Source: an optimization exercise on an open RTL-to-GDS flow (aim: small area, a short achievable clock period and few clock cycles per item). Production flows keep margins and buffers that such runs may drop.
RTL that was checked went through simulation tests only; none was proved equivalent to the original.
Not every run is shown, and edits may drop behaviour that the tests do not exercise.
Function not checked in runs 12 to 14: the RTL went through the layout flow alone.

## flow/design.v in outline (module list and top-level ports)
// module ml_accel: 1079 lines
// module fa_cell: 4 lines
// module rd_port: 14 lines
module ml_accel(
    input wire clk,
    input wire rst,
    input wire w_en,
    input wire r_en,
    input wire [5:0] addr,
    input wire [31:0] w_data,
    output reg [31:0] r_data,
    output reg done
    );
  // ...
==> flow/flow/run.sh <==
#!/bin/bash
# Standard layout, with two changes to how cells are sized:
#  - the port buffers are buf_2 cells instead of the default (a delay-buffer
#    cell that timing repair cannot resize away);
#  - timing repair may resize a cell to one of a different width.
set -euo pipefail
export BUFFER_PORTS_ARGS="-buffer_cell sky130_fd_sc_hd__buf_2"
bash standard.sh MATCH_CELL_FOOTPRINT=0 finish > standard.log 2>&1
==> flow/standard.sh <==
#!/bin/bash
# synth_recipe.tcl (not shown) runs the flow's synth.tcl, then flattens the netlist and writes it again
# the make line also repeats each setting of config.mk as NAME=value (left out here)
make -C /OpenROAD-flow-scripts/flow DESIGN_CONFIG=/design/flow/config.mk WORK_HOME=/design/flow/orfs CLKGATE_MAP_FILE= SYNTH_SCRIPT=/design/flow/synth_recipe.tcl "${@:-finish}"
==> flow/config.mk <==
export PLATFORM = sky130hd
export DESIGN_NAME = ml_accel
export DESIGN_NICKNAME = ml_accel
export VERILOG_FILES = /design/flow/design.v
export SDC_FILE = /design/flow/constraint.sdc
export NUM_CORES = 4
export LEC_CHECK = 0
export ABC_AREA = 1
export CAP_MARGIN = 20
export CORE_MARGIN = 2
export CORE_UTILIZATION = 40
export CTS_BUF_LIST = sky130_fd_sc_hd__clkbuf_8 sky130_fd_sc_hd__clkbuf_16
export CTS_CLUSTER_DIAMETER = 80
export CTS_CLUSTER_SIZE = 30
export SETUP_SLACK_MARGIN = 5.0
export SLEW_MARGIN = 20
export SYNTH_HIERARCHICAL = 1
export SYNTH_MINIMUM_KEEP_SIZE = 0
==> flow/constraint.sdc <==
create_clock -name core_clock -period 10.0 [get_ports {clk}]
set_input_delay 2.0000 -clock core_clock [delete_from_list [all_inputs] [get_ports {clk}]]
set_output_delay 2.0000 -clock core_clock [all_outputs]
set_load 0.01 [all_outputs]
run_1/met1.png
Bar = 100 µm.
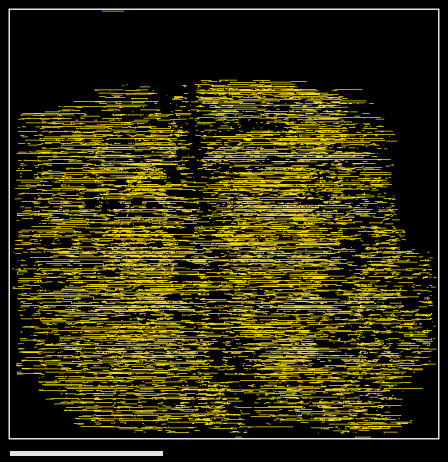
longest straight run: 81.0 µm
nets with wire on the layer: 3114
share of all routed wire: 42%
main direction: horizontal
wire length on this layer: 38.7 mm

run_1/wire_density.png
The die is cut into 28 by 28 equal tiles; white is low, dark blue is high, scaled to the fullest tile. Values are wire area over tile area, all layers added.
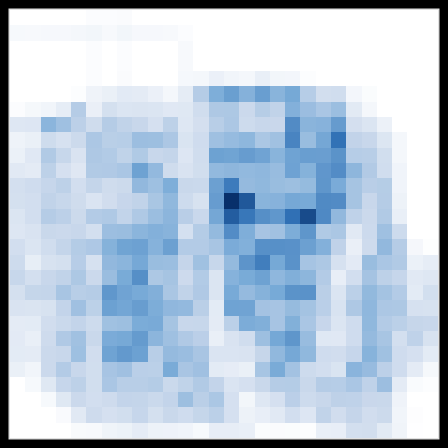
mean over tiles: 0.19
nearly empty tiles: 21%
tiles over half the peak: 9.3%
fullest tile: 0.83

run_1/gate_families.png
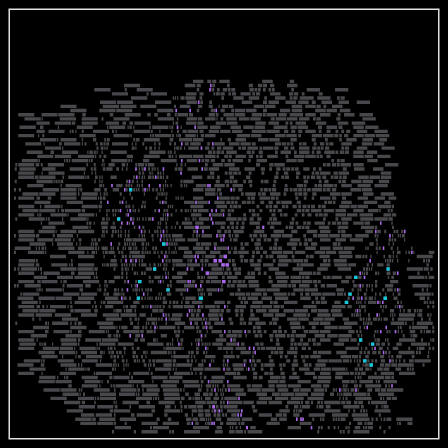
[purple] inverters | cells: 179
[cyan] AND-OR and OR-AND gates | cells: 17

==> qor.yml, run 1 <==
synthesis:
  syn_nets: 3360
  ys_seq_area_frac: 0.399
  syn_inst: 2955
  ys_seq_elements: 441
  synth-main-ff-cell: "edfxtp_1"
  avgSynthCellArea_um2: 10.2
  synthArstFlopShare: 0.166
  yosys_warnings: 9
job:
  cap_viol_max_count: 0
layout:
  multi_input_area_mm2: 0.0172
  layout-drive-gt1-share: 0.122
  syn_to_final_growth_pct: 10.3
  nets: 3382
  ff_latch_area_mm2: 0.0121
drt:
  wire_per_inst_um: 23.0
  drt-vias-per-instance: 5.65
  num_vias: 22400
  wirelength_mm: 91.1
  drc_errors: 0
place:
  routabilityCongestion: 0.960
  io_buffers: 74
  pre_cts_ws_ps: 3870
  hpwlAfterDp_mm: 60.4
grt:
  grt_pass1_vias: 22500
  grt_max_degree: 82
  grt_util_met3: 0.0447
  use_met2: 0.370
  grt_busiest_layer: "met2"
timing:
  hold_slack_ps: 461
  hold_viol: 0
  max_freq_mhz: 198
  rsz0062_at_grt: "yes"
  post-route-period-util: 0.505
  max-slew-margin-rel: 0.314
  worstMarginPinSlew_ps: 1030
  tns_ps: 0
critical_path:
  reg2reg_depth: 10
  reg2reg_setup_slack_ps: 5170
  endpoint_kind: "output pin"
  worstPathRequired_ps: 8000
  start_kind: "input port"
  cp_max_fo: 8
cts:
  cts.sinks: 441
  h-tree-depth: 1
  clk_path_buf_depth: 3
  clock_latency_ps: 630
  cts_tree: "done"
  cts_hold_buf: 0
  cts-root-buf: "clkbuf_16"
  clk_pin_slew_worst_paths_ps: 70
floorplan:
  initial_core_util: 0.405
  die_w_um: 279
min_path:
  whs_path_depth: 2
status:
  status: "complete, no violations"
Testbench counts for the RTL of run 1, summed over its fixed seeds: cycles 30,962, items 4,000.
[run 1: layout make-up]
type                            count  area share
Antenna cell                        1   0.0000750
Clock buffer                       28      0.0210
Clock inverter                     16     0.00611
Inverter                          178      0.0210
Multi-Input combinational cell   2170       0.516
Sequential cell                   441       0.362
Tap cell                          969      0.0363
Timing Repair Buffer              159      0.0368
Timing Repair inverter              1    0.000150
[run 1: what timing repair did]
action	4_1_cts	5_1_grt
buffers inserted	11	20
pin swaps	19	35
cloned	7	6
endpoints found under the setup margin	54	55
gates resized for setup	54	98
[run 1: cells in the mapped netlist (2+ instances only)]
master | number | area (µm²)
nor3_1 | 16 | 80.1
ha_1 | 89 | 1110
xnor2_1 | 28 | 245
nand2_1 | 492 | 1850
dfxtp_1 | 80 | 1600
a21boi_0 | 4 | 30.0
o22ai_1 | 254 | 1590
buf_2 | 32 | 160
a22oi_1 | 45 | 338
nand3_1 | 219 | 1100
dfrtp_1 | 73 | 1830
edfxtp_1 | 288 | 8650
nor2_2 | 2 | 12.5
buf_6 | 14 | 158
nand2_2 | 23 | 144
o211ai_1 | 3 | 22.5
or2_2 | 3 | 18.8
clkinv_1 | 16 | 60.1
clkbuf_1 | 96 | 360
buf_1 | 24 | 90.1
a31oi_1 | 31 | 194
a21oi_1 | 96 | 480
o21bai_1 | 7 | 52.6
o21ai_0 | 61 | 305
a21o_1 | 9 | 67.6
inv_1 | 146 | 548
nor2_1 | 157 | 589
nor2_8 | 2 | 40.0
nand2_4 | 2 | 22.5
nand4_1 | 37 | 231
nor2_4 | 4 | 45.0
buf_4 | 9 | 67.6
fa_1 | 274 | 5490
nand3_2 | 4 | 40.0
mux2i_1 | 2 | 20.0
xor2_1 | 281 | 2460
inv_2 | 15 | 56.3
o21a_1 | 7 | 52.6
nor4_1 | 3 | 18.8
[run 1: worst max-delay path: stages]
cell and delay (ps):
buf_8 100, nor2_4 140, nand2_8 120, nor2_8 190, clkbuf_16 190, nand3_1 90, nand2_2 110, buf_6 100
[run 1: layout by cell type, fill, tap and decap left out, types with 10 or more instances in the layout]
cell type	Yosys	routed
xor2_1	281	279
inv_2	15	16
inv_1	146	143
nand3_1	219	202
nor2_1	157	145
buf_6	14	19
a31oi_1	31	31
nand2_2	23	32
nand2_1	492	479
fa_1	274	273
xnor2_1	28	27
nor3_1	16	15
nand4_1	37	37
ha_2	0	13
ha_1	89	70
a22oi_1	45	45
o22ai_1	254	254
buf_2	32	62
clkbuf_16	0	30
a21oi_1	96	89
o21ai_0	61	53
nand3_2	4	21
nor2_4	4	20
dfrtp_1	73	69
dfxtp_1	80	77
clkinv_1	16	10
buf_4	9	68
edfxtp_1	288	288
[run 1: stage by stage]
step | instance area (µm²) | util | std cells
6_report | 33400 | 0.447 | 3963
5_1_grt | 33400 | 0.447 | 3963
4_1_cts | 32800 | 0.438 | 3936
3_5_place_dp | 31500 | 0.421 | 3874
3_3_place_gp | 31500 | 0.421 | 3874
2_1_floorplan | 30300 | - | 2955
[run 1: metal layers]
layer,part of all wire,vias up
li1,-,10200
met1,0.42,11000
met2,0.47,994
met3,0.077,208
met4,0.032,6
met5,0.00026,-
[run 1: logic make-up (layout without fill, tap and decap cells)]
group	Yosys count	in the layout	share of synthesized area
compound gates	520	520	0.104
xor+xnor	309	309	0.0894
fa+ha+maj	363	363	0.218
buf+inv	353	382	0.0498
flops	441	441	0.399
mux	2	2	0.000661
other cells	1	2	0.000124
simple gates	966	975	0.139
run_1/registers.png
Bar = 100 µm. Other sequential cells in the stronger gray, the rest of the logic in the fainter gray.
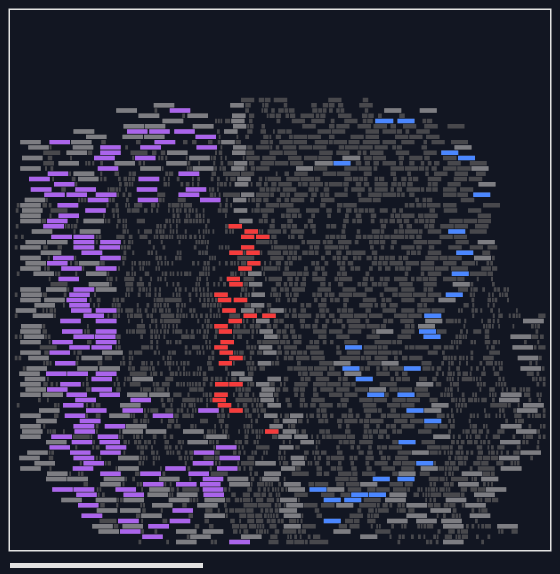

--- run 2 (diff from run 1) ---
--- a/flow/config.mk
+++ b/flow/config.mk
@@ -14,3 +14,3 @@
 export CTS_CLUSTER_SIZE = 30
-export SETUP_SLACK_MARGIN = 5.0
+export SETUP_SLACK_MARGIN = 4.9
 export SLEW_MARGIN = 20
run_2/registers.png
Bar = 100 µm. Other sequential cells in the stronger gray, the rest of the logic in the fainter gray.
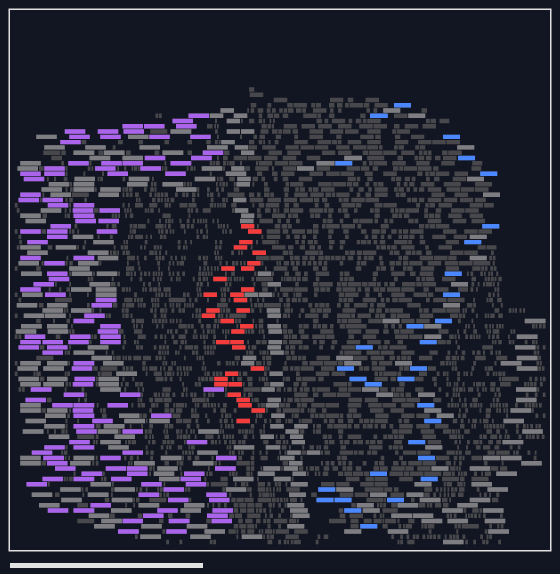
[red] diff | placed flops: 32 | where: center
[purple] vec_a | placed flops: 128
[blue] acc_c | placed flops: 31 | where: a vertical strip on the right
not colored: 250

run_2/met1.png
Bar = 100 µm.
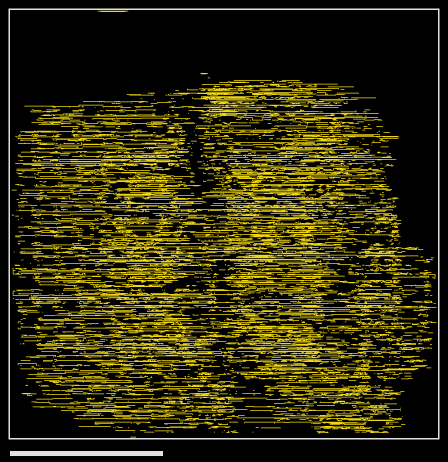
wire length on this layer: 38.0 mm
nets with wire on the layer: 3112
main direction: horizontal
share of all routed wire: 43%
longest straight run: 68.5 µm

run_2/gate_families.png
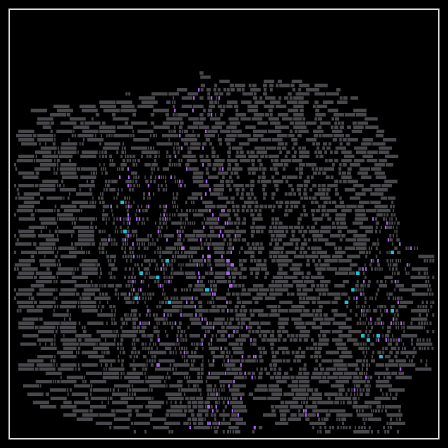
[cyan] AND-OR and OR-AND gates | cells: 17
[purple] inverters | cells: 179

==> qor.yml, run 2 <==
layout:
  instances_no_fill: 3952  # -0.28%
  diodes: 0  # -1
  final_common_cell: "nand2_1"
  syn_to_final_growth_pct: 9.12
  layout-drive-gt1-share: 0.106  # -0.0153
  layout_common_cells: "nand2_1, edfxtp_1, xor2_1"
  nets: 3368  # -0.41%
  fin_util: 0.442  # -0.00466
place:
  pre_cts_ws_ps: 3980  # +109 ps
  dpl.cell_count: 3875  # +0.026%
  io_buffers: 74  # unchanged
  routabilityCongestion: 0.925  # -3.7%
  hpwlAfterDp_mm: 60.5  # +0.17%
drt:
  wirelength_mm: 89.0  # -2.3%
  num_vias: 22100  # -1.2%
  drt-vias-per-instance: 5.60  # -0.93%
critical_path:
  cp_cell_sequence: "buf_6 -> nor2_4 -> nand2_8 -> nor2_8 -> clkbuf_16 -> nand3_1 -> nand2_1 -> buf_2"
  crit_buf_inv: 3  # unchanged
  endpoint_kind: "output pin"
  critPathSlowestCell: "nor2_8"
  worstPathRequired_ps: 8000  # about the same
  start_kind: "input port"
  slowest_delay_ps: 200  # about the same
  crit_family: "simple AND/OR/NAND/NOR gates"
  cp.depth: 8  # unchanged
  cp_max_fo: 8  # unchanged
  reg2reg_setup_slack_ps: 5120  # -50 ps
synthesis:
  ys_top_cells_by_area: "edfxtp_1, fa_1, xor2_1, nand2_1, dfrtp_1"
  ys_top_cells_by_count: "nand2_1, edfxtp_1, xor2_1, fa_1, o22ai_1"
  synth_top_area_frac: 0.286  # unchanged
  avgSynthCellArea_um2: 10.2  # unchanged
  syn_inst: 2955  # unchanged
  yosysMostFrequentCell: "nand2_1"
  synth-main-ff-cell: "edfxtp_1"
  yosys_warnings: 9  # unchanged
  synth_top_area_cell: "edfxtp_1"
  ys_seq_area_frac: 0.399  # unchanged
  ys_seq_elements: 441  # unchanged
cts:
  clock_latency_ps: 650  # +20 ps
  cts-root-buf: "clkbuf_16"
  clk_pin_slew_worst_paths_ps: 90  # +20 ps
  cts_hold_buf: 0  # unchanged
  cts_tree: "done"
  clk_path_buf_depth: 3  # unchanged
  h-tree-depth: 1  # unchanged
  cts.sinks: 441  # unchanged
timing:
  worstMarginPinSlew_ps: 1120  # +88.0 ps
  setup_ws_ps: 4910
  rsz0062_at_grt: "yes"
  tns_ps: 0  # unchanged
  post-route-period-util: 0.509  # +0.00410
  hold_viol: 0  # unchanged
grt:
  grt_pass1_vias: 22000  # -2.4%
  grt_max_degree: 83  # +1.2%
floorplan:
  die_w_um: 279  # unchanged
  initial_core_util: 0.405  # unchanged
min_path:
  hold_path.class: "register to register"
job:
  cap_viol_max_count: 0  # unchanged
status:
  status: "complete, no violations"
## run 2: cell counts after synthesis
Identical to the previous run, type by type.
## run 2: cell type report
type / count / area, µm²
Clock buffer: 26 / 651
Clock inverter: 22 / 282
Fill cell: 7017 / 41700
Inverter: 178 / 698
Multi-Input combinational cell: 2166 / 17000
Sequential cell: 441 / 12100
Tap cell: 969 / 1210
Timing Repair Buffer: 149 / 1070
Timing Repair inverter: 1 / 5.00
## run 2: metal layers
metal	GRT usage	vias to the layer above	wire, µm	share of wire
met4	0.0664	6	2730	0.031
met2	0.366	904	41400	0.47
met3	0.0380	159	6780	0.076
met5	0	-	41	0.00046
met1	0.315	10900	38000	0.43
li1	-	10200	-	-
## run 2: stage by stage
step / hold slack [ps] / cell area [µm²]
2_1_floorplan: 427 / 30300
3_3_place_gp: 445 / 31500
3_5_place_dp: 447 / 31500
4_1_cts: 468 / 32600
5_1_grt: 487 / 33000
6_report: 464 / 33000
## run 2: cells by family after synthesis
kind of cell | after synthesis | share of synthesized area
and+or+nand+nor | 966 | 0.139
AOI/OAI and AO/OA | 520 | 0.104
DFF | 441 | 0.399
adders and majority gates | 363 | 0.218
buffers and inverters | 353 | 0.0498
xor gates and xnor gates | 309 | 0.0894
muxes | 2 | 0.000661
other | 1 | 0.000124
## run 2: repair_timing
action | in CTS | in global routing
gates resized for setup | 23 | 66
setup endpoints to repair | 45 | 53
gates cloned | 5 | 2
pin swaps | 8 | 16
buffers inserted | 7 | 14
## run 2: worst register-to-register path, stage by stage, from the launching register on
cell and delay (ps):
dfxtp_1 310, inv_1 620, o22ai_1 240, xor2_1 200, fa_1 570, fa_1 460, fa_1 520, fa_1 440
fa_1 510, fa_1 430, fa_1 450
run_2/wire_density.png
The die is cut into 28 by 28 equal tiles; white is low, dark blue is high, scaled to the fullest tile. Values are wire area over tile area, all layers added.
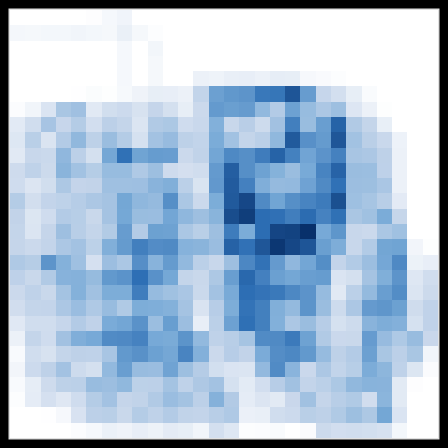

--- run 3 (diff from run 2) ---
--- a/flow/config.mk
+++ b/flow/config.mk
@@ -14,3 +14,3 @@
 export CTS_CLUSTER_SIZE = 30
-export SETUP_SLACK_MARGIN = 4.9
+export SETUP_SLACK_MARGIN = 4.8
 export SLEW_MARGIN = 20
run_3/wire_density.png
The die is cut into 28 by 28 equal tiles; white is low, dark blue is high, scaled to the fullest tile. Values are wire area over tile area, all layers added.
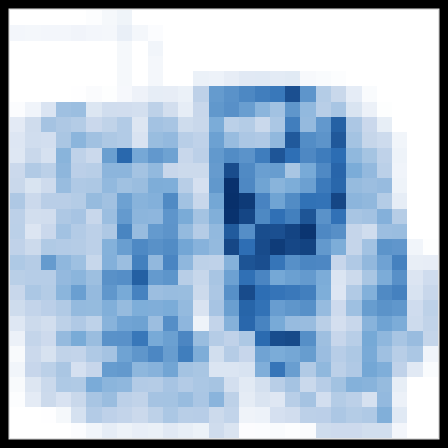
nearly empty tiles: 21%
densest ninth of the die: center
mean over tiles: 0.19
fullest tile: 0.61
tiles over half the peak: 21%
emptiest ninth of the die: upper left

run_3/gate_families.png
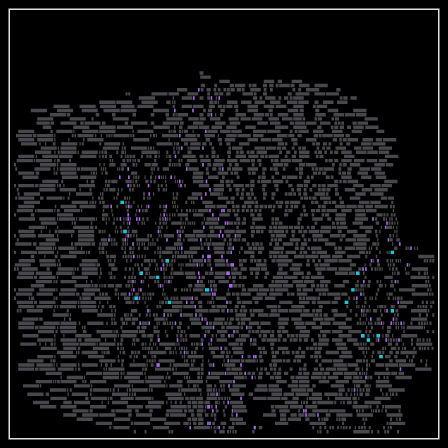
[purple] inverters | cells: 179
[cyan] AND-OR and OR-AND gates | cells: 17

==> qor.yml, run 3 <==
place:
  routabilityCongestion: 0.925  # unchanged
  dpl.cell_count: 3875  # unchanged
  io_buffers: 74  # unchanged
drt:
  drt-vias-per-instance: 5.59  # about the same
  wirelength_mm: 88.7  # -0.35%
  num_vias: 22000  # -0.36%
critical_path:
  endpoint_kind: "output pin"
  worstPathRequired_ps: 8000  # about the same
  start_kind: "input port"
  cp_max_fo: 16  # +8
  reg2reg_setup_slack_ps: 4950  # -170 ps
  critPathSlowestCell: "nor2_8"
job:
  cap_viol_max_count: 0  # unchanged
layout:
  fillCellCount: 7070  # +0.76%
  final_common_cell: "nand2_1"
  multi_input_area_mm2: 0.0169  # -0.84%
  layout_common_cells: "nand2_1, edfxtp_1, xor2_1"
  syn_to_final_growth_pct: 8.09
  nets: 3355  # -0.39%
  ff_latch_area_mm2: 0.0121  # about the same
timing:
  hold_viol: 0  # unchanged
  post-route-period-util: 0.510  # +0.000514
  tns_ps: 0  # unchanged
min_path:
  hold_path.class: "register to register"
cts:
  clk_path_buf_depth: 3  # unchanged
  h-tree-depth: 1  # unchanged
  cts_tree: "done"
  clock_latency_ps: 650  # about the same
  cts-root-buf: "clkbuf_16"
  clk_pin_slew_worst_paths_ps: 90  # about the same
  cts.sinks: 441  # unchanged
synthesis:
  yosysMostFrequentCell: "nand2_1"
  avgSynthCellArea_um2: 10.2  # unchanged
  synth-main-ff-cell: "edfxtp_1"
  syn_inst: 2955  # unchanged
  yosys_warnings: 9  # unchanged
grt:
  grt_max_degree: 83  # unchanged
  grt_pass1_vias: 22000  # -0.032%
floorplan:
  die_w_um: 279  # unchanged
status:
  status: "complete, no violations"
run_3/met1.png
Bar = 100 µm.
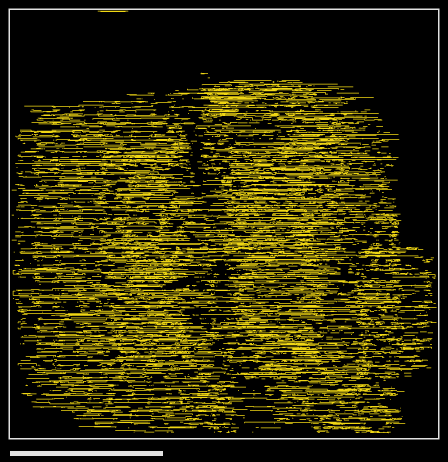
nets with wire on the layer: 3098
longest straight run: 77.3 µm
wire length on this layer: 38.0 mm
share of all routed wire: 43%

==> run 3: cell counts after synthesis <==
No cell type changed its count.
==> run 3: repair_timing <==
item                                    in CTS  in global routing
cloned                                       5                  1
hold buffers                                 0                  0
gates resized for setup                      8                 35
pin swaps                                    5                  3
buffers inserted                             6                  3
endpoints found under the setup margin      43                 53
==> run 3: per-stage QoR <==
stage          area, µm²  hold WS (ps)  setup slack [ps]  utilization
6_report           32700           464              4900        0.438
5_1_grt            32700           487              4800        0.438
4_1_cts            32500           468              4810        0.436
3_5_place_dp       31500           447              3980        0.421
3_3_place_gp       31500           445              4050        0.421
2_1_floorplan      30300           427              4910            -
==> run 3: cell families (layout without fill, tap and decap cells) <==
kind of cell             Yosys count  in the layout  share of synthesized area
flip-flops                       441            441                      0.399
AO/OA/AOI/OAI                    520            520                      0.104
multiplexers                       2              2                   0.000661
other                              1              1                   0.000124
buffers and inverters            353            363                     0.0498
AND/OR/NAND/NOR                  966            971                      0.139
adder cells (fa/ha/maj)          363            363                      0.218
XOR/XNOR                         309            309                     0.0894
==> run 3: critical path: cells and delay by family <==
family / cells / cell delay [ps]
buffers and inverters: 4 / 510
and+or+nand+nor: 5 / 550
==> run 3: cell type report <==
class                      instances  area share
inverter                         178      0.0211
sequential                       441       0.369
multi-input combinational       2166       0.516
clock inverter                    22     0.00860
timing repair buffer             136      0.0277
clock buffer                      26      0.0199
timing repair inverter             1    0.000153
tap                              969      0.0371
==> run 3: per-layer routing <==
layer | track usage | part of all wire | up-vias
met3 | 0.0381 | 0.071 | 178
met4 | 0.0664 | 0.033 | 6
met2 | 0.367 | 0.47 | 865
met1 | 0.314 | 0.43 | 10800
met5 | 0 | 0.00046 | -
li1 | - | - | 10100
run_3/registers.png
Bar = 100 µm. Other sequential cells in the stronger gray, the rest of the logic in the fainter gray.
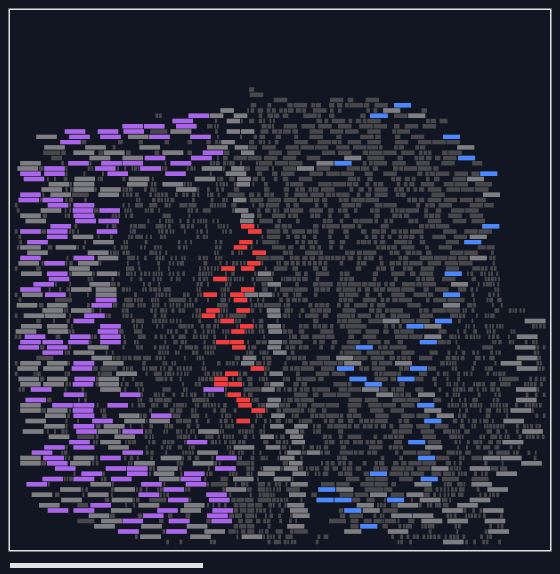

--- run 4 (diff from run 3) ---
--- a/flow/config.mk
+++ b/flow/config.mk
@@ -10,3 +10,3 @@
 export CORE_MARGIN = 2
-export CORE_UTILIZATION = 40
+export CORE_UTILIZATION = 65
 export CTS_BUF_LIST = sky130_fd_sc_hd__clkbuf_8 sky130_fd_sc_hd__clkbuf_16
@@ -14,2 +14,3 @@
 export CTS_CLUSTER_SIZE = 30
+export PLACE_DENSITY = 0.8
 export SETUP_SLACK_MARGIN = 4.8
run_4/registers.png
Bar = 50 µm. Other sequential cells in the stronger gray, the rest of the logic in the fainter gray.
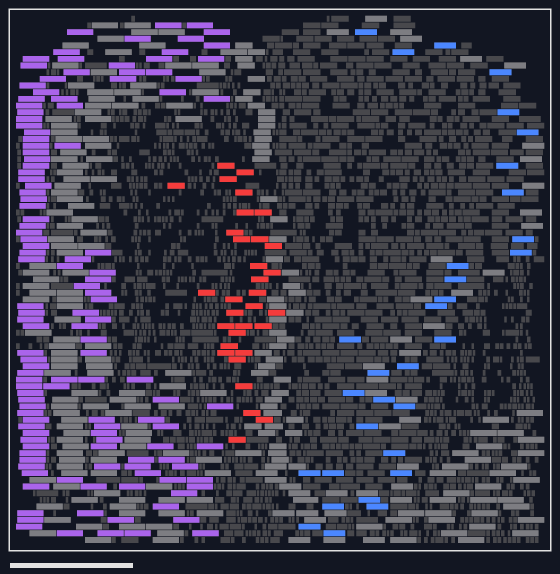
[red] diff | placed flops: 32 | where: center
[purple] vec_a | placed flops: 128
[blue] acc_c | placed flops: 31

run_4/met1.png
Bar = 50 µm.
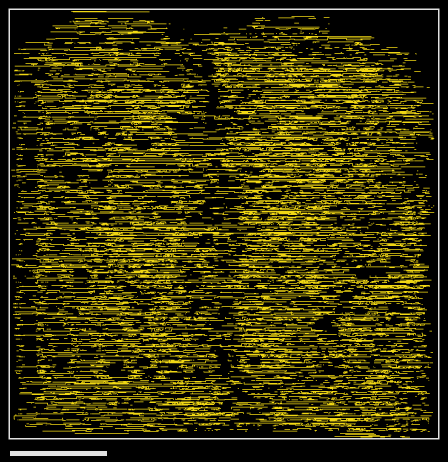
longest straight run: 60.3 µm
wire length on this layer: 32.6 mm
nets with wire on the layer: 3119
main direction: horizontal
share of all routed wire: 37%

==> qor.yml, run 4 <==
layout:
  final_area_mm2: 0.0323  # -1.2%
  fin_util: 0.698  # +0.260
  syn_to_final_growth_pct: 6.75
  layout_common_cells: "nand2_1, edfxtp_1, xor2_1"
  nets: 3350  # -0.15%
  final_common_cell: "nand2_1"
cts:
  h-tree-depth: 1  # unchanged
  cts.sinks: 441  # unchanged
  cts_hold_buf: 0  # unchanged
  clk_path_buf_depth: 3  # unchanged
  clock_latency_ps: 620  # -30 ps
  cts_tree: "done"
  cts-root-buf: "clkbuf_16"
  clk_pin_slew_worst_paths_ps: 100  # about the same
  cts_buffers: 25
critical_path:
  cp.depth: 9  # unchanged
  crit_family: "simple AND/OR/NAND/NOR gates"
  crit_buf_inv: 4  # unchanged
  start_kind: "input port"
  critPathSlowestCell: "buf_4"
  endpoint_kind: "output pin"
  worstPathRequired_ps: 8000  # about the same
synthesis:
  yosysMostFrequentCell: "nand2_1"
  yosys_warnings: 9  # unchanged
  syn_inst: 2955  # unchanged
  synth-main-ff-cell: "edfxtp_1"
  yosysUniqueCellTypes: 46
  avgSynthCellArea_um2: 10.2  # unchanged
grt:
  grt_pass1_vias: 23800  # +7.9%
  grt_max_degree: 82  # -1.2%
timing:
  post-route-period-util: 0.514  # +0.00406
  hold_viol: 0  # unchanged
  tns_ps: 0  # unchanged
place:
  io_buffers: 74  # unchanged
  place_area_mm2: 0.0309  # -1.7%
floorplan:
  die_w_um: 220  # -21%
drt:
  dr_wl_met3_mm: 8.90  # +41%
  drt-vias-per-instance: 6.53  # +17%
  wl_met2_mm: 41.5  # +0.35%
  top_layer: "met5"
  wirelength_mm: 87.7  # -1.1%
  wl_met1_mm: 32.6  # -14%
  num_vias: 23300  # +5.9%
status:
  status: "complete, no violations"
min_path:
  hold_path.class: "register to register"
job:
  cap_viol_max_count: 0  # unchanged
run_4/gate_families.png
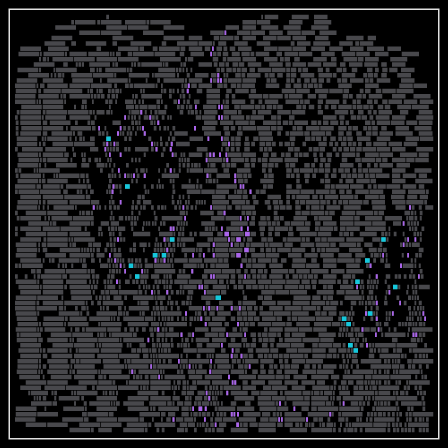
[cyan] AND-OR and OR-AND gates | cells: 17
[purple] inverters | cells: 178

-- run 4: metrics by stage --
step | hold slack, ps | setup WS [ps] | cells
2_1_floorplan | 427 | 4910 | 2955
3_3_place_gp | 451 | 4070 | 3502
3_5_place_dp | 452 | 3930 | 3502
4_1_cts | 476 | 4810 | 3562
5_1_grt | 510 | 4770 | 3572
6_report | 476 | 4860 | 3572
-- run 4: per-layer routing --
metal  vias up  track usage
li1      10100            -
met1     11300        0.477
met2      1534        0.599
met3       323       0.0736
met4         2        0.173
met5         -            0
-- run 4: cell families (layout without fill, tap and decap cells) --
logic type	after synthesis	after routing	share of synthesized area
simple gates	966	972	0.139
compound gates	520	520	0.104
flops	441	441	0.399
fa+ha+maj	363	363	0.218
buf+inv	353	356	0.0498
xor+xnor	309	309	0.0894
mux	2	2	0.000661
other cells	1	2	0.000124
-- run 4: what timing repair did --
action / 4_1_cts / 5_1_grt
pin swaps: 7 / 5
cloned: 6 / 0
setup buffers: 8 / 4
gates resized for setup: 12 / 31
endpoints found under the setup margin: 45 / 50
-- run 4: layout make-up --
type,count,area [µm²]
Timing Repair Buffer,132,923
Tap cell,607,759
Fill cell,3368,13900
Sequential cell,441,12100
Inverter,178,691
Clock inverter,21,307
Multi-Input combinational cell,2167,16900
Clock buffer,25,626
Antenna cell,1,2.50
-- run 4: worst register-to-register path: cells and delay by family (launching register included) --
kind	cells	cell delay [ps]
compound gates	1	380
xor+xnor	1	260
fa+ha+maj	7	3500
buf+inv	1	540
flops	1	320
run_4/wire_density.png
The die is cut into 22 by 22 equal tiles; white is low, dark blue is high, scaled to the fullest tile. Values are wire area over tile area, all layers added.
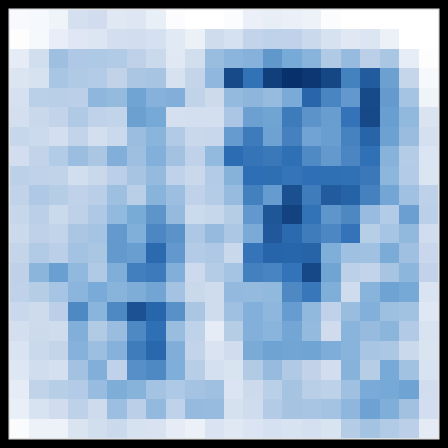

--- run 5 (diff from run 4) ---
--- a/flow/config.mk
+++ b/flow/config.mk
@@ -10,3 +10,3 @@
 export CORE_MARGIN = 2
-export CORE_UTILIZATION = 65
+export CORE_UTILIZATION = 55
 export CTS_BUF_LIST = sky130_fd_sc_hd__clkbuf_8 sky130_fd_sc_hd__clkbuf_16
@@ -14,3 +14,4 @@
 export CTS_CLUSTER_SIZE = 30
-export PLACE_DENSITY = 0.8
+export GPL_TIMING_DRIVEN = 0
+export PLACE_DENSITY = 0.7
 export SETUP_SLACK_MARGIN = 4.8
run_5/wire_density.png
The die is cut into 24 by 24 equal tiles; white is low, dark blue is high, scaled to the fullest tile. Values are wire area over tile area, all layers added.
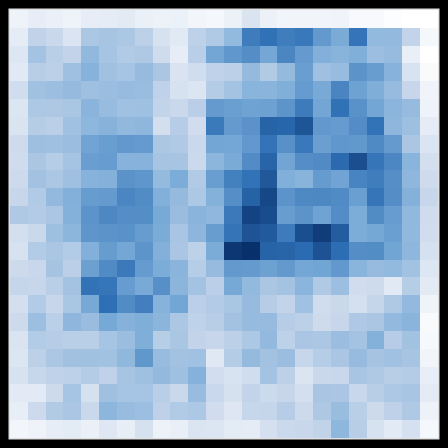
mean over tiles: 0.31
nearly empty tiles: 0.70%
tiles over half the peak: 26%

run_5/gate_families.png
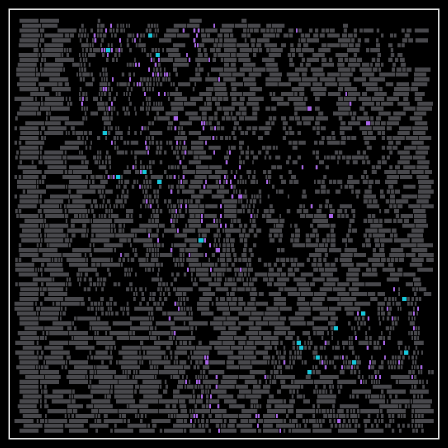
[cyan] AND-OR and OR-AND gates | cells: 17 | where: spread over the die
[purple] inverters | cells: 178

run_5/met1.png
Bar = 50 µm.
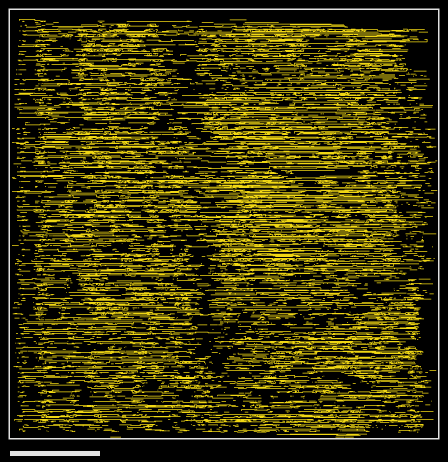
wire length on this layer: 40.0 mm
longest straight run: 105 µm

==> qor.yml, run 5 <==
timing:
  fin_skew_ps: 50.8
  final.min_clock_period_ps: 5150
  max_freq_mhz: 194
  hold_viol: 0  # unchanged
  tns_ps: 0  # unchanged
  max-slew-margin-rel: 0.274
  hold_slack_ps: 475  # -1.06 ps
  post-route-period-util: 0.515  # +0.000967
cts:
  clk_path_buf_depth: 3  # unchanged
  cts_tree: "done"
  clock_latency_ps: 650  # +30 ps
  clk_pin_slew_worst_paths_ps: 100  # about the same
  h-tree-depth: 1  # unchanged
  cts_buffers: 27  # +8.0%
  cts_hold_buf: 0  # unchanged
  cts-root-buf: "clkbuf_16"
  cts.sinks: 441  # unchanged
drt:
  num_vias: 23600  # +1.0%
  wirelength_mm: 105  # +20%
  ant_nets: 0
  drt-vias-per-instance: 6.20  # -5.1%
  wire_per_inst_um: 27.6
critical_path:
  worstPathRequired_ps: 10490  # +2490 ps
  start_kind: "register"
  endpoint_kind: "register"
  reg2reg_setup_slack_ps: 4850
  critPathKind: "register to register"
  worst_ep_arrival_time_ps: 5630
synthesis:
  yosysMostFrequentCell: "nand2_1"
  ys_top_cells_by_count: "nand2_1, edfxtp_1, xor2_1, fa_1, o22ai_1"
  yosysUniqueCellTypes: 46  # unchanged
  avgSynthCellArea_um2: 10.2  # unchanged
  synth_edf_count: 288
  synth-main-ff-cell: "edfxtp_1"
  ys_top_cells_by_area: "edfxtp_1, fa_1, xor2_1, nand2_1, dfrtp_1"
  syn_inst: 2955  # unchanged
  yosys_warnings: 9  # unchanged
  ys_seq_area_frac: 0.399
place:
  io_buffers: 74  # unchanged
  routabilityCongestion: 1.07
layout:
  final_common_cell: "nand2_1"
  layout_common_cells: "nand2_1, edfxtp_1, xor2_1"
  syn_to_final_growth_pct: 8.92
  nets: 3487  # +4.1%
min_path:
  hold_path.class: "register to register"
grt:
  grt_pass1_vias: 23600  # -0.56%
  overflow: 0
  grt_max_degree: 56  # -32%
floorplan:
  die_w_um: 239  # +8.6%
  core_mm2: 0.0541
status:
  status: "complete, no violations"
job:
  cap_viol_max_count: 0  # unchanged
-- run 5: critical path: stages, from the launching register on --
cell and delay (ps):
dfxtp_1 320, inv_1 130, clkbuf_1 640, o22ai_1 220, xor2_1 270, fa_1 510, fa_1 460, fa_1 480
fa_1 580, fa_1 450, fa_1 430, fa_1 500
-- run 5: cell families after synthesis --
group,after synthesis,synth area share
other cells,1,0.000124
mux,2,0.000661
simple gates,966,0.139
xor+xnor,309,0.0894
fa+ha+maj,363,0.218
compound gates,520,0.104
buf+inv,353,0.0498
flops,441,0.399
-- run 5: per-layer routing --
layer / up-vias / GRT usage / wire [µm]
li1: 10400 / - / -
met1: 11500 / 0.469 / 40000
met2: 1306 / 0.607 / 49000
met3: 299 / 0.0685 / 8890
met4: 0 / 0.210 / 7070
met5: - / 0 / 0
-- run 5: timing repair --
action | CTS | global route
pin swaps | 0 | 4
setup buffers | 0 | 11
endpoints found under the hold margin | 0 | 0
gates resized for setup | 30 | 65
cloned | 0 | 1
setup endpoints to repair | 16 | 23
-- run 5: cell type report --
cell class | instances | area (µm²)
Tap cell | 696 | 871
Timing Repair Buffer | 97 | 651
Clock inverter | 22 | 274
Inverter | 178 | 696
Fill cell | 4622 | 21200
Buffer | 175 | 881
Multi-Input combinational cell | 2162 | 16800
Sequential cell | 441 | 12100
Antenna cell | 2 | 5.00
Clock buffer | 28 | 689
-- run 5: metrics by stage --
| stage | cells | setup slack (ps) | utilization | area (µm²) |
|---|---|---|---|---|
| after floorplan | 2955 | 4910 | - | 30300 |
| after global placement | 3725 | 2590 | 0.582 | 31500 |
| after detailed placement | 3737 | 4210 | 0.587 | 31800 |
| after CTS | 3787 | 4740 | 0.605 | 32800 |
| after global routing | 3799 | 4790 | 0.609 | 33000 |
| final | 3801 | 4850 | 0.609 | 33000 |
run_5/registers.png
Bar = 50 µm. Other sequential cells in the stronger gray, the rest of the logic in the fainter gray.
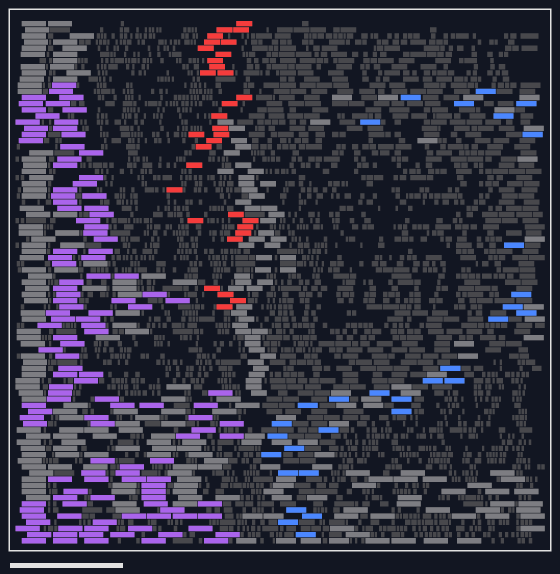

--- run 6 (diff from run 5) ---
--- a/flow/config.mk
+++ b/flow/config.mk
@@ -14,3 +14,2 @@
 export CTS_CLUSTER_SIZE = 30
-export GPL_TIMING_DRIVEN = 0
 export PLACE_DENSITY = 0.7
@@ -20 +19,2 @@
 export SYNTH_MINIMUM_KEEP_SIZE = 0
+export TNS_END_PERCENT = 10
run_6/registers.png
Bar = 50 µm. Other sequential cells in the stronger gray, the rest of the logic in the fainter gray.
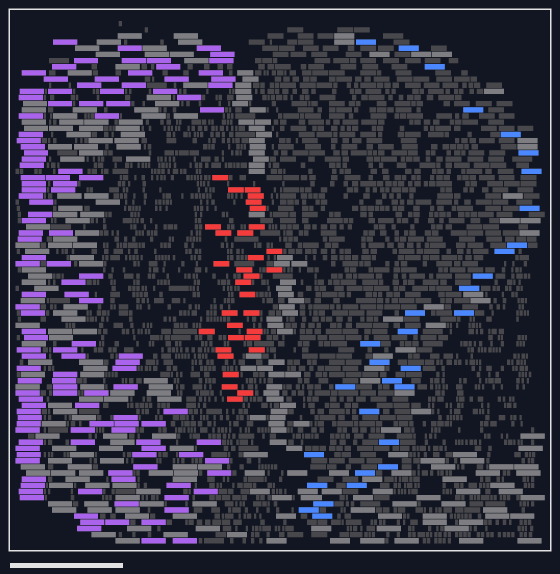
[red] diff | placed flops: 32 | where: center
[purple] vec_a | placed flops: 128
[blue] acc_c | placed flops: 31
not colored: 250

run_6/gate_families.png
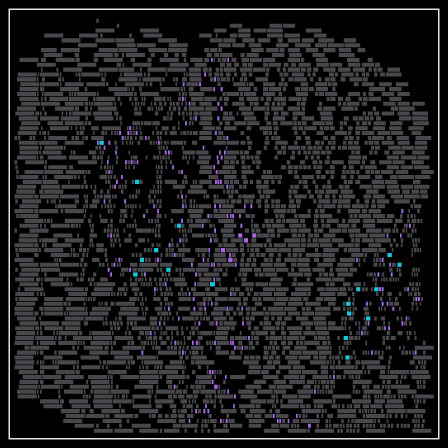
[cyan] AND-OR and OR-AND gates | cells: 17
[purple] inverters | cells: 178

run_6/wire_density.png
The die is cut into 24 by 24 equal tiles; white is low, dark blue is high, scaled to the fullest tile. Values are wire area over tile area, all layers added.
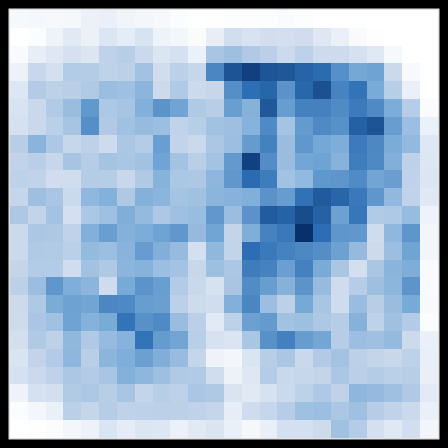
tiles over half the peak: 22%
emptiest ninth of the die: upper left
fullest tile: 0.73

==> qor.yml, run 6 <==
cts:
  clk_pin_slew_worst_paths_ps: 100  # about the same
  cts-root-buf: "clkbuf_16"
  h-tree-depth: 1  # unchanged
  clock_latency_ps: 630  # -20 ps
  cts_buffers: 25  # -7.4%
  clk_path_buf_depth: 3  # unchanged
critical_path:
  worstPathRequired_ps: 8000  # -2490 ps
  reg2reg_setup_slack_ps: 4900  # +50 ps
  endpoint_kind: "output pin"
  critPathKind: "input port to output pin"
  start_kind: "input port"
  worst_ep_arrival_time_ps: 3140  # -2490 ps
job:
  cap_viol_max_count: 0  # unchanged
synthesis:
  ys_top_cells_by_area: "edfxtp_1, fa_1, xor2_1, nand2_1, dfrtp_1"
  avgSynthCellArea_um2: 10.2  # unchanged
  ys_seq_area_frac: 0.399  # unchanged
  syn_inst: 2955  # unchanged
  ys_top_cells_by_count: "nand2_1, edfxtp_1, xor2_1, fa_1, o22ai_1"
  synth-main-ff-cell: "edfxtp_1"
  synth_edf_count: 288  # unchanged
timing:
  hold_viol: 0  # unchanged
  hold_slack_ps: 473  # -1.35 ps
  final.min_clock_period_ps: 5140  # -6.02 ps
  tns_ps: 0  # unchanged
layout:
  diodes: 0  # -2
  nets: 3347  # -4.0%
  syn_to_final_growth_pct: 6.50
  fillCellCount: 4567  # -1.2%
  layout_common_cells: "nand2_1, edfxtp_1, xor2_1"
drt:
  num_vias: 22700  # -3.8%
  wirelength_mm: 87.5  # -17%
  drt-vias-per-instance: 6.21  # +0.16%
  ant_nets: 0  # unchanged
grt:
  grt_max_degree: 76  # +36%
floorplan:
  core_mm2: 0.0541  # unchanged
  die_w_um: 239  # unchanged
min_path:
  hold_path.class: "register to register"
place:
  io_buffers: 74  # unchanged
status:
  status: "complete, no violations"
run 6: layout make-up:
class / count / area [µm²] / share of cell area
Clock buffer: 26 / 651 / 0.0202
Clock inverter: 15 / 259 / 0.00803
Tap cell: 696 / 871 / 0.0270
Timing Repair Buffer: 129 / 828 / 0.0257
Multi-Input combinational cell: 2167 / 16900 / 0.523
Sequential cell: 441 / 12100 / 0.375
Inverter: 178 / 691 / 0.0214
run 6: stage by stage:
step	utilization	instance area [µm²]	worst slack (ps)	std cells
after CTS	0.594	32100	4760	3649
after detailed placement	0.575	31100	3930	3598
after global placement	0.575	31100	4040	3598
final	0.595	32200	4860	3652
after global routing	0.595	32200	4720	3652
after floorplan	-	30300	4910	2955
run 6: critical path, stage by stage:
cell,delay [ps]
buf_4,200
nand2_1,70
inv_1,100
nand2_4,140
nor2_4,130
buf_4,170
nand3_1,70
nand2_1,120
buf_2,130
run 6: logic make-up after synthesis:
group | count (synthesis) | share of synthesized area
and+or+nand+nor | 966 | 0.139
AOI/OAI and AO/OA | 520 | 0.104
DFF | 441 | 0.399
adders and majority gates | 363 | 0.218
buffers and inverters | 353 | 0.0498
xor gates and xnor gates | 309 | 0.0894
muxes | 2 | 0.000661
other | 1 | 0.000124
run 6: per-layer routing:
metal / part of all wire / global-route usage
met5: 0.00015 / 0
met4: 0.043 / 0.117
met3: 0.082 / 0.0531
met2: 0.47 / 0.506
met1: 0.40 / 0.417
run 6: repair_timing:
action	CTS	global route
setup endpoints to repair	45	52
resized for setup	6	20
setup buffers	5	2
pin swaps	5	1
gates cloned	5	1
run_6/met1.png
Bar = 50 µm.
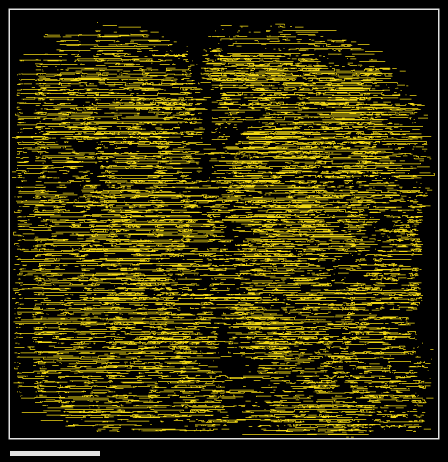

--- run 7 (diff from run 6) ---
--- a/flow/config.mk
+++ b/flow/config.mk
@@ -15,3 +15,3 @@
 export PLACE_DENSITY = 0.7
-export SETUP_SLACK_MARGIN = 4.8
+export SETUP_SLACK_MARGIN = 4.7
 export SLEW_MARGIN = 20
@@ -19,2 +19 @@
 export SYNTH_MINIMUM_KEEP_SIZE = 0
-export TNS_END_PERCENT = 10
run_7/met1.png
Bar = 50 µm.
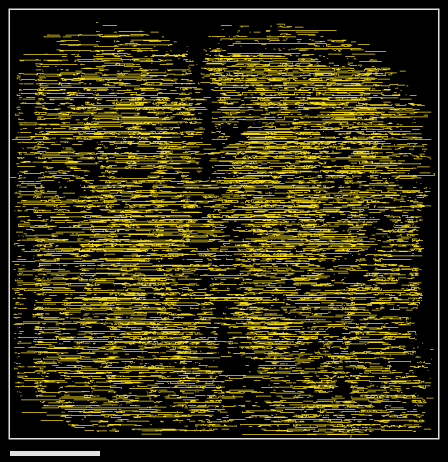
nets with wire on the layer: 3113
wire length on this layer: 34.8 mm

run_7/gate_families.png
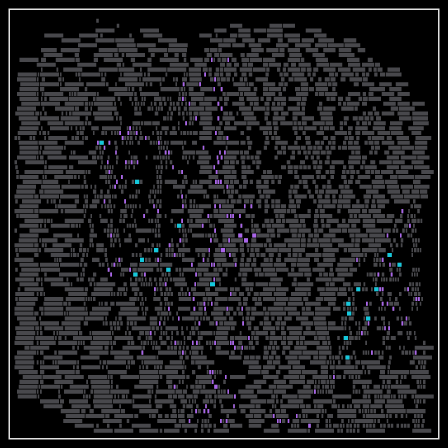
[purple] inverters | cells: 178
[cyan] AND-OR and OR-AND gates | cells: 17

==> qor.yml, run 7 <==
cts:
  clk_path_buf_depth: 3  # unchanged
  h-tree-depth: 1  # unchanged
  clk_pin_slew_worst_paths_ps: 100  # about the same
  cts-root-buf: "clkbuf_16"
  cts_buffers: 25  # unchanged
  clock_latency_ps: 630  # about the same
floorplan:
  core_mm2: 0.0541  # unchanged
  die_w_um: 239  # unchanged
  initial_core_util: 0.559
critical_path:
  worstPathRequired_ps: 8000  # about the same
  worst_ep_arrival_time_ps: 3250  # +110 ps
  cp_cell_sequence: "ha_1 -> nand2_1 -> o21ai_0 -> nand2_1 -> nand3_1 -> a21oi_1 -> nand2_1 -> xor2_1 -> nand3_1 -> nand2_1 -> buf_2"
  cp.depth: 11  # +2
  endpoint_kind: "output pin"
  slowest_delay_ps: 520  # +320 ps
  critPathKind: "register to output pin"
  crit_top_cell: "nand2_1"
  crit_family: "simple AND/OR/NAND/NOR gates"
  reg2reg_setup_slack_ps: 4850  # -50 ps
  start_kind: "register"
  crit_buf_inv: 1  # -3
  critPathSlowestCell: "o21ai_0"
job:
  cap_viol_max_count: 0  # unchanged
drt:
  drt-vias-per-instance: 6.22  # +0.17%
  num_vias: 22700  # +0.11%
  ant_nets: 0  # unchanged
  wirelength_mm: 87.6  # about the same
status:
  status: "complete, no violations"
synthesis:
  synth_edf_count: 288  # unchanged
  syn-cell-area_mm2: 0.0303
  syn_inst: 2955  # unchanged
  avgSynthCellArea_um2: 10.2  # unchanged
  ys_top_cells_by_area: "edfxtp_1, fa_1, xor2_1, nand2_1, dfrtp_1"
  synth-main-ff-cell: "edfxtp_1"
  ys_top_cells_by_count: "nand2_1, edfxtp_1, xor2_1, fa_1, o22ai_1"
  ys_seq_area_frac: 0.399  # unchanged
grt:
  grt_max_degree: 76  # unchanged
  overflow: 0
timing:
  final.min_clock_period_ps: 5250  # +110 ps
  setup_viol: 0
  tns_ps: 0  # unchanged
  hold_viol: 0  # unchanged
  hold_slack_ps: 474  # +1.05 ps
layout:
  final_area_mm2: 0.0322  # -0.16%
  fillCellCount: 4570  # +0.066%
  nets: 3345  # -0.060%
  layout_common_cells: "nand2_1, edfxtp_1, xor2_1"
  diodes: 0  # unchanged
  syn_to_final_growth_pct: 6.33
  ff_latch_area_mm2: 0.0121  # unchanged
  multi_input_area_mm2: 0.0168  # about the same
place:
  io_buffers: 74  # unchanged
  place_area_mm2: 0.0311  # unchanged
min_path:
  hold_path.class: "register to register"
run_7/registers.png
Bar = 50 µm. Other sequential cells in the stronger gray, the rest of the logic in the fainter gray.
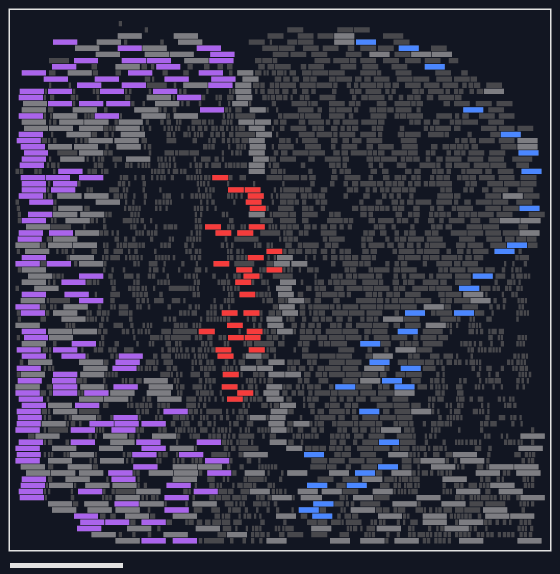
[purple] vec_a | placed flops: 128
[blue] acc_c | placed flops: 31
[red] diff | placed flops: 32 | where: center
not colored: 250

==> run 7: cell counts after synthesis <==
No cell type changed its count.
==> run 7: area by class of cell <==
cell class / count / share of cell area
Clock inverter: 15 / 0.00805
Timing Repair Buffer: 127 / 0.0247
Tap cell: 696 / 0.0271
Multi-Input combinational cell: 2167 / 0.523
Clock buffer: 26 / 0.0202
Inverter: 178 / 0.0213
Sequential cell: 441 / 0.375
==> run 7: metrics by stage <==
stage	instances	util	setup WS [ps]
final	3650	0.595	4750
after global routing	3650	0.595	4700
after CTS	3649	0.593	4720
after detailed placement	3598	0.575	3930
after global placement	3598	0.575	4040
after floorplan	2955	-	4910
==> run 7: cell families (layout without fill, tap and decap cells) <==
group / Yosys count / after routing / share of synthesized area
fa+ha+maj: 363 / 363 / 0.218
flops: 441 / 441 / 0.399
xor+xnor: 309 / 309 / 0.0894
other cells: 1 / 1 / 0.000124
compound gates: 520 / 520 / 0.104
mux: 2 / 2 / 0.000661
buf+inv: 353 / 346 / 0.0498
simple gates: 966 / 972 / 0.139
==> run 7: metal layers <==
layer / share of wire / global-route usage
met1: 0.40 / 0.417
met2: 0.47 / 0.506
met5: 0.00017 / 0
met3: 0.086 / 0.0531
met4: 0.042 / 0.117
==> run 7: repair_timing <==
item,CTS,global route
pin swaps,6,1
gates cloned,5,1
buffers inserted,5,0
setup endpoints to repair,43,45
resized for setup,4,15
hold buffers,0,0
==> run 7: tightest hold or removal path, stage by stage, from the launching register on <==
cell     delay [ps]
dfrtp_1         330
inv_1            50
o21ai_0          60
run_7/wire_density.png
The die is cut into 24 by 24 equal tiles; white is low, dark blue is high, scaled to the fullest tile. Values are wire area over tile area, all layers added.
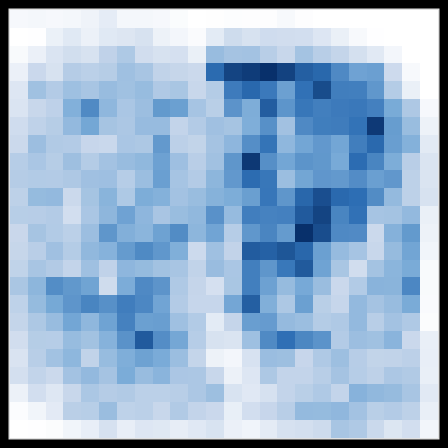

--- run 8 (diff from run 7) ---
--- a/flow/config.mk
+++ b/flow/config.mk
@@ -15,3 +15,3 @@
 export PLACE_DENSITY = 0.7
-export SETUP_SLACK_MARGIN = 4.7
+export SETUP_SLACK_MARGIN = 5
 export SLEW_MARGIN = 20
@@ -19 +19,2 @@
 export SYNTH_MINIMUM_KEEP_SIZE = 0
+export TNS_END_PERCENT = 10
run_8/wire_density.png
The die is cut into 24 by 24 equal tiles; white is low, dark blue is high, scaled to the fullest tile. Values are wire area over tile area, all layers added.
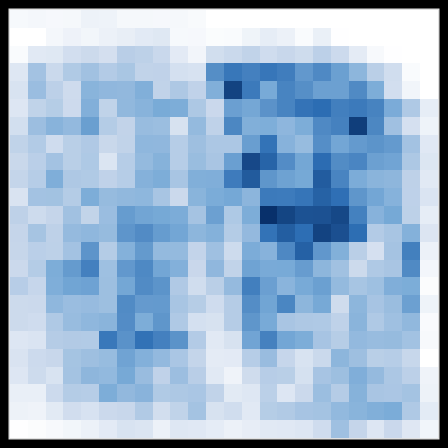
tiles over half the peak: 22%
nearly empty tiles: 5.2%
emptiest ninth of the die: upper left

run_8/gate_families.png
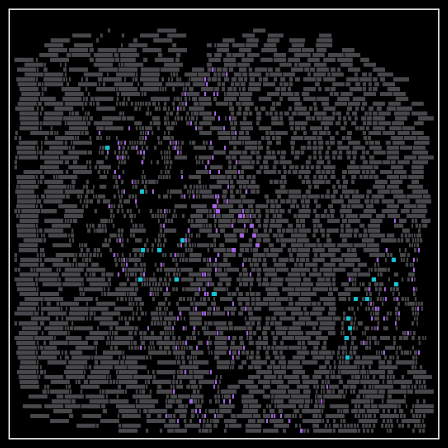
[purple] inverters | cells: 178
[cyan] AND-OR and OR-AND gates | cells: 17

==> qor.yml, run 8 <==
status:
  status: "complete, no violations"
critical_path:
  reg2reg_setup_slack_ps: 5060  # +210 ps
  endpoint_kind: "output pin"
  critPathKind: "input port to output pin"
  start_kind: "input port"
cts:
  cts_hold_buf: 0  # unchanged
  clock_latency_ps: 650  # +20 ps
  clk_path_buf_depth: 3  # unchanged
  cts_buffers: 26  # +4.0%
  clk_pin_slew_worst_paths_ps: 110  # about the same
  h-tree-depth: 1  # unchanged
synthesis:
  synth-main-ff-cell: "edfxtp_1"
  ys_top_cells_by_area: "edfxtp_1, fa_1, xor2_1, nand2_1, dfrtp_1"
  syn_inst: 2955  # unchanged
  ys_seq_area_frac: 0.399  # unchanged
drt:
  drt-vias-per-instance: 6.24  # +0.28%
  num_vias: 22900  # +0.85%
  wirelength_mm: 89.0  # +1.6%
  ant_nets: 0  # unchanged
floorplan:
  initial_core_util: 0.559  # unchanged
grt:
  overflow: 0  # unchanged
  grt_max_degree: 82  # +7.9%
timing:
  hold_viol: 0  # unchanged
  final.min_clock_period_ps: 5060  # -188 ps
layout:
  fillCellCount: 4441  # -2.8%
  nets: 3359  # +0.42%
min_path:
  hold_path.class: "register to register"
job:
  cap_viol_max_count: 0  # unchanged
run_8/met1.png
Bar = 50 µm.
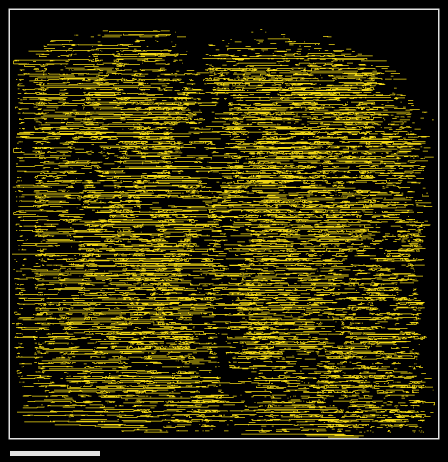
main direction: horizontal
longest straight run: 61.6 µm

-- run 8: changes by cell type in the layout (fill, tap and decap cells not counted), sizes merged --
cell	delta
buf	+13
bufinv	-1
clkbuf	-1
clkinv	-1
clkinvlp	+4
diode	+1
inv	+5
nand2	+1
-- run 8: per-layer routing --
metal	vias to the layer above	track usage	routed length, µm
li1	10200	-	-
met1	11200	0.419	35200
met2	1275	0.512	42400
met3	231	0.0513	7790
met4	2	0.111	3570
met5	-	0	14
-- run 8: what timing repair did --
action,4_1_cts,5_1_grt
endpoints found under the setup margin,51,56
pin swaps,12,14
buffers inserted,7,8
cloned,6,2
resized for setup,39,58
-- run 8: through the flow --
stage / worst slack (ps) / cells / instance area, µm²
floorplan: 5290 / 2955 / 30300
global placement: 4080 / 3596 / 31100
detailed placement: 3980 / 3599 / 31200
CTS: 4950 / 3660 / 32400
global route: 4880 / 3671 / 32700
finish: 4940 / 3671 / 32700
-- run 8: cell type report --
cell class                      instances  area (µm²)  share of cell area
Inverter                              178         702              0.0215
Clock inverter                         22         283             0.00866
Multi-Input combinational cell       2168       17000               0.522
Sequential cell                       441       12100               0.370
Timing Repair Buffer                  139        1020              0.0312
Clock buffer                           26         651              0.0199
Tap cell                              696         871              0.0267
Antenna cell                            1        2.50           0.0000766
-- run 8: kinds of logic after synthesis --
group           after synthesis  synth area share
simple gates                966             0.139
flops                       441             0.399
compound gates              520             0.104
other cells                   1          0.000124
buf+inv                     353            0.0498
fa+ha+maj                   363             0.218
mux                           2          0.000661
xor+xnor                    309            0.0894
-- run 8: worst max-delay path: stages --
cell	delay [ps]
buf_2	120
nor2_4	140
nand2_8	120
nor2_4	150
buf_6	140
nand3_1	100
nand2_1	130
buf_2	140
run_8/registers.png
Bar = 50 µm. Other sequential cells in the stronger gray, the rest of the logic in the fainter gray.
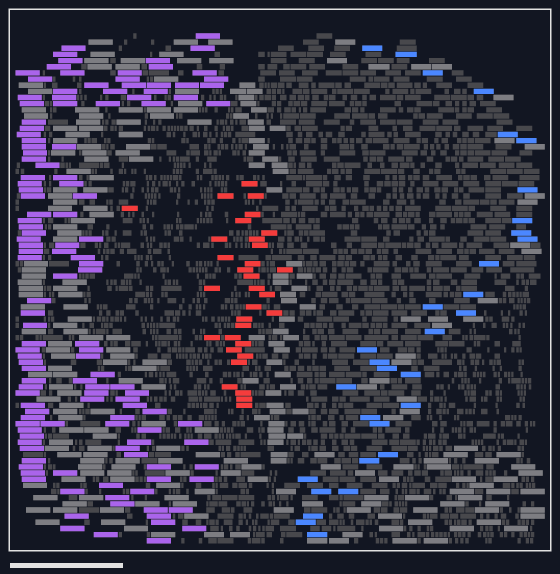

--- run 9 (diff from run 8) ---
--- a/flow/config.mk
+++ b/flow/config.mk
@@ -15,3 +15,3 @@
 export PLACE_DENSITY = 0.7
-export SETUP_SLACK_MARGIN = 5
+export SETUP_SLACK_MARGIN = 4.8
 export SLEW_MARGIN = 20
@@ -19,2 +19 @@
 export SYNTH_MINIMUM_KEEP_SIZE = 0
-export TNS_END_PERCENT = 10
run_9/registers.png
Bar = 50 µm. Other sequential cells in the stronger gray, the rest of the logic in the fainter gray.
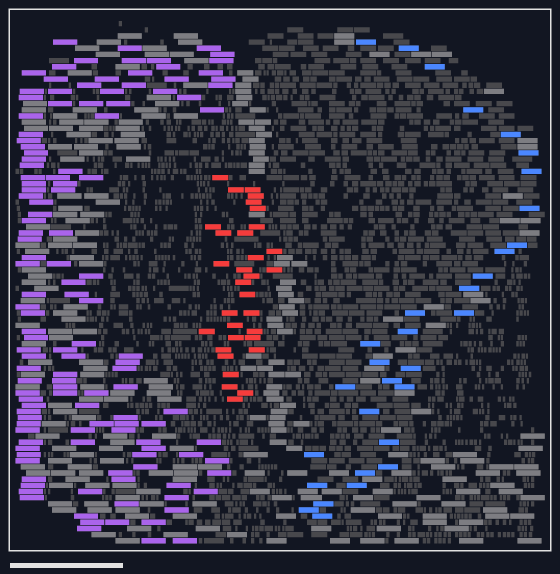
[purple] vec_a | placed flops: 128
[red] diff | placed flops: 32 | where: center
[blue] acc_c | placed flops: 31
not colored: 250

run_9/wire_density.png
The die is cut into 24 by 24 equal tiles; white is low, dark blue is high, scaled to the fullest tile. Values are wire area over tile area, all layers added.
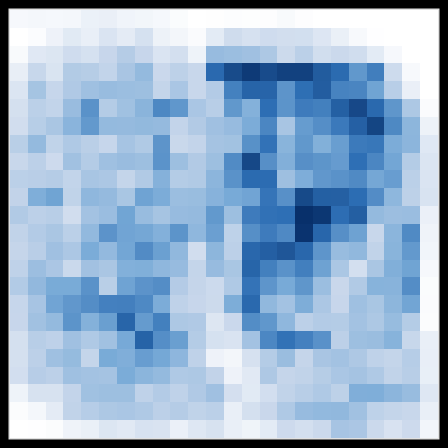
emptiest ninth of the die: upper left
nearly empty tiles: 4.5%
tiles over half the peak: 25%
mean over tiles: 0.26
fullest tile: 0.69

==> qor.yml, run 9 <==
timing:
  worstMarginPinSlew_ps: 1160
  rsz0062_at_grt: "yes"
  max-slew-margin-rel: 0.228
  setup_ws_ps: 4910  # -21.4 ps
  hold_viol: 0  # unchanged
  final.min_clock_period_ps: 5090  # +21.4 ps
place:
  pre_cts_ws_ps: 3930  # -43.6 ps
  io_buffers: 74
cts:
  cts_buffers: 25  # -3.8%
  clk_pin_slew_worst_paths_ps: 100  # about the same
  clk_path_buf_depth: 3  # unchanged
  cts.sinks: 441
  clock_latency_ps: 630  # -20 ps
  h-tree-depth: 1  # unchanged
  cts_hold_buf: 0  # unchanged
critical_path:
  worst_ep_arrival_time_ps: 3090
  worstPathRequired_ps: 8000
  reg2reg_setup_slack_ps: 4920  # -140 ps
  critPathKind: "register to output pin"
  endpoint_kind: "output pin"
  start_kind: "register"
floorplan:
  initial_core_util: 0.559  # unchanged
  die_h_um: 239
job:
  cap_viol_max_count: 0  # unchanged
grt:
  grt_antenna_before_repair: 1
  grt.total_usage: 0.310
  grt_max_degree: 76  # -7.3%
  overflow: 0  # unchanged
synthesis:
  ys_top_cells_by_count: "nand2_1, edfxtp_1, xor2_1, fa_1, o22ai_1"
  synth_top_area_cell: "edfxtp_1"
  ys_top_cells_by_area: "edfxtp_1, fa_1, xor2_1, nand2_1, dfrtp_1"
  synth-main-ff-cell: "edfxtp_1"
  syn_inst: 2955  # unchanged
  ys_seq_area_frac: 0.399  # unchanged
  avgSynthCellArea_um2: 10.2
  syn-cell-area_mm2: 0.0303
drt:
  drt-vias-per-instance: 6.22  # -0.32%
  num_vias: 22700  # -0.73%
  wirelength_mm: 87.5  # -1.7%
  ant_nets: 0  # unchanged
min_path:
  hold_path.class: "register to register"
status:
  status: "complete, no violations"
layout:
  nets: 3350  # -0.27%
  syn_to_final_growth_pct: 6.63
  layout-drive-gt1-share: 0.0882
run_9/met1.png
Bar = 50 µm.
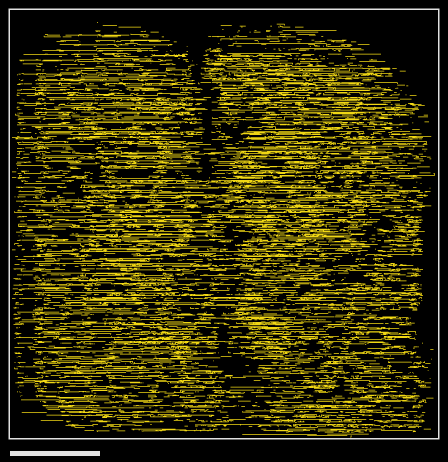
longest straight run: 52.4 µm
nets with wire on the layer: 3117

run 9: repair_timing:
item	CTS	global route
pin swaps	5	2
setup buffers	5	5
endpoints found under the setup margin	45	47
resized for setup	10	22
cloned	5	1
run 9: through the flow:
stage | hold slack (ps) | instance area, µm² | util | cells
after floorplan | 427 | 30300 | - | 2955
after global routing | 504 | 32300 | 0.596 | 3655
final | 469 | 32300 | 0.596 | 3656
after CTS | 471 | 32100 | 0.594 | 3649
after global placement | 439 | 31100 | 0.575 | 3598
after detailed placement | 447 | 31100 | 0.575 | 3598
run 9: per-layer routing:
metal / up-vias / GRT usage / wire length (µm)
met2: 1200 / 0.507 / 41400
li1: 10100 / - / -
met1: 11200 / 0.417 / 34600
met4: 0 / 0.117 / 3690
met5: - / 0 / 0
met3: 206 / 0.0531 / 7740
run 9: cell type report:
cell class              instances  area [µm²]
repair buffers                132         842
clock inverters                15         259
flip-flops and latches        441       12100
diodes                          1        2.50
well taps                     696         871
multi-input cells            2167       16900
inverters                     178         698
fillers                      4562       21900
clock buffers                  26         651
run 9: logic make-up after synthesis:
logic type / Yosys count / synth area share
other cells: 1 / 0.000124
flops: 441 / 0.399
simple gates: 966 / 0.139
fa+ha+maj: 363 / 0.218
buf+inv: 353 / 0.0498
compound gates: 520 / 0.104
xor+xnor: 309 / 0.0894
mux: 2 / 0.000661
run 9: worst max-delay path, cell delays in order, from the launching register on:
cell and delay [ps]:
dfrtp_1 370, ha_1 440, a21oi_1 340, o21ai_0 250, nand2_1 130, o2111ai_1 210
a21oi_1 220, nand3_1 90, nand2_1 120, nand3_1 80, nand2_1 110, buf_2 130
run_9/gate_families.png
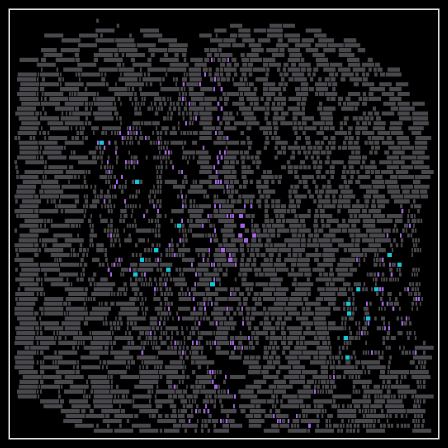

--- run 10 (diff from run 9) ---
--- a/flow/config.mk
+++ b/flow/config.mk
@@ -14,2 +14,3 @@
 export CTS_CLUSTER_SIZE = 30
+export GPL_ROUTABILITY_DRIVEN = 0
 export PLACE_DENSITY = 0.7
run_10/gate_families.png
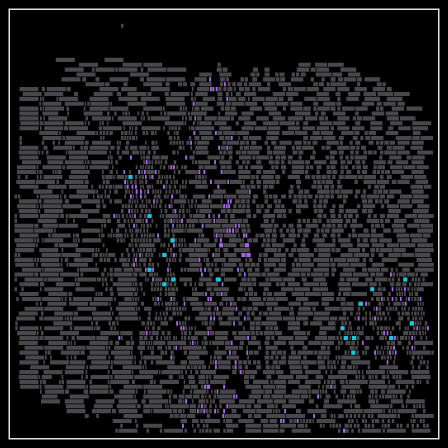
[purple] inverters | cells: 178
[cyan] AND-OR and OR-AND gates | cells: 17

run_10/wire_density.png
The die is cut into 24 by 24 equal tiles; white is low, dark blue is high, scaled to the fullest tile. Values are wire area over tile area, all layers added.
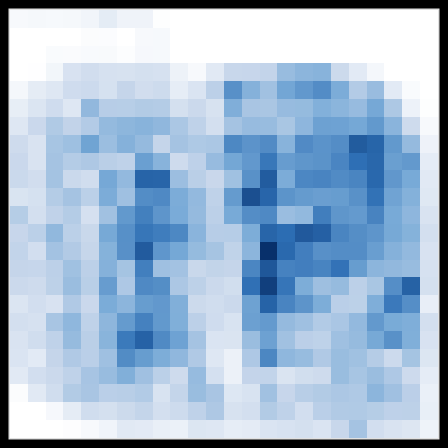
emptiest ninth of the die: upper left
nearly empty tiles: 12%
tiles over half the peak: 22%
mean over tiles: 0.25
fullest tile: 0.77

run_10/registers.png
Bar = 50 µm. Other sequential cells in the stronger gray, the rest of the logic in the fainter gray.
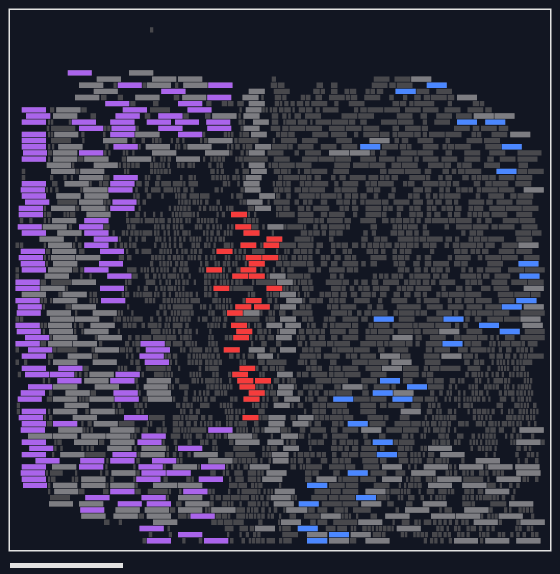
[blue] acc_c | placed flops: 31
[red] diff | placed flops: 32 | where: center
[purple] vec_a | placed flops: 128
not colored: 250

==> qor.yml, run 10 <==
status:
  status: "complete, no violations"
grt:
  grt.total_usage: 0.299  # -0.0110
  grt_antenna_before_repair: 1  # unchanged
cts:
  cts_buffers: 26  # +4.0%
  clk_path_buf_depth: 3  # unchanged
  clk_pin_slew_worst_paths_ps: 110  # about the same
  clock_latency_ps: 640  # about the same
  h-tree-depth: 1  # unchanged
  cts.sinks: 441  # unchanged
  cts_hold_buf: 0  # unchanged
timing:
  worstMarginPinSlew_ps: 1110  # -47.0 ps
  max-slew-margin-rel: 0.259  # +0.0314
  hold_slack_ps: 470  # +1.16 ps
drt:
  drt-vias-per-instance: 6.32  # +1.7%
  wirelength_mm: 84.7  # -3.2%
critical_path:
  worstPathRequired_ps: 8000  # about the same
  crit_buf_inv: 3  # +2
  cp.depth: 8  # -3
  cp_cell_sequence: "buf_6 -> nand2_1 -> inv_1 -> nand2_4 -> nor2_8 -> nand3_1 -> nand2_1 -> buf_2"
  reg2reg_setup_slack_ps: 4930  # about the same
  crit_top_cell: "nand2_1"
synthesis:
  syn-cell-area_mm2: 0.0303  # unchanged
  avgSynthCellArea_um2: 10.2  # unchanged
place:
  io_buffers: 74  # unchanged
job:
  cap_viol_max_count: 0  # unchanged
layout:
  fin_util: 0.598  # +0.00215
min_path:
  hold_path.class: "register to register"
floorplan:
  die_h_um: 239  # unchanged
  initial_core_util: 0.559  # unchanged
## run 10: changes by cell type in the layout (fill, tap and decap cells not counted), moves of 3 or more
| cell | previous run | this run |
|---|---|---|
| buf_4 | 53 | 45 |
| bufinv_16 | 0 | 3 |
| clkinv_1 | 9 | 12 |
| clkinv_16 | 2 | 6 |
| clkinvlp_4 | 7 | 4 |
| inv_16 | 5 | 1 |
## run 10: worst min-delay path, cell delays in order, from the launching register on
cell	delay [ps]
dfrtp_1	330
inv_1	50
o21ai_0	60
## run 10: timing repair
| item | 4_1_cts | 5_1_grt |
|---|---|---|
| pin swaps | 5 | 3 |
| setup buffers | 5 | 2 |
| gates resized for setup | 9 | 22 |
| cloned | 5 | 1 |
| endpoints found under the hold margin | 0 | 0 |
| endpoints found under the setup margin | 43 | 54 |
## run 10: cells by family (layout without fill, tap and decap cells)
kind of cell             after synthesis  count (layout)  share of synthesized area
buffers and inverters                353             348                     0.0498
XOR/XNOR                             309             309                     0.0894
flip-flops                           441             441                      0.399
AO/OA/AOI/OAI                        520             520                      0.104
other                                  1               2                   0.000124
multiplexers                           2               2                   0.000661
AND/OR/NAND/NOR                      966             972                      0.139
adder cells (fa/ha/maj)              363             363                      0.218
## run 10: area by class of cell
type | count | area, µm²
inverter | 178 | 687
sequential | 441 | 12100
multi-input combinational | 2167 | 16900
fill | 4422 | 21700
antenna | 1 | 2.50
timing repair buffer | 127 | 833
clock buffer | 26 | 651
clock inverter | 17 | 392
tap | 696 | 871
## run 10: metal layers
metal | GRT usage | part of all wire
met5 | 0 | 0
met1 | 0.396 | 0.39
met2 | 0.487 | 0.47
met3 | 0.0600 | 0.095
met4 | 0.115 | 0.042
## run 10: stage by stage
stage | instance area (µm²) | setup WS [ps]
after global routing | 32400 | 4780
after global placement | 31100 | 4080
after floorplan | 30300 | 4910
after CTS | 32300 | 4820
after detailed placement | 31100 | 3960
final | 32400 | 4920
--- run 11 (diff from run 10) ---
--- a/flow/config.mk
+++ b/flow/config.mk
@@ -8,3 +8,3 @@
 export ABC_AREA = 1
-export CAP_MARGIN = 20
+export CAP_MARGIN = 5
 export CORE_MARGIN = 2
@@ -14,6 +14,5 @@
 export CTS_CLUSTER_SIZE = 30
-export GPL_ROUTABILITY_DRIVEN = 0
 export PLACE_DENSITY = 0.7
 export SETUP_SLACK_MARGIN = 4.8
-export SLEW_MARGIN = 20
+export SLEW_MARGIN = 5
 export SYNTH_HIERARCHICAL = 1
==> qor.yml, run 11 <==
status:
  status: "complete, no violations"
synthesis:
  avgSynthCellArea_um2: 10.2  # unchanged
  syn_nets: 3360
  ys_seq_elements: 441
  syn-cell-area_mm2: 0.0303  # unchanged
  yosysUniqueCellTypes: 46
  ys_top_cells_by_count: "nand2_1, edfxtp_1, xor2_1, fa_1, o22ai_1"
critical_path:
  reg2reg_setup_slack_ps: 4920  # about the same
  crit_top_cell: "nand2_1"
  worstPathRequired_ps: 8000  # about the same
  slowest_delay_ps: 440
  cp_cell_sequence: "ha_1 -> a21oi_1 -> o21ai_0 -> nand2_1 -> o2111ai_1 -> a21oi_1 -> nand3_1 -> nand2_1 -> nand3_1 -> nand2_1 -> buf_2"
  cp.depth: 11  # +3
  crit_family: "compound AO/OA/AOI/OAI gates"
  start_kind: "register"
  crit_buf_inv: 1  # -2
  worst_ep_arrival_time_ps: 3090
cts:
  h-tree-depth: 1  # unchanged
  cts.sinks: 441  # unchanged
  clk_path_buf_depth: 3  # unchanged
  clock_latency_ps: 630  # about the same
  cts_buffers: 25  # -3.8%
  clk_pin_slew_worst_paths_ps: 100  # about the same
  cts-root-buf: "clkbuf_16"
  cts_hold_buf: 0  # unchanged
layout:
  layout_common_cells: "nand2_1, edfxtp_1, xor2_1"
  syn_to_final_growth_pct: 6.63
  ff_latch_area_mm2: 0.0121  # unchanged
  fin_util: 0.596  # -0.00215
  multi_input_area_mm2: 0.0169  # about the same
  fillCellCount: 4562  # +3.2%
grt:
  grt.total_usage: 0.310  # +0.0110
  grt_first_pass_wirelength_mm: 135
  grt_max_degree: 76
  grt_pass1_vias: 22900
  overflow: 0
  grt_antenna_before_repair: 1  # unchanged
drt:
  wl_met1_mm: 34.6  # +4.4%
  dr.pass1.iters: 8
  drt-vias-per-instance: 6.22  # -1.7%
  wirelength_mm: 87.5  # +3.3%
  wl_met2_mm: 41.4  # +3.9%
  dr_wl_met3_mm: 7.74  # -4.1%
  ant_nets: 0
  top_layer: "met4"
timing:
  max_freq_mhz: 197
  fin_skew_ps: 34.9
  post-route-period-util: 0.509
  max-slew-margin-rel: 0.228  # -0.0314
  maxSlewViolCount: 0
  worstMarginPinSlew_ps: 1160  # +47.0 ps
job:
  cap_viol_max_count: 0  # unchanged
place:
  io_buffers: 74  # unchanged
floorplan:
  die_h_um: 239  # unchanged
  initial_core_util: 0.559  # unchanged
  dieArea_mm2: 0.0569
min_path:
  hold_path.class: "register to register"
## run 11: kinds of logic after synthesis
| logic type | synth area share |
|---|---|
| buf+inv | 0.0498 |
| simple gates | 0.139 |
| other cells | 0.000124 |
| xor+xnor | 0.0894 |
| compound gates | 0.104 |
| mux | 0.000661 |
| flops | 0.399 |
| fa+ha+maj | 0.218 |
## run 11: final cells by class
type,count,area share
clock buffer,26,0.0202
clock inverter,15,0.00802
sequential,441,0.374
antenna,1,0.0000775
tap,696,0.0270
multi-input combinational,2167,0.523
inverter,178,0.0216
timing repair buffer,132,0.0261
## run 11: metrics by stage
stage                     instance area, µm²  hold WS (ps)  cells  worst slack [ps]
after floorplan                        30300           427   2955              4910
after global placement                 31100           439   3598              4040
after detailed placement               31100           447   3598              3930
after CTS                              32100           471   3649              4810
after global routing                   32300           504   3655              4770
final                                  32300           469   3656              4910
## run 11: layer usage
layer,GRT usage,up-vias
met5,0,-
met4,0.117,0
met3,0.0531,206
met2,0.507,1200
met1,0.417,11200
li1,-,10100
## run 11: worst reg2reg max path, cell delays in order, from the launching register on
cell,delay [ps]
dfxtp_1,320
inv_1,680
o22ai_1,220
xor2_1,200
fa_1,610
fa_1,460
fa_1,560
fa_1,470
fa_1,520
fa_1,430
fa_1,470
## run 11: what timing repair did
item,4_1_cts,5_1_grt
setup endpoints to repair,45,47
gates cloned,5,1
pin swaps,5,2
setup buffers,5,5
hold endpoints to repair,0,0
resized for setup,10,22
--- run 12 (diff from run 11) ---
--- a/flow/design.v
+++ b/flow/design.v
@@ -1047,5 +1047,5 @@
     always @(posedge clk) begin
-        diff  <= vec_wr ? (w_data - old_v) : 32'd0;
-        b_one <= bo_v;
-        b_two <= bt_v;
+        diff  <= w_data - old_v;
+        b_one <= bo_v & {16{vec_wr}};
+        b_two <= bt_v & {16{vec_wr}};
         b_neg <= bn_v;
--- a/flow/config.mk
+++ b/flow/config.mk
@@ -8,3 +8,3 @@
 export ABC_AREA = 1
-export CAP_MARGIN = 5
+export CAP_MARGIN = 20
 export CORE_MARGIN = 2
@@ -16,3 +16,3 @@
 export SETUP_SLACK_MARGIN = 4.8
-export SLEW_MARGIN = 5
+export SLEW_MARGIN = 20
 export SYNTH_HIERARCHICAL = 1
run_12/wire_density.png
The die is cut into 24 by 24 equal tiles; white is low, dark blue is high, scaled to the fullest tile. Values are wire area over tile area, all layers added.
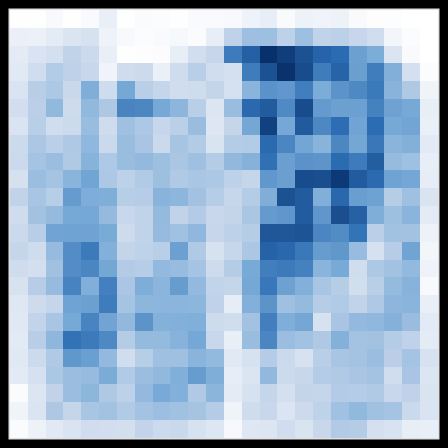
tiles over half the peak: 23%
densest ninth of the die: middle right
fullest tile: 0.75

run_12/met1.png
Bar = 50 µm.
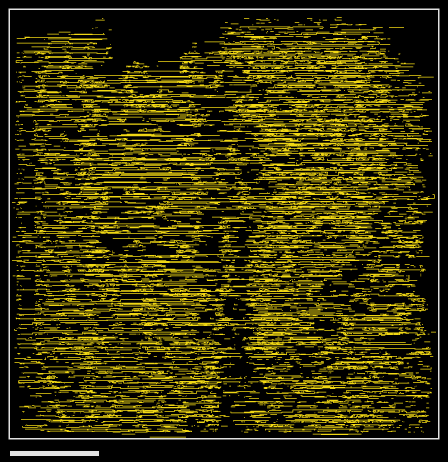
nets with wire on the layer: 3244
share of all routed wire: 39%
wire length on this layer: 36.1 mm
main direction: horizontal
longest straight run: 64.9 µm

==> qor.yml, run 12 <==
status:
  status: "complete, no violations"
critical_path:
  crit_family: "simple AND/OR/NAND/NOR gates"
  worst_ep_arrival_time_ps: 3160  # +70 ps
  slowest_delay_ps: 190  # -250 ps
  start_kind: "input port"
  worstPathRequired_ps: 8000  # about the same
  cp.depth: 8  # -3
  crit_buf_inv: 3  # +2
  reg2reg_setup_slack_ps: 4880  # -40 ps
synthesis:
  ys_top_cells_by_count: "nand2_1, xor2_1, edfxtp_1, fa_1, o22ai_1"
  syn-cell-area_mm2: 0.0307  # +1.3%
  avgSynthCellArea_um2: 9.93  # -3.0%
  ys_seq_elements: 441  # unchanged
  syn_nets: 3492  # +3.9%
drt:
  wl_met1_mm: 36.1  # +4.3%
  ant_nets: 0  # unchanged
  dr.pass1.iters: 7  # -1
  dr_wl_met3_mm: 7.46  # -3.6%
  wl_met2_mm: 44.4  # +7.2%
floorplan:
  dieArea_mm2: 0.0577  # +1.3%
layout:
  layout_common_cells: "nand2_1, xor2_1, edfxtp_1"
  diodes: 0  # -1
  instances_no_fill: 3838  # +5.0%
  syn_to_final_growth_pct: 7.42
cts:
  clk_path_buf_depth: 3  # unchanged
  clk_pin_slew_worst_paths_ps: 110  # about the same
  cts-root-buf: "clkbuf_16"
  cts.sinks: 441  # unchanged
  h-tree-depth: 1  # unchanged
  cts_buffers: 27  # +8.0%
timing:
  hold_slack_ps: 476  # +7.08 ps
  post-route-period-util: 0.516  # +0.00697
  maxSlewViolCount: 0  # unchanged
grt:
  grt_antenna_before_repair: 0  # -1
  grt_first_pass_wirelength_mm: 140  # +3.5%
  overflow: 0  # unchanged
  grt_pass1_vias: 23100  # +1.2%
job:
  cap_viol_max_count: 0  # unchanged
run_12/registers.png
Bar = 50 µm. Other sequential cells in the stronger gray, the rest of the logic in the fainter gray.
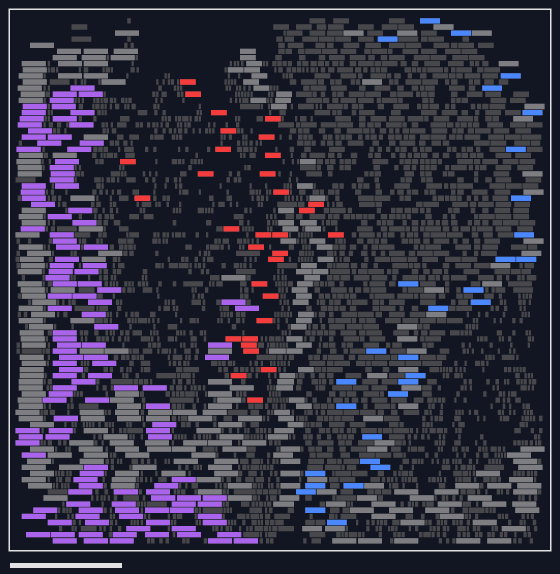
[red] diff | placed flops: 32
[blue] acc_c | placed flops: 31
[purple] vec_a | placed flops: 128
not colored: 250

## run 12: cell count changes after synthesis, moves of 12 or more
cell / previous run / this run
inv_1: 146 / 164
xor2_1: 281 / 293
nand2_2: 23 / 3
a41oi_1: 1 / 13
or2_1: 0 / 28
nand2_1: 492 / 551
a31oi_1: 31 / 15
nand4_1: 37 / 69
nor2_1: 157 / 239
a22oi_1: 45 / 0
## run 12: layer usage
layer  track usage  vias to the layer above
li1              -                    10500
met1         0.416                    11400
met2         0.542                     1337
met3        0.0482                      288
met4         0.152                        0
met5             0                        -
## run 12: cell type report
cell class,instances,area (µm²)
clock inverters,21,337
multi-input cells,2282,17200
flip-flops and latches,441,12100
fillers,4667,22200
well taps,748,936
inverters,187,727
clock buffers,27,676
repair buffers,132,933
## run 12: per-stage QoR
stage / utilization / cell area, µm² / worst slack (ps)
CTS: 0.594 / 32700 / 4800
finish: 0.598 / 32900 / 4840
detailed placement: 0.572 / 31500 / 3490
global placement: 0.572 / 31500 / 3530
global route: 0.598 / 32900 / 4790
floorplan: - / 30700 / 5270
## run 12: worst register-to-register path: stages, from the launching register on
cell	delay (ps)
dfxtp_1	350
clkinv_1	570
o22ai_1	380
xor2_1	240
fa_1	520
fa_1	570
fa_1	450
fa_1	490
fa_1	520
fa_1	450
fa_1	460
## run 12: logic make-up (layout without fill, tap and decap cells)
group | Yosys count | count (layout) | synth area share
xor+xnor | 312 | 312 | 0.0891
simple gates | 1151 | 1157 | 0.163
flops | 441 | 441 | 0.394
fa+ha+maj | 363 | 363 | 0.215
buf+inv | 370 | 367 | 0.0506
compound gates | 449 | 449 | 0.0882
other cells | 1 | 1 | 0.000122
## run 12: timing repair
item                                    in CTS  in global routing
hold buffers                                 0                  0
endpoints found under the setup margin      58                 57
pin swaps                                    5                  6
gates cloned                                 5                  2
resized for setup                           15                 25
setup buffers                                7                  5
run_12/gate_families.png
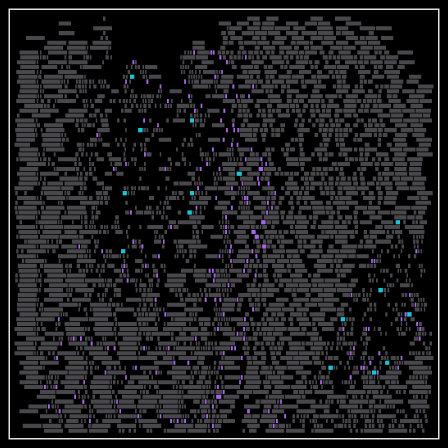

--- run 13 (diff from run 12) ---
--- a/flow/design.v
+++ b/flow/design.v
@@ -1047,5 +1047,5 @@
     always @(posedge clk) begin
-        diff  <= w_data - old_v;
-        b_one <= bo_v & {16{vec_wr}};
-        b_two <= bt_v & {16{vec_wr}};
+        diff  <= vec_wr ? (w_data - old_v) : 32'd0;
+        b_one <= bo_v;
+        b_two <= bt_v;
         b_neg <= bn_v;
@@ -1093,5 +1093,4 @@
     wire hit = r_en & addr[5] & addr[2] & ~addr[4] & ~addr[3] & ~addr[1] & ~addr[0];
-    wire s_acc = hit & done;
-    wire s_res = hit & ~done & res_ok;
-    assign r_data = ({32{s_acc}} & acc_val) | ({32{s_res}} & result);
+    wire [31:0] val = done ? acc_val : (result & {32{res_ok}});
+    assign r_data = {32{hit}} & val;
 endmodule
--- a/flow/config.mk
+++ b/flow/config.mk
@@ -10,3 +10,3 @@
 export CORE_MARGIN = 2
-export CORE_UTILIZATION = 55
+export CORE_UTILIZATION = 40
 export CTS_BUF_LIST = sky130_fd_sc_hd__clkbuf_8 sky130_fd_sc_hd__clkbuf_16
@@ -14,3 +14,2 @@
 export CTS_CLUSTER_SIZE = 30
-export PLACE_DENSITY = 0.7
 export SETUP_SLACK_MARGIN = 4.8
run_13/gate_families.png
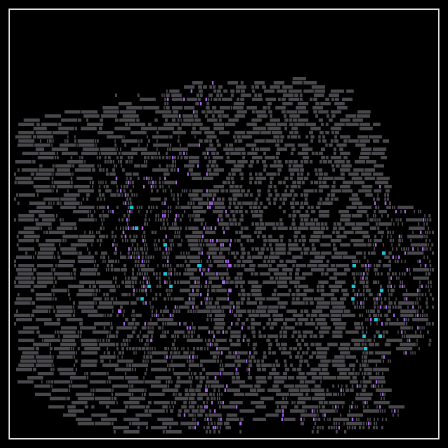
[cyan] AND-OR and OR-AND gates | cells: 17
[purple] inverters | cells: 212

run_13/registers.png
Bar = 100 µm. Other sequential cells in the stronger gray, the rest of the logic in the fainter gray.
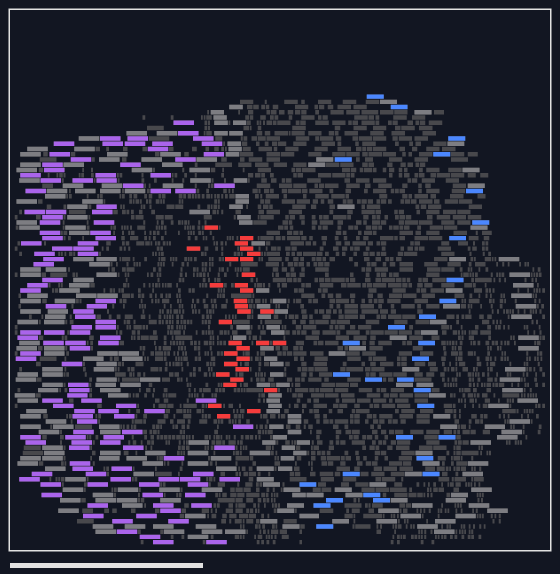
[red] diff | placed flops: 32 | where: center
[blue] acc_c | placed flops: 31 | where: a vertical strip on the right
[purple] vec_a | placed flops: 128

run_13/met1.png
Bar = 100 µm.
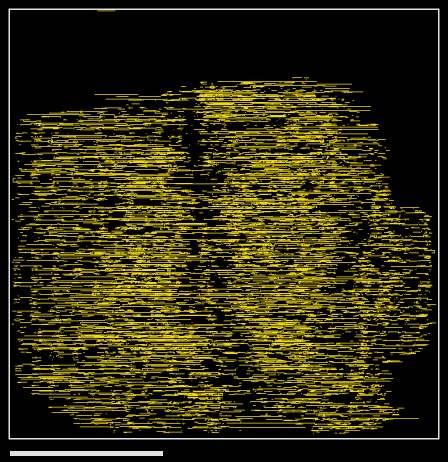
wire length on this layer: 38.0 mm
main direction: horizontal
nets with wire on the layer: 3204

==> qor.yml, run 13 <==
status:
  status: "complete, no violations"
layout:
  multi_input_area_mm2: 0.0171  # -0.80%
  fillCellCount: 7247  # +55%
  ff_latch_area_mm2: 0.0121  # about the same
  fin_util: 0.438  # -0.160
  layout_common_cells: "nand2_1, edfxtp_1, xor2_1"
  instances_no_fill: 4040  # +5.3%
  syn_to_final_growth_pct: 8.55
grt:
  grt_antenna_before_repair: 4  # +4
  overflow: 0  # unchanged
  grt_pass1_vias: 22200  # -4.2%
synthesis:
  avgSynthCellArea_um2: 10.0  # +0.72%
  ys_top_cells_by_count: "nand2_1, edfxtp_1, xor2_1, fa_1, o22ai_1"
  ys_seq_elements: 441  # unchanged
drt:
  dr.pass1.iters: 8  # +1
  ant_nets: 0  # unchanged
cts:
  cts_buffers: 27  # unchanged
  clk_path_buf_depth: 3  # unchanged
timing:
  maxSlewViolCount: 0  # unchanged
  hold_slack_ps: 472  # -4.70 ps
critical_path:
  reg2reg_setup_slack_ps: 4900  # +20 ps
  worst_ep_arrival_time_ps: 5590  # +2430 ps
  worstPathRequired_ps: 10500  # +2500 ps
  start_kind: "register"
job:
  cap_viol_max_count: 0  # unchanged
[run 13: changes by cell type in the layout (fill, tap and decap cells not counted), sizes merged, moves of 16 or more]
cell | previous run | this run
a22oi | 0 | 45
nand4 | 69 | 37
or2 | 33 | 3
inv | 183 | 204
a31oi | 15 | 31
nand3 | 225 | 159
[run 13: critical path, cell delays in order, from the launching register on]
cell	delay, ps
dfxtp_1	320
clkinv_1	570
o22ai_1	380
xor2_1	270
fa_1	500
fa_1	580
fa_1	450
fa_1	480
fa_1	520
fa_1	430
fa_1	450
[run 13: metrics by stage]
step / worst slack, ps / cell area [µm²]
final: 4900 / 33100
after global routing: 4740 / 33100
after CTS: 4820 / 32800
after detailed placement: 3940 / 31700
after global placement: 4070 / 31700
after floorplan: 4910 / 30500
[run 13: logic make-up after synthesis]
kind of cell / Yosys count / share of synthesized area
flip-flops: 441 / 0.396
multiplexers: 2 / 0.000656
AND/OR/NAND/NOR: 1029 / 0.141
XOR/XNOR: 309 / 0.0887
adder cells (fa/ha/maj): 363 / 0.216
buffers and inverters: 386 / 0.0539
other: 1 / 0.000123
AO/OA/AOI/OAI: 520 / 0.103
[run 13: cell type report]
cell class,instances,share of cell area
inverter,211,0.0245
antenna,2,0.000151
clock inverter,19,0.0102
timing repair inverter,1,0.000151
multi-input combinational,2227,0.516
clock buffer,27,0.0204
tap,978,0.0369
sequential,441,0.365
timing repair buffer,134,0.0267
[run 13: timing repair]
action / 4_1_cts / 5_1_grt
endpoints found under the setup margin: 43 / 51
endpoints found under the hold margin: 0 / 0
resized for setup: 12 / 58
hold buffers: 0 / 0
pin swaps: 3 / 17
cloned: 1 / 3
setup buffers: 1 / 10
[run 13: metal layers]
metal | track usage | routed length, µm
met5 | 0 | 27
met4 | 0.0635 | 2490
met3 | 0.0338 | 6300
met2 | 0.359 | 40900
met1 | 0.308 | 38000
run_13/wire_density.png
The die is cut into 28 by 28 equal tiles; white is low, dark blue is high, scaled to the fullest tile. Values are wire area over tile area, all layers added.
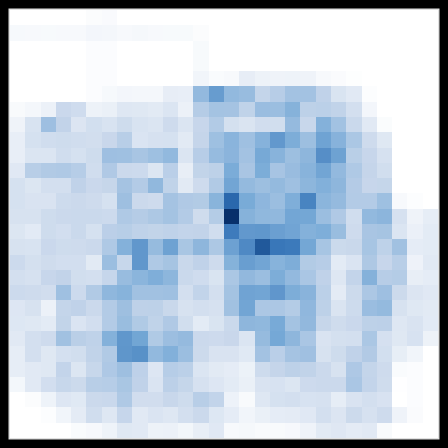

--- run 14 (diff from run 13) ---
--- a/flow/design.v
+++ b/flow/design.v
@@ -1092,5 +1092,21 @@
     );
-    wire hit = r_en & addr[5] & addr[2] & ~addr[4] & ~addr[3] & ~addr[1] & ~addr[0];
+    wire p, q;
+    rd_dec_p u_p (.r_en(r_en), .a5(addr[5]), .a2(addr[2]), .a4(addr[4]), .y(p));
+    rd_dec_q u_q (.a3(addr[3]), .a1(addr[1]), .a0(addr[0]), .y(q));
     wire [31:0] val = done ? acc_val : (result & {32{res_ok}});
-    assign r_data = {32{hit}} & val;
+    genvar k;
+    generate
+        for (k = 0; k < 32; k = k + 1) begin : bits
+            rd_and3 u_and (.a(val[k]), .b(p), .c(q), .y(r_data[k]));
+        end
+    endgenerate
+endmodule
+module rd_dec_p(input wire r_en, input wire a5, input wire a2, input wire a4, output wire y);
+    assign y = r_en & a5 & a2 & ~a4;
+endmodule
+module rd_dec_q(input wire a3, input wire a1, input wire a0, output wire y);
+    assign y = ~(a3 | a1 | a0);
+endmodule
+module rd_and3(input wire a, input wire b, input wire c, output wire y);
+    assign y = a & b & c;
 endmodule
run_14/wire_density.png
The die is cut into 28 by 28 equal tiles; white is low, dark blue is high, scaled to the fullest tile. Values are wire area over tile area, all layers added.
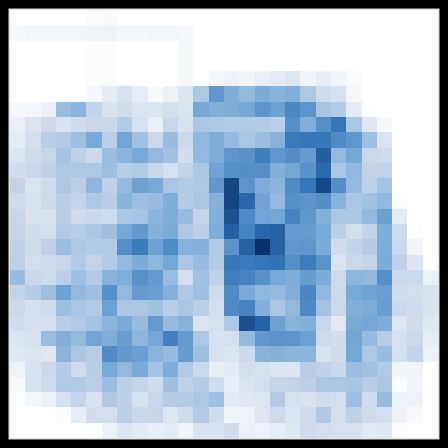
densest ninth of the die: center
tiles over half the peak: 16%
fullest tile: 0.67

run_14/met1.png
Bar = 100 µm.
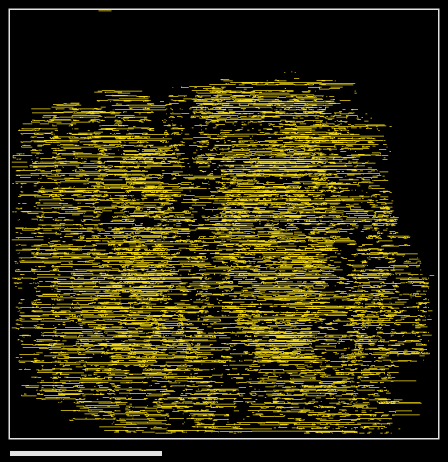
wire length on this layer: 37.7 mm
longest straight run: 77.3 µm
main direction: horizontal

run_14/registers.png
Bar = 100 µm. Other sequential cells in the stronger gray, the rest of the logic in the fainter gray.
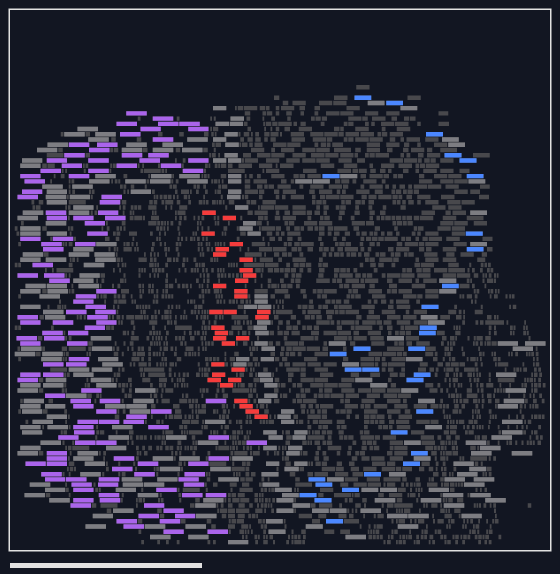
[red] diff | placed flops: 32 | where: center
[purple] vec_a | placed flops: 128
[blue] acc_c | placed flops: 31
not colored: 250

==> qor.yml, run 14 <==
layout:
  diodes: 0  # -2
  layout_common_cells: "nand2_1, edfxtp_1, xor2_1"
  multi_input_area_mm2: 0.0173  # +1.1%
  fillCellCount: 7247  # unchanged
  instances_no_fill: 4094  # +1.3%
  ff_latch_area_mm2: 0.0121  # about the same
  fin_util: 0.440  # +0.00215
  syn_to_final_growth_pct: 8.92
critical_path:
  reg2reg_setup_slack_ps: 4900  # about the same
  critPathSlowestCell: "clkinv_1"
  endpoint_kind: "register"
  cp_cell_sequence: "clkinv_1 -> o22ai_1 -> xor2_1 -> fa_1 -> fa_1 -> fa_1 -> fa_1 -> fa_1 -> fa_1 -> fa_1"
  slowest_delay_ps: 600  # +20 ps
  crit_top_cell: "fa_1"
  worst_ep_arrival_time_ps: 5570  # -20 ps
  start_kind: "register"
  worstPathRequired_ps: 10470  # -30 ps
cts:
  cts_hold_buf: 0  # unchanged
  cts_buffers: 27  # unchanged
  clk_pin_slew_worst_paths_ps: 90
  clk_path_buf_depth: 3  # unchanged
drt:
  dr.pass1.iters: 6  # -2
  wirelength_mm: 87.7
  ant_nets: 0  # unchanged
job:
  cap_viol_max_count: 0  # unchanged
synthesis:
  yosysUniqueCellTypes: 47
  ys_seq_elements: 441  # unchanged
  ys_top_cells_by_area: "edfxtp_1, fa_1, xor2_1, nand2_1, dfrtp_1"
  yosys_warnings: 9
  avgSynthCellArea_um2: 10.1  # +0.59%
  ys_top_cells_by_count: "nand2_1, edfxtp_1, xor2_1, fa_1, o22ai_1"
grt:
  grt_util_met3: 0.0376  # +0.00377
  grt_busiest_layer: "met2"
  grt_antenna_before_repair: 1  # -3
  grt_max_degree: 75
  overflow: 0  # unchanged
  use_met2: 0.365  # +0.00589
  grt_pass1_vias: 22400  # +1.3%
  grtUsageMet1: 0.308  # about the same
timing:
  maxSlewViolCount: 0  # unchanged
floorplan:
  dieArea_mm2: 0.0789
  die_h_um: 281
place:
  dpl.cell_count: 4032
  routabilityCongestion: 0.925
  place_area_mm2: 0.0320  # +0.88%
min_path:
  whs_path_depth: 2
status:
  status: "complete, no violations"
-- run 14: changes by cell type after synthesis, sizes merged --
| cell | before | now |
|---|---|---|
| nor2 | 259 | 195 |
| nand3 | 159 | 191 |
| inv | 195 | 196 |
| nand2 | 550 | 581 |
| buf | 80 | 77 |
-- run 14: per-layer routing --
layer | vias to the layer above | wire (µm)
met4 | 2 | 2460
met1 | 11000 | 37700
met5 | - | 12
li1 | 10400 | -
met3 | 151 | 6370
met2 | 914 | 41100
-- run 14: what timing repair did --
action,in CTS,in global routing
endpoints found under the setup margin,43,54
pin swaps,2,15
setup buffers,3,11
gates resized for setup,15,75
cloned,1,0
-- run 14: critical path: cells and delay by family, from the launching register on --
kind | cells | cell delay [ps]
fa+ha+maj | 7 | 3340
xor+xnor | 1 | 220
flops | 1 | 320
buf+inv | 1 | 600
compound gates | 1 | 430
-- run 14: area by class of cell --
| type | count | area share |
|---|---|---|
| well taps | 1030 | 0.0386 |
| inverters | 212 | 0.0246 |
| repair buffers | 141 | 0.0286 |
| clock buffers | 28 | 0.0210 |
| multi-input cells | 2224 | 0.518 |
| clock inverters | 18 | 0.00787 |
| flip-flops and latches | 441 | 0.362 |
-- run 14: metrics by stage --
stage | setup slack [ps] | hold slack (ps)
after global placement | 4100 | 448
after CTS | 4660 | 466
after floorplan | 4910 | 427
after global routing | 4760 | 498
final | 4900 | 461
after detailed placement | 3980 | 447
-- run 14: kinds of logic (layout without fill, tap and decap cells) --
logic type	count (synthesis)	after routing	share of synthesized area
compound gates	520	520	0.103
xor+xnor	309	309	0.0882
fa+ha+maj	363	363	0.215
buf+inv	384	399	0.0531
flops	441	441	0.394
mux	2	2	0.000653
other cells	1	1	0.000122
simple gates	1028	1029	0.146

-- port drivers added, routing unchanged --
In the flow no input, the clock included, has a driving cell. The finished layouts below were timed again as built, in two steps.
Step 1 sets driving cells, clkbuf_16 on the clock port and buf_2 on the other inputs (assumed; they add their load-dependent delay and slew).
Step 2 moves the port delays by t, midway between the first and last clock arrival at a register: inputs arrive t later, outputs are due t later. That takes back most of the time a late clock gives input paths.
Slacks: no drivers / after step 1 / after step 2; pairs: no drivers / after step 1.
run	t (ns)	setup WS [ns]	worst hold slack (ns)
run 1	0.670	4.948 / 4.910 / 4.575	0.461 / 0.461 / 0.461
run 2	0.682	4.907 / 4.877 / 4.481	0.464 / 0.464 / 0.464
run 3	0.685	4.902 / 4.859 / 4.519	0.464 / 0.464 / 0.464
run 4	0.669	4.862 / 4.824 / 4.419	0.476 / 0.476 / 0.476
run 5	0.691	4.852 / 4.852 / 4.344	0.475 / 0.475 / 0.475
run 6	0.667	4.858 / 4.831 / 4.432	0.473 / 0.473 / 0.473
run 7	0.664	4.748 / 4.691 / 4.412	0.474 / 0.474 / 0.474
run 8	0.672	4.936 / 4.884 / 4.483	0.470 / 0.470 / 0.470
run 9	0.665	4.914 / 4.857 / 4.441	0.469 / 0.469 / 0.469
run 10	0.669	4.921 / 4.883 / 4.401	0.470 / 0.470 / 0.470
run 11	0.665	4.914 / 4.857 / 4.441	0.469 / 0.469 / 0.469
run 12	0.682	4.844 / 4.804 / 4.359	0.476 / 0.476 / 0.476
run 13	0.677	4.903 / 4.887 / 4.540	0.472 / 0.472 / 0.472
run 14	0.680	4.904 / 4.881 / 4.540	0.461 / 0.461 / 0.461
After both steps every run listed still meets setup and hold. For run 10, which loses most, drivers alone change the setup slack by -0.038 ns; drivers and shift together by -0.520 ns.
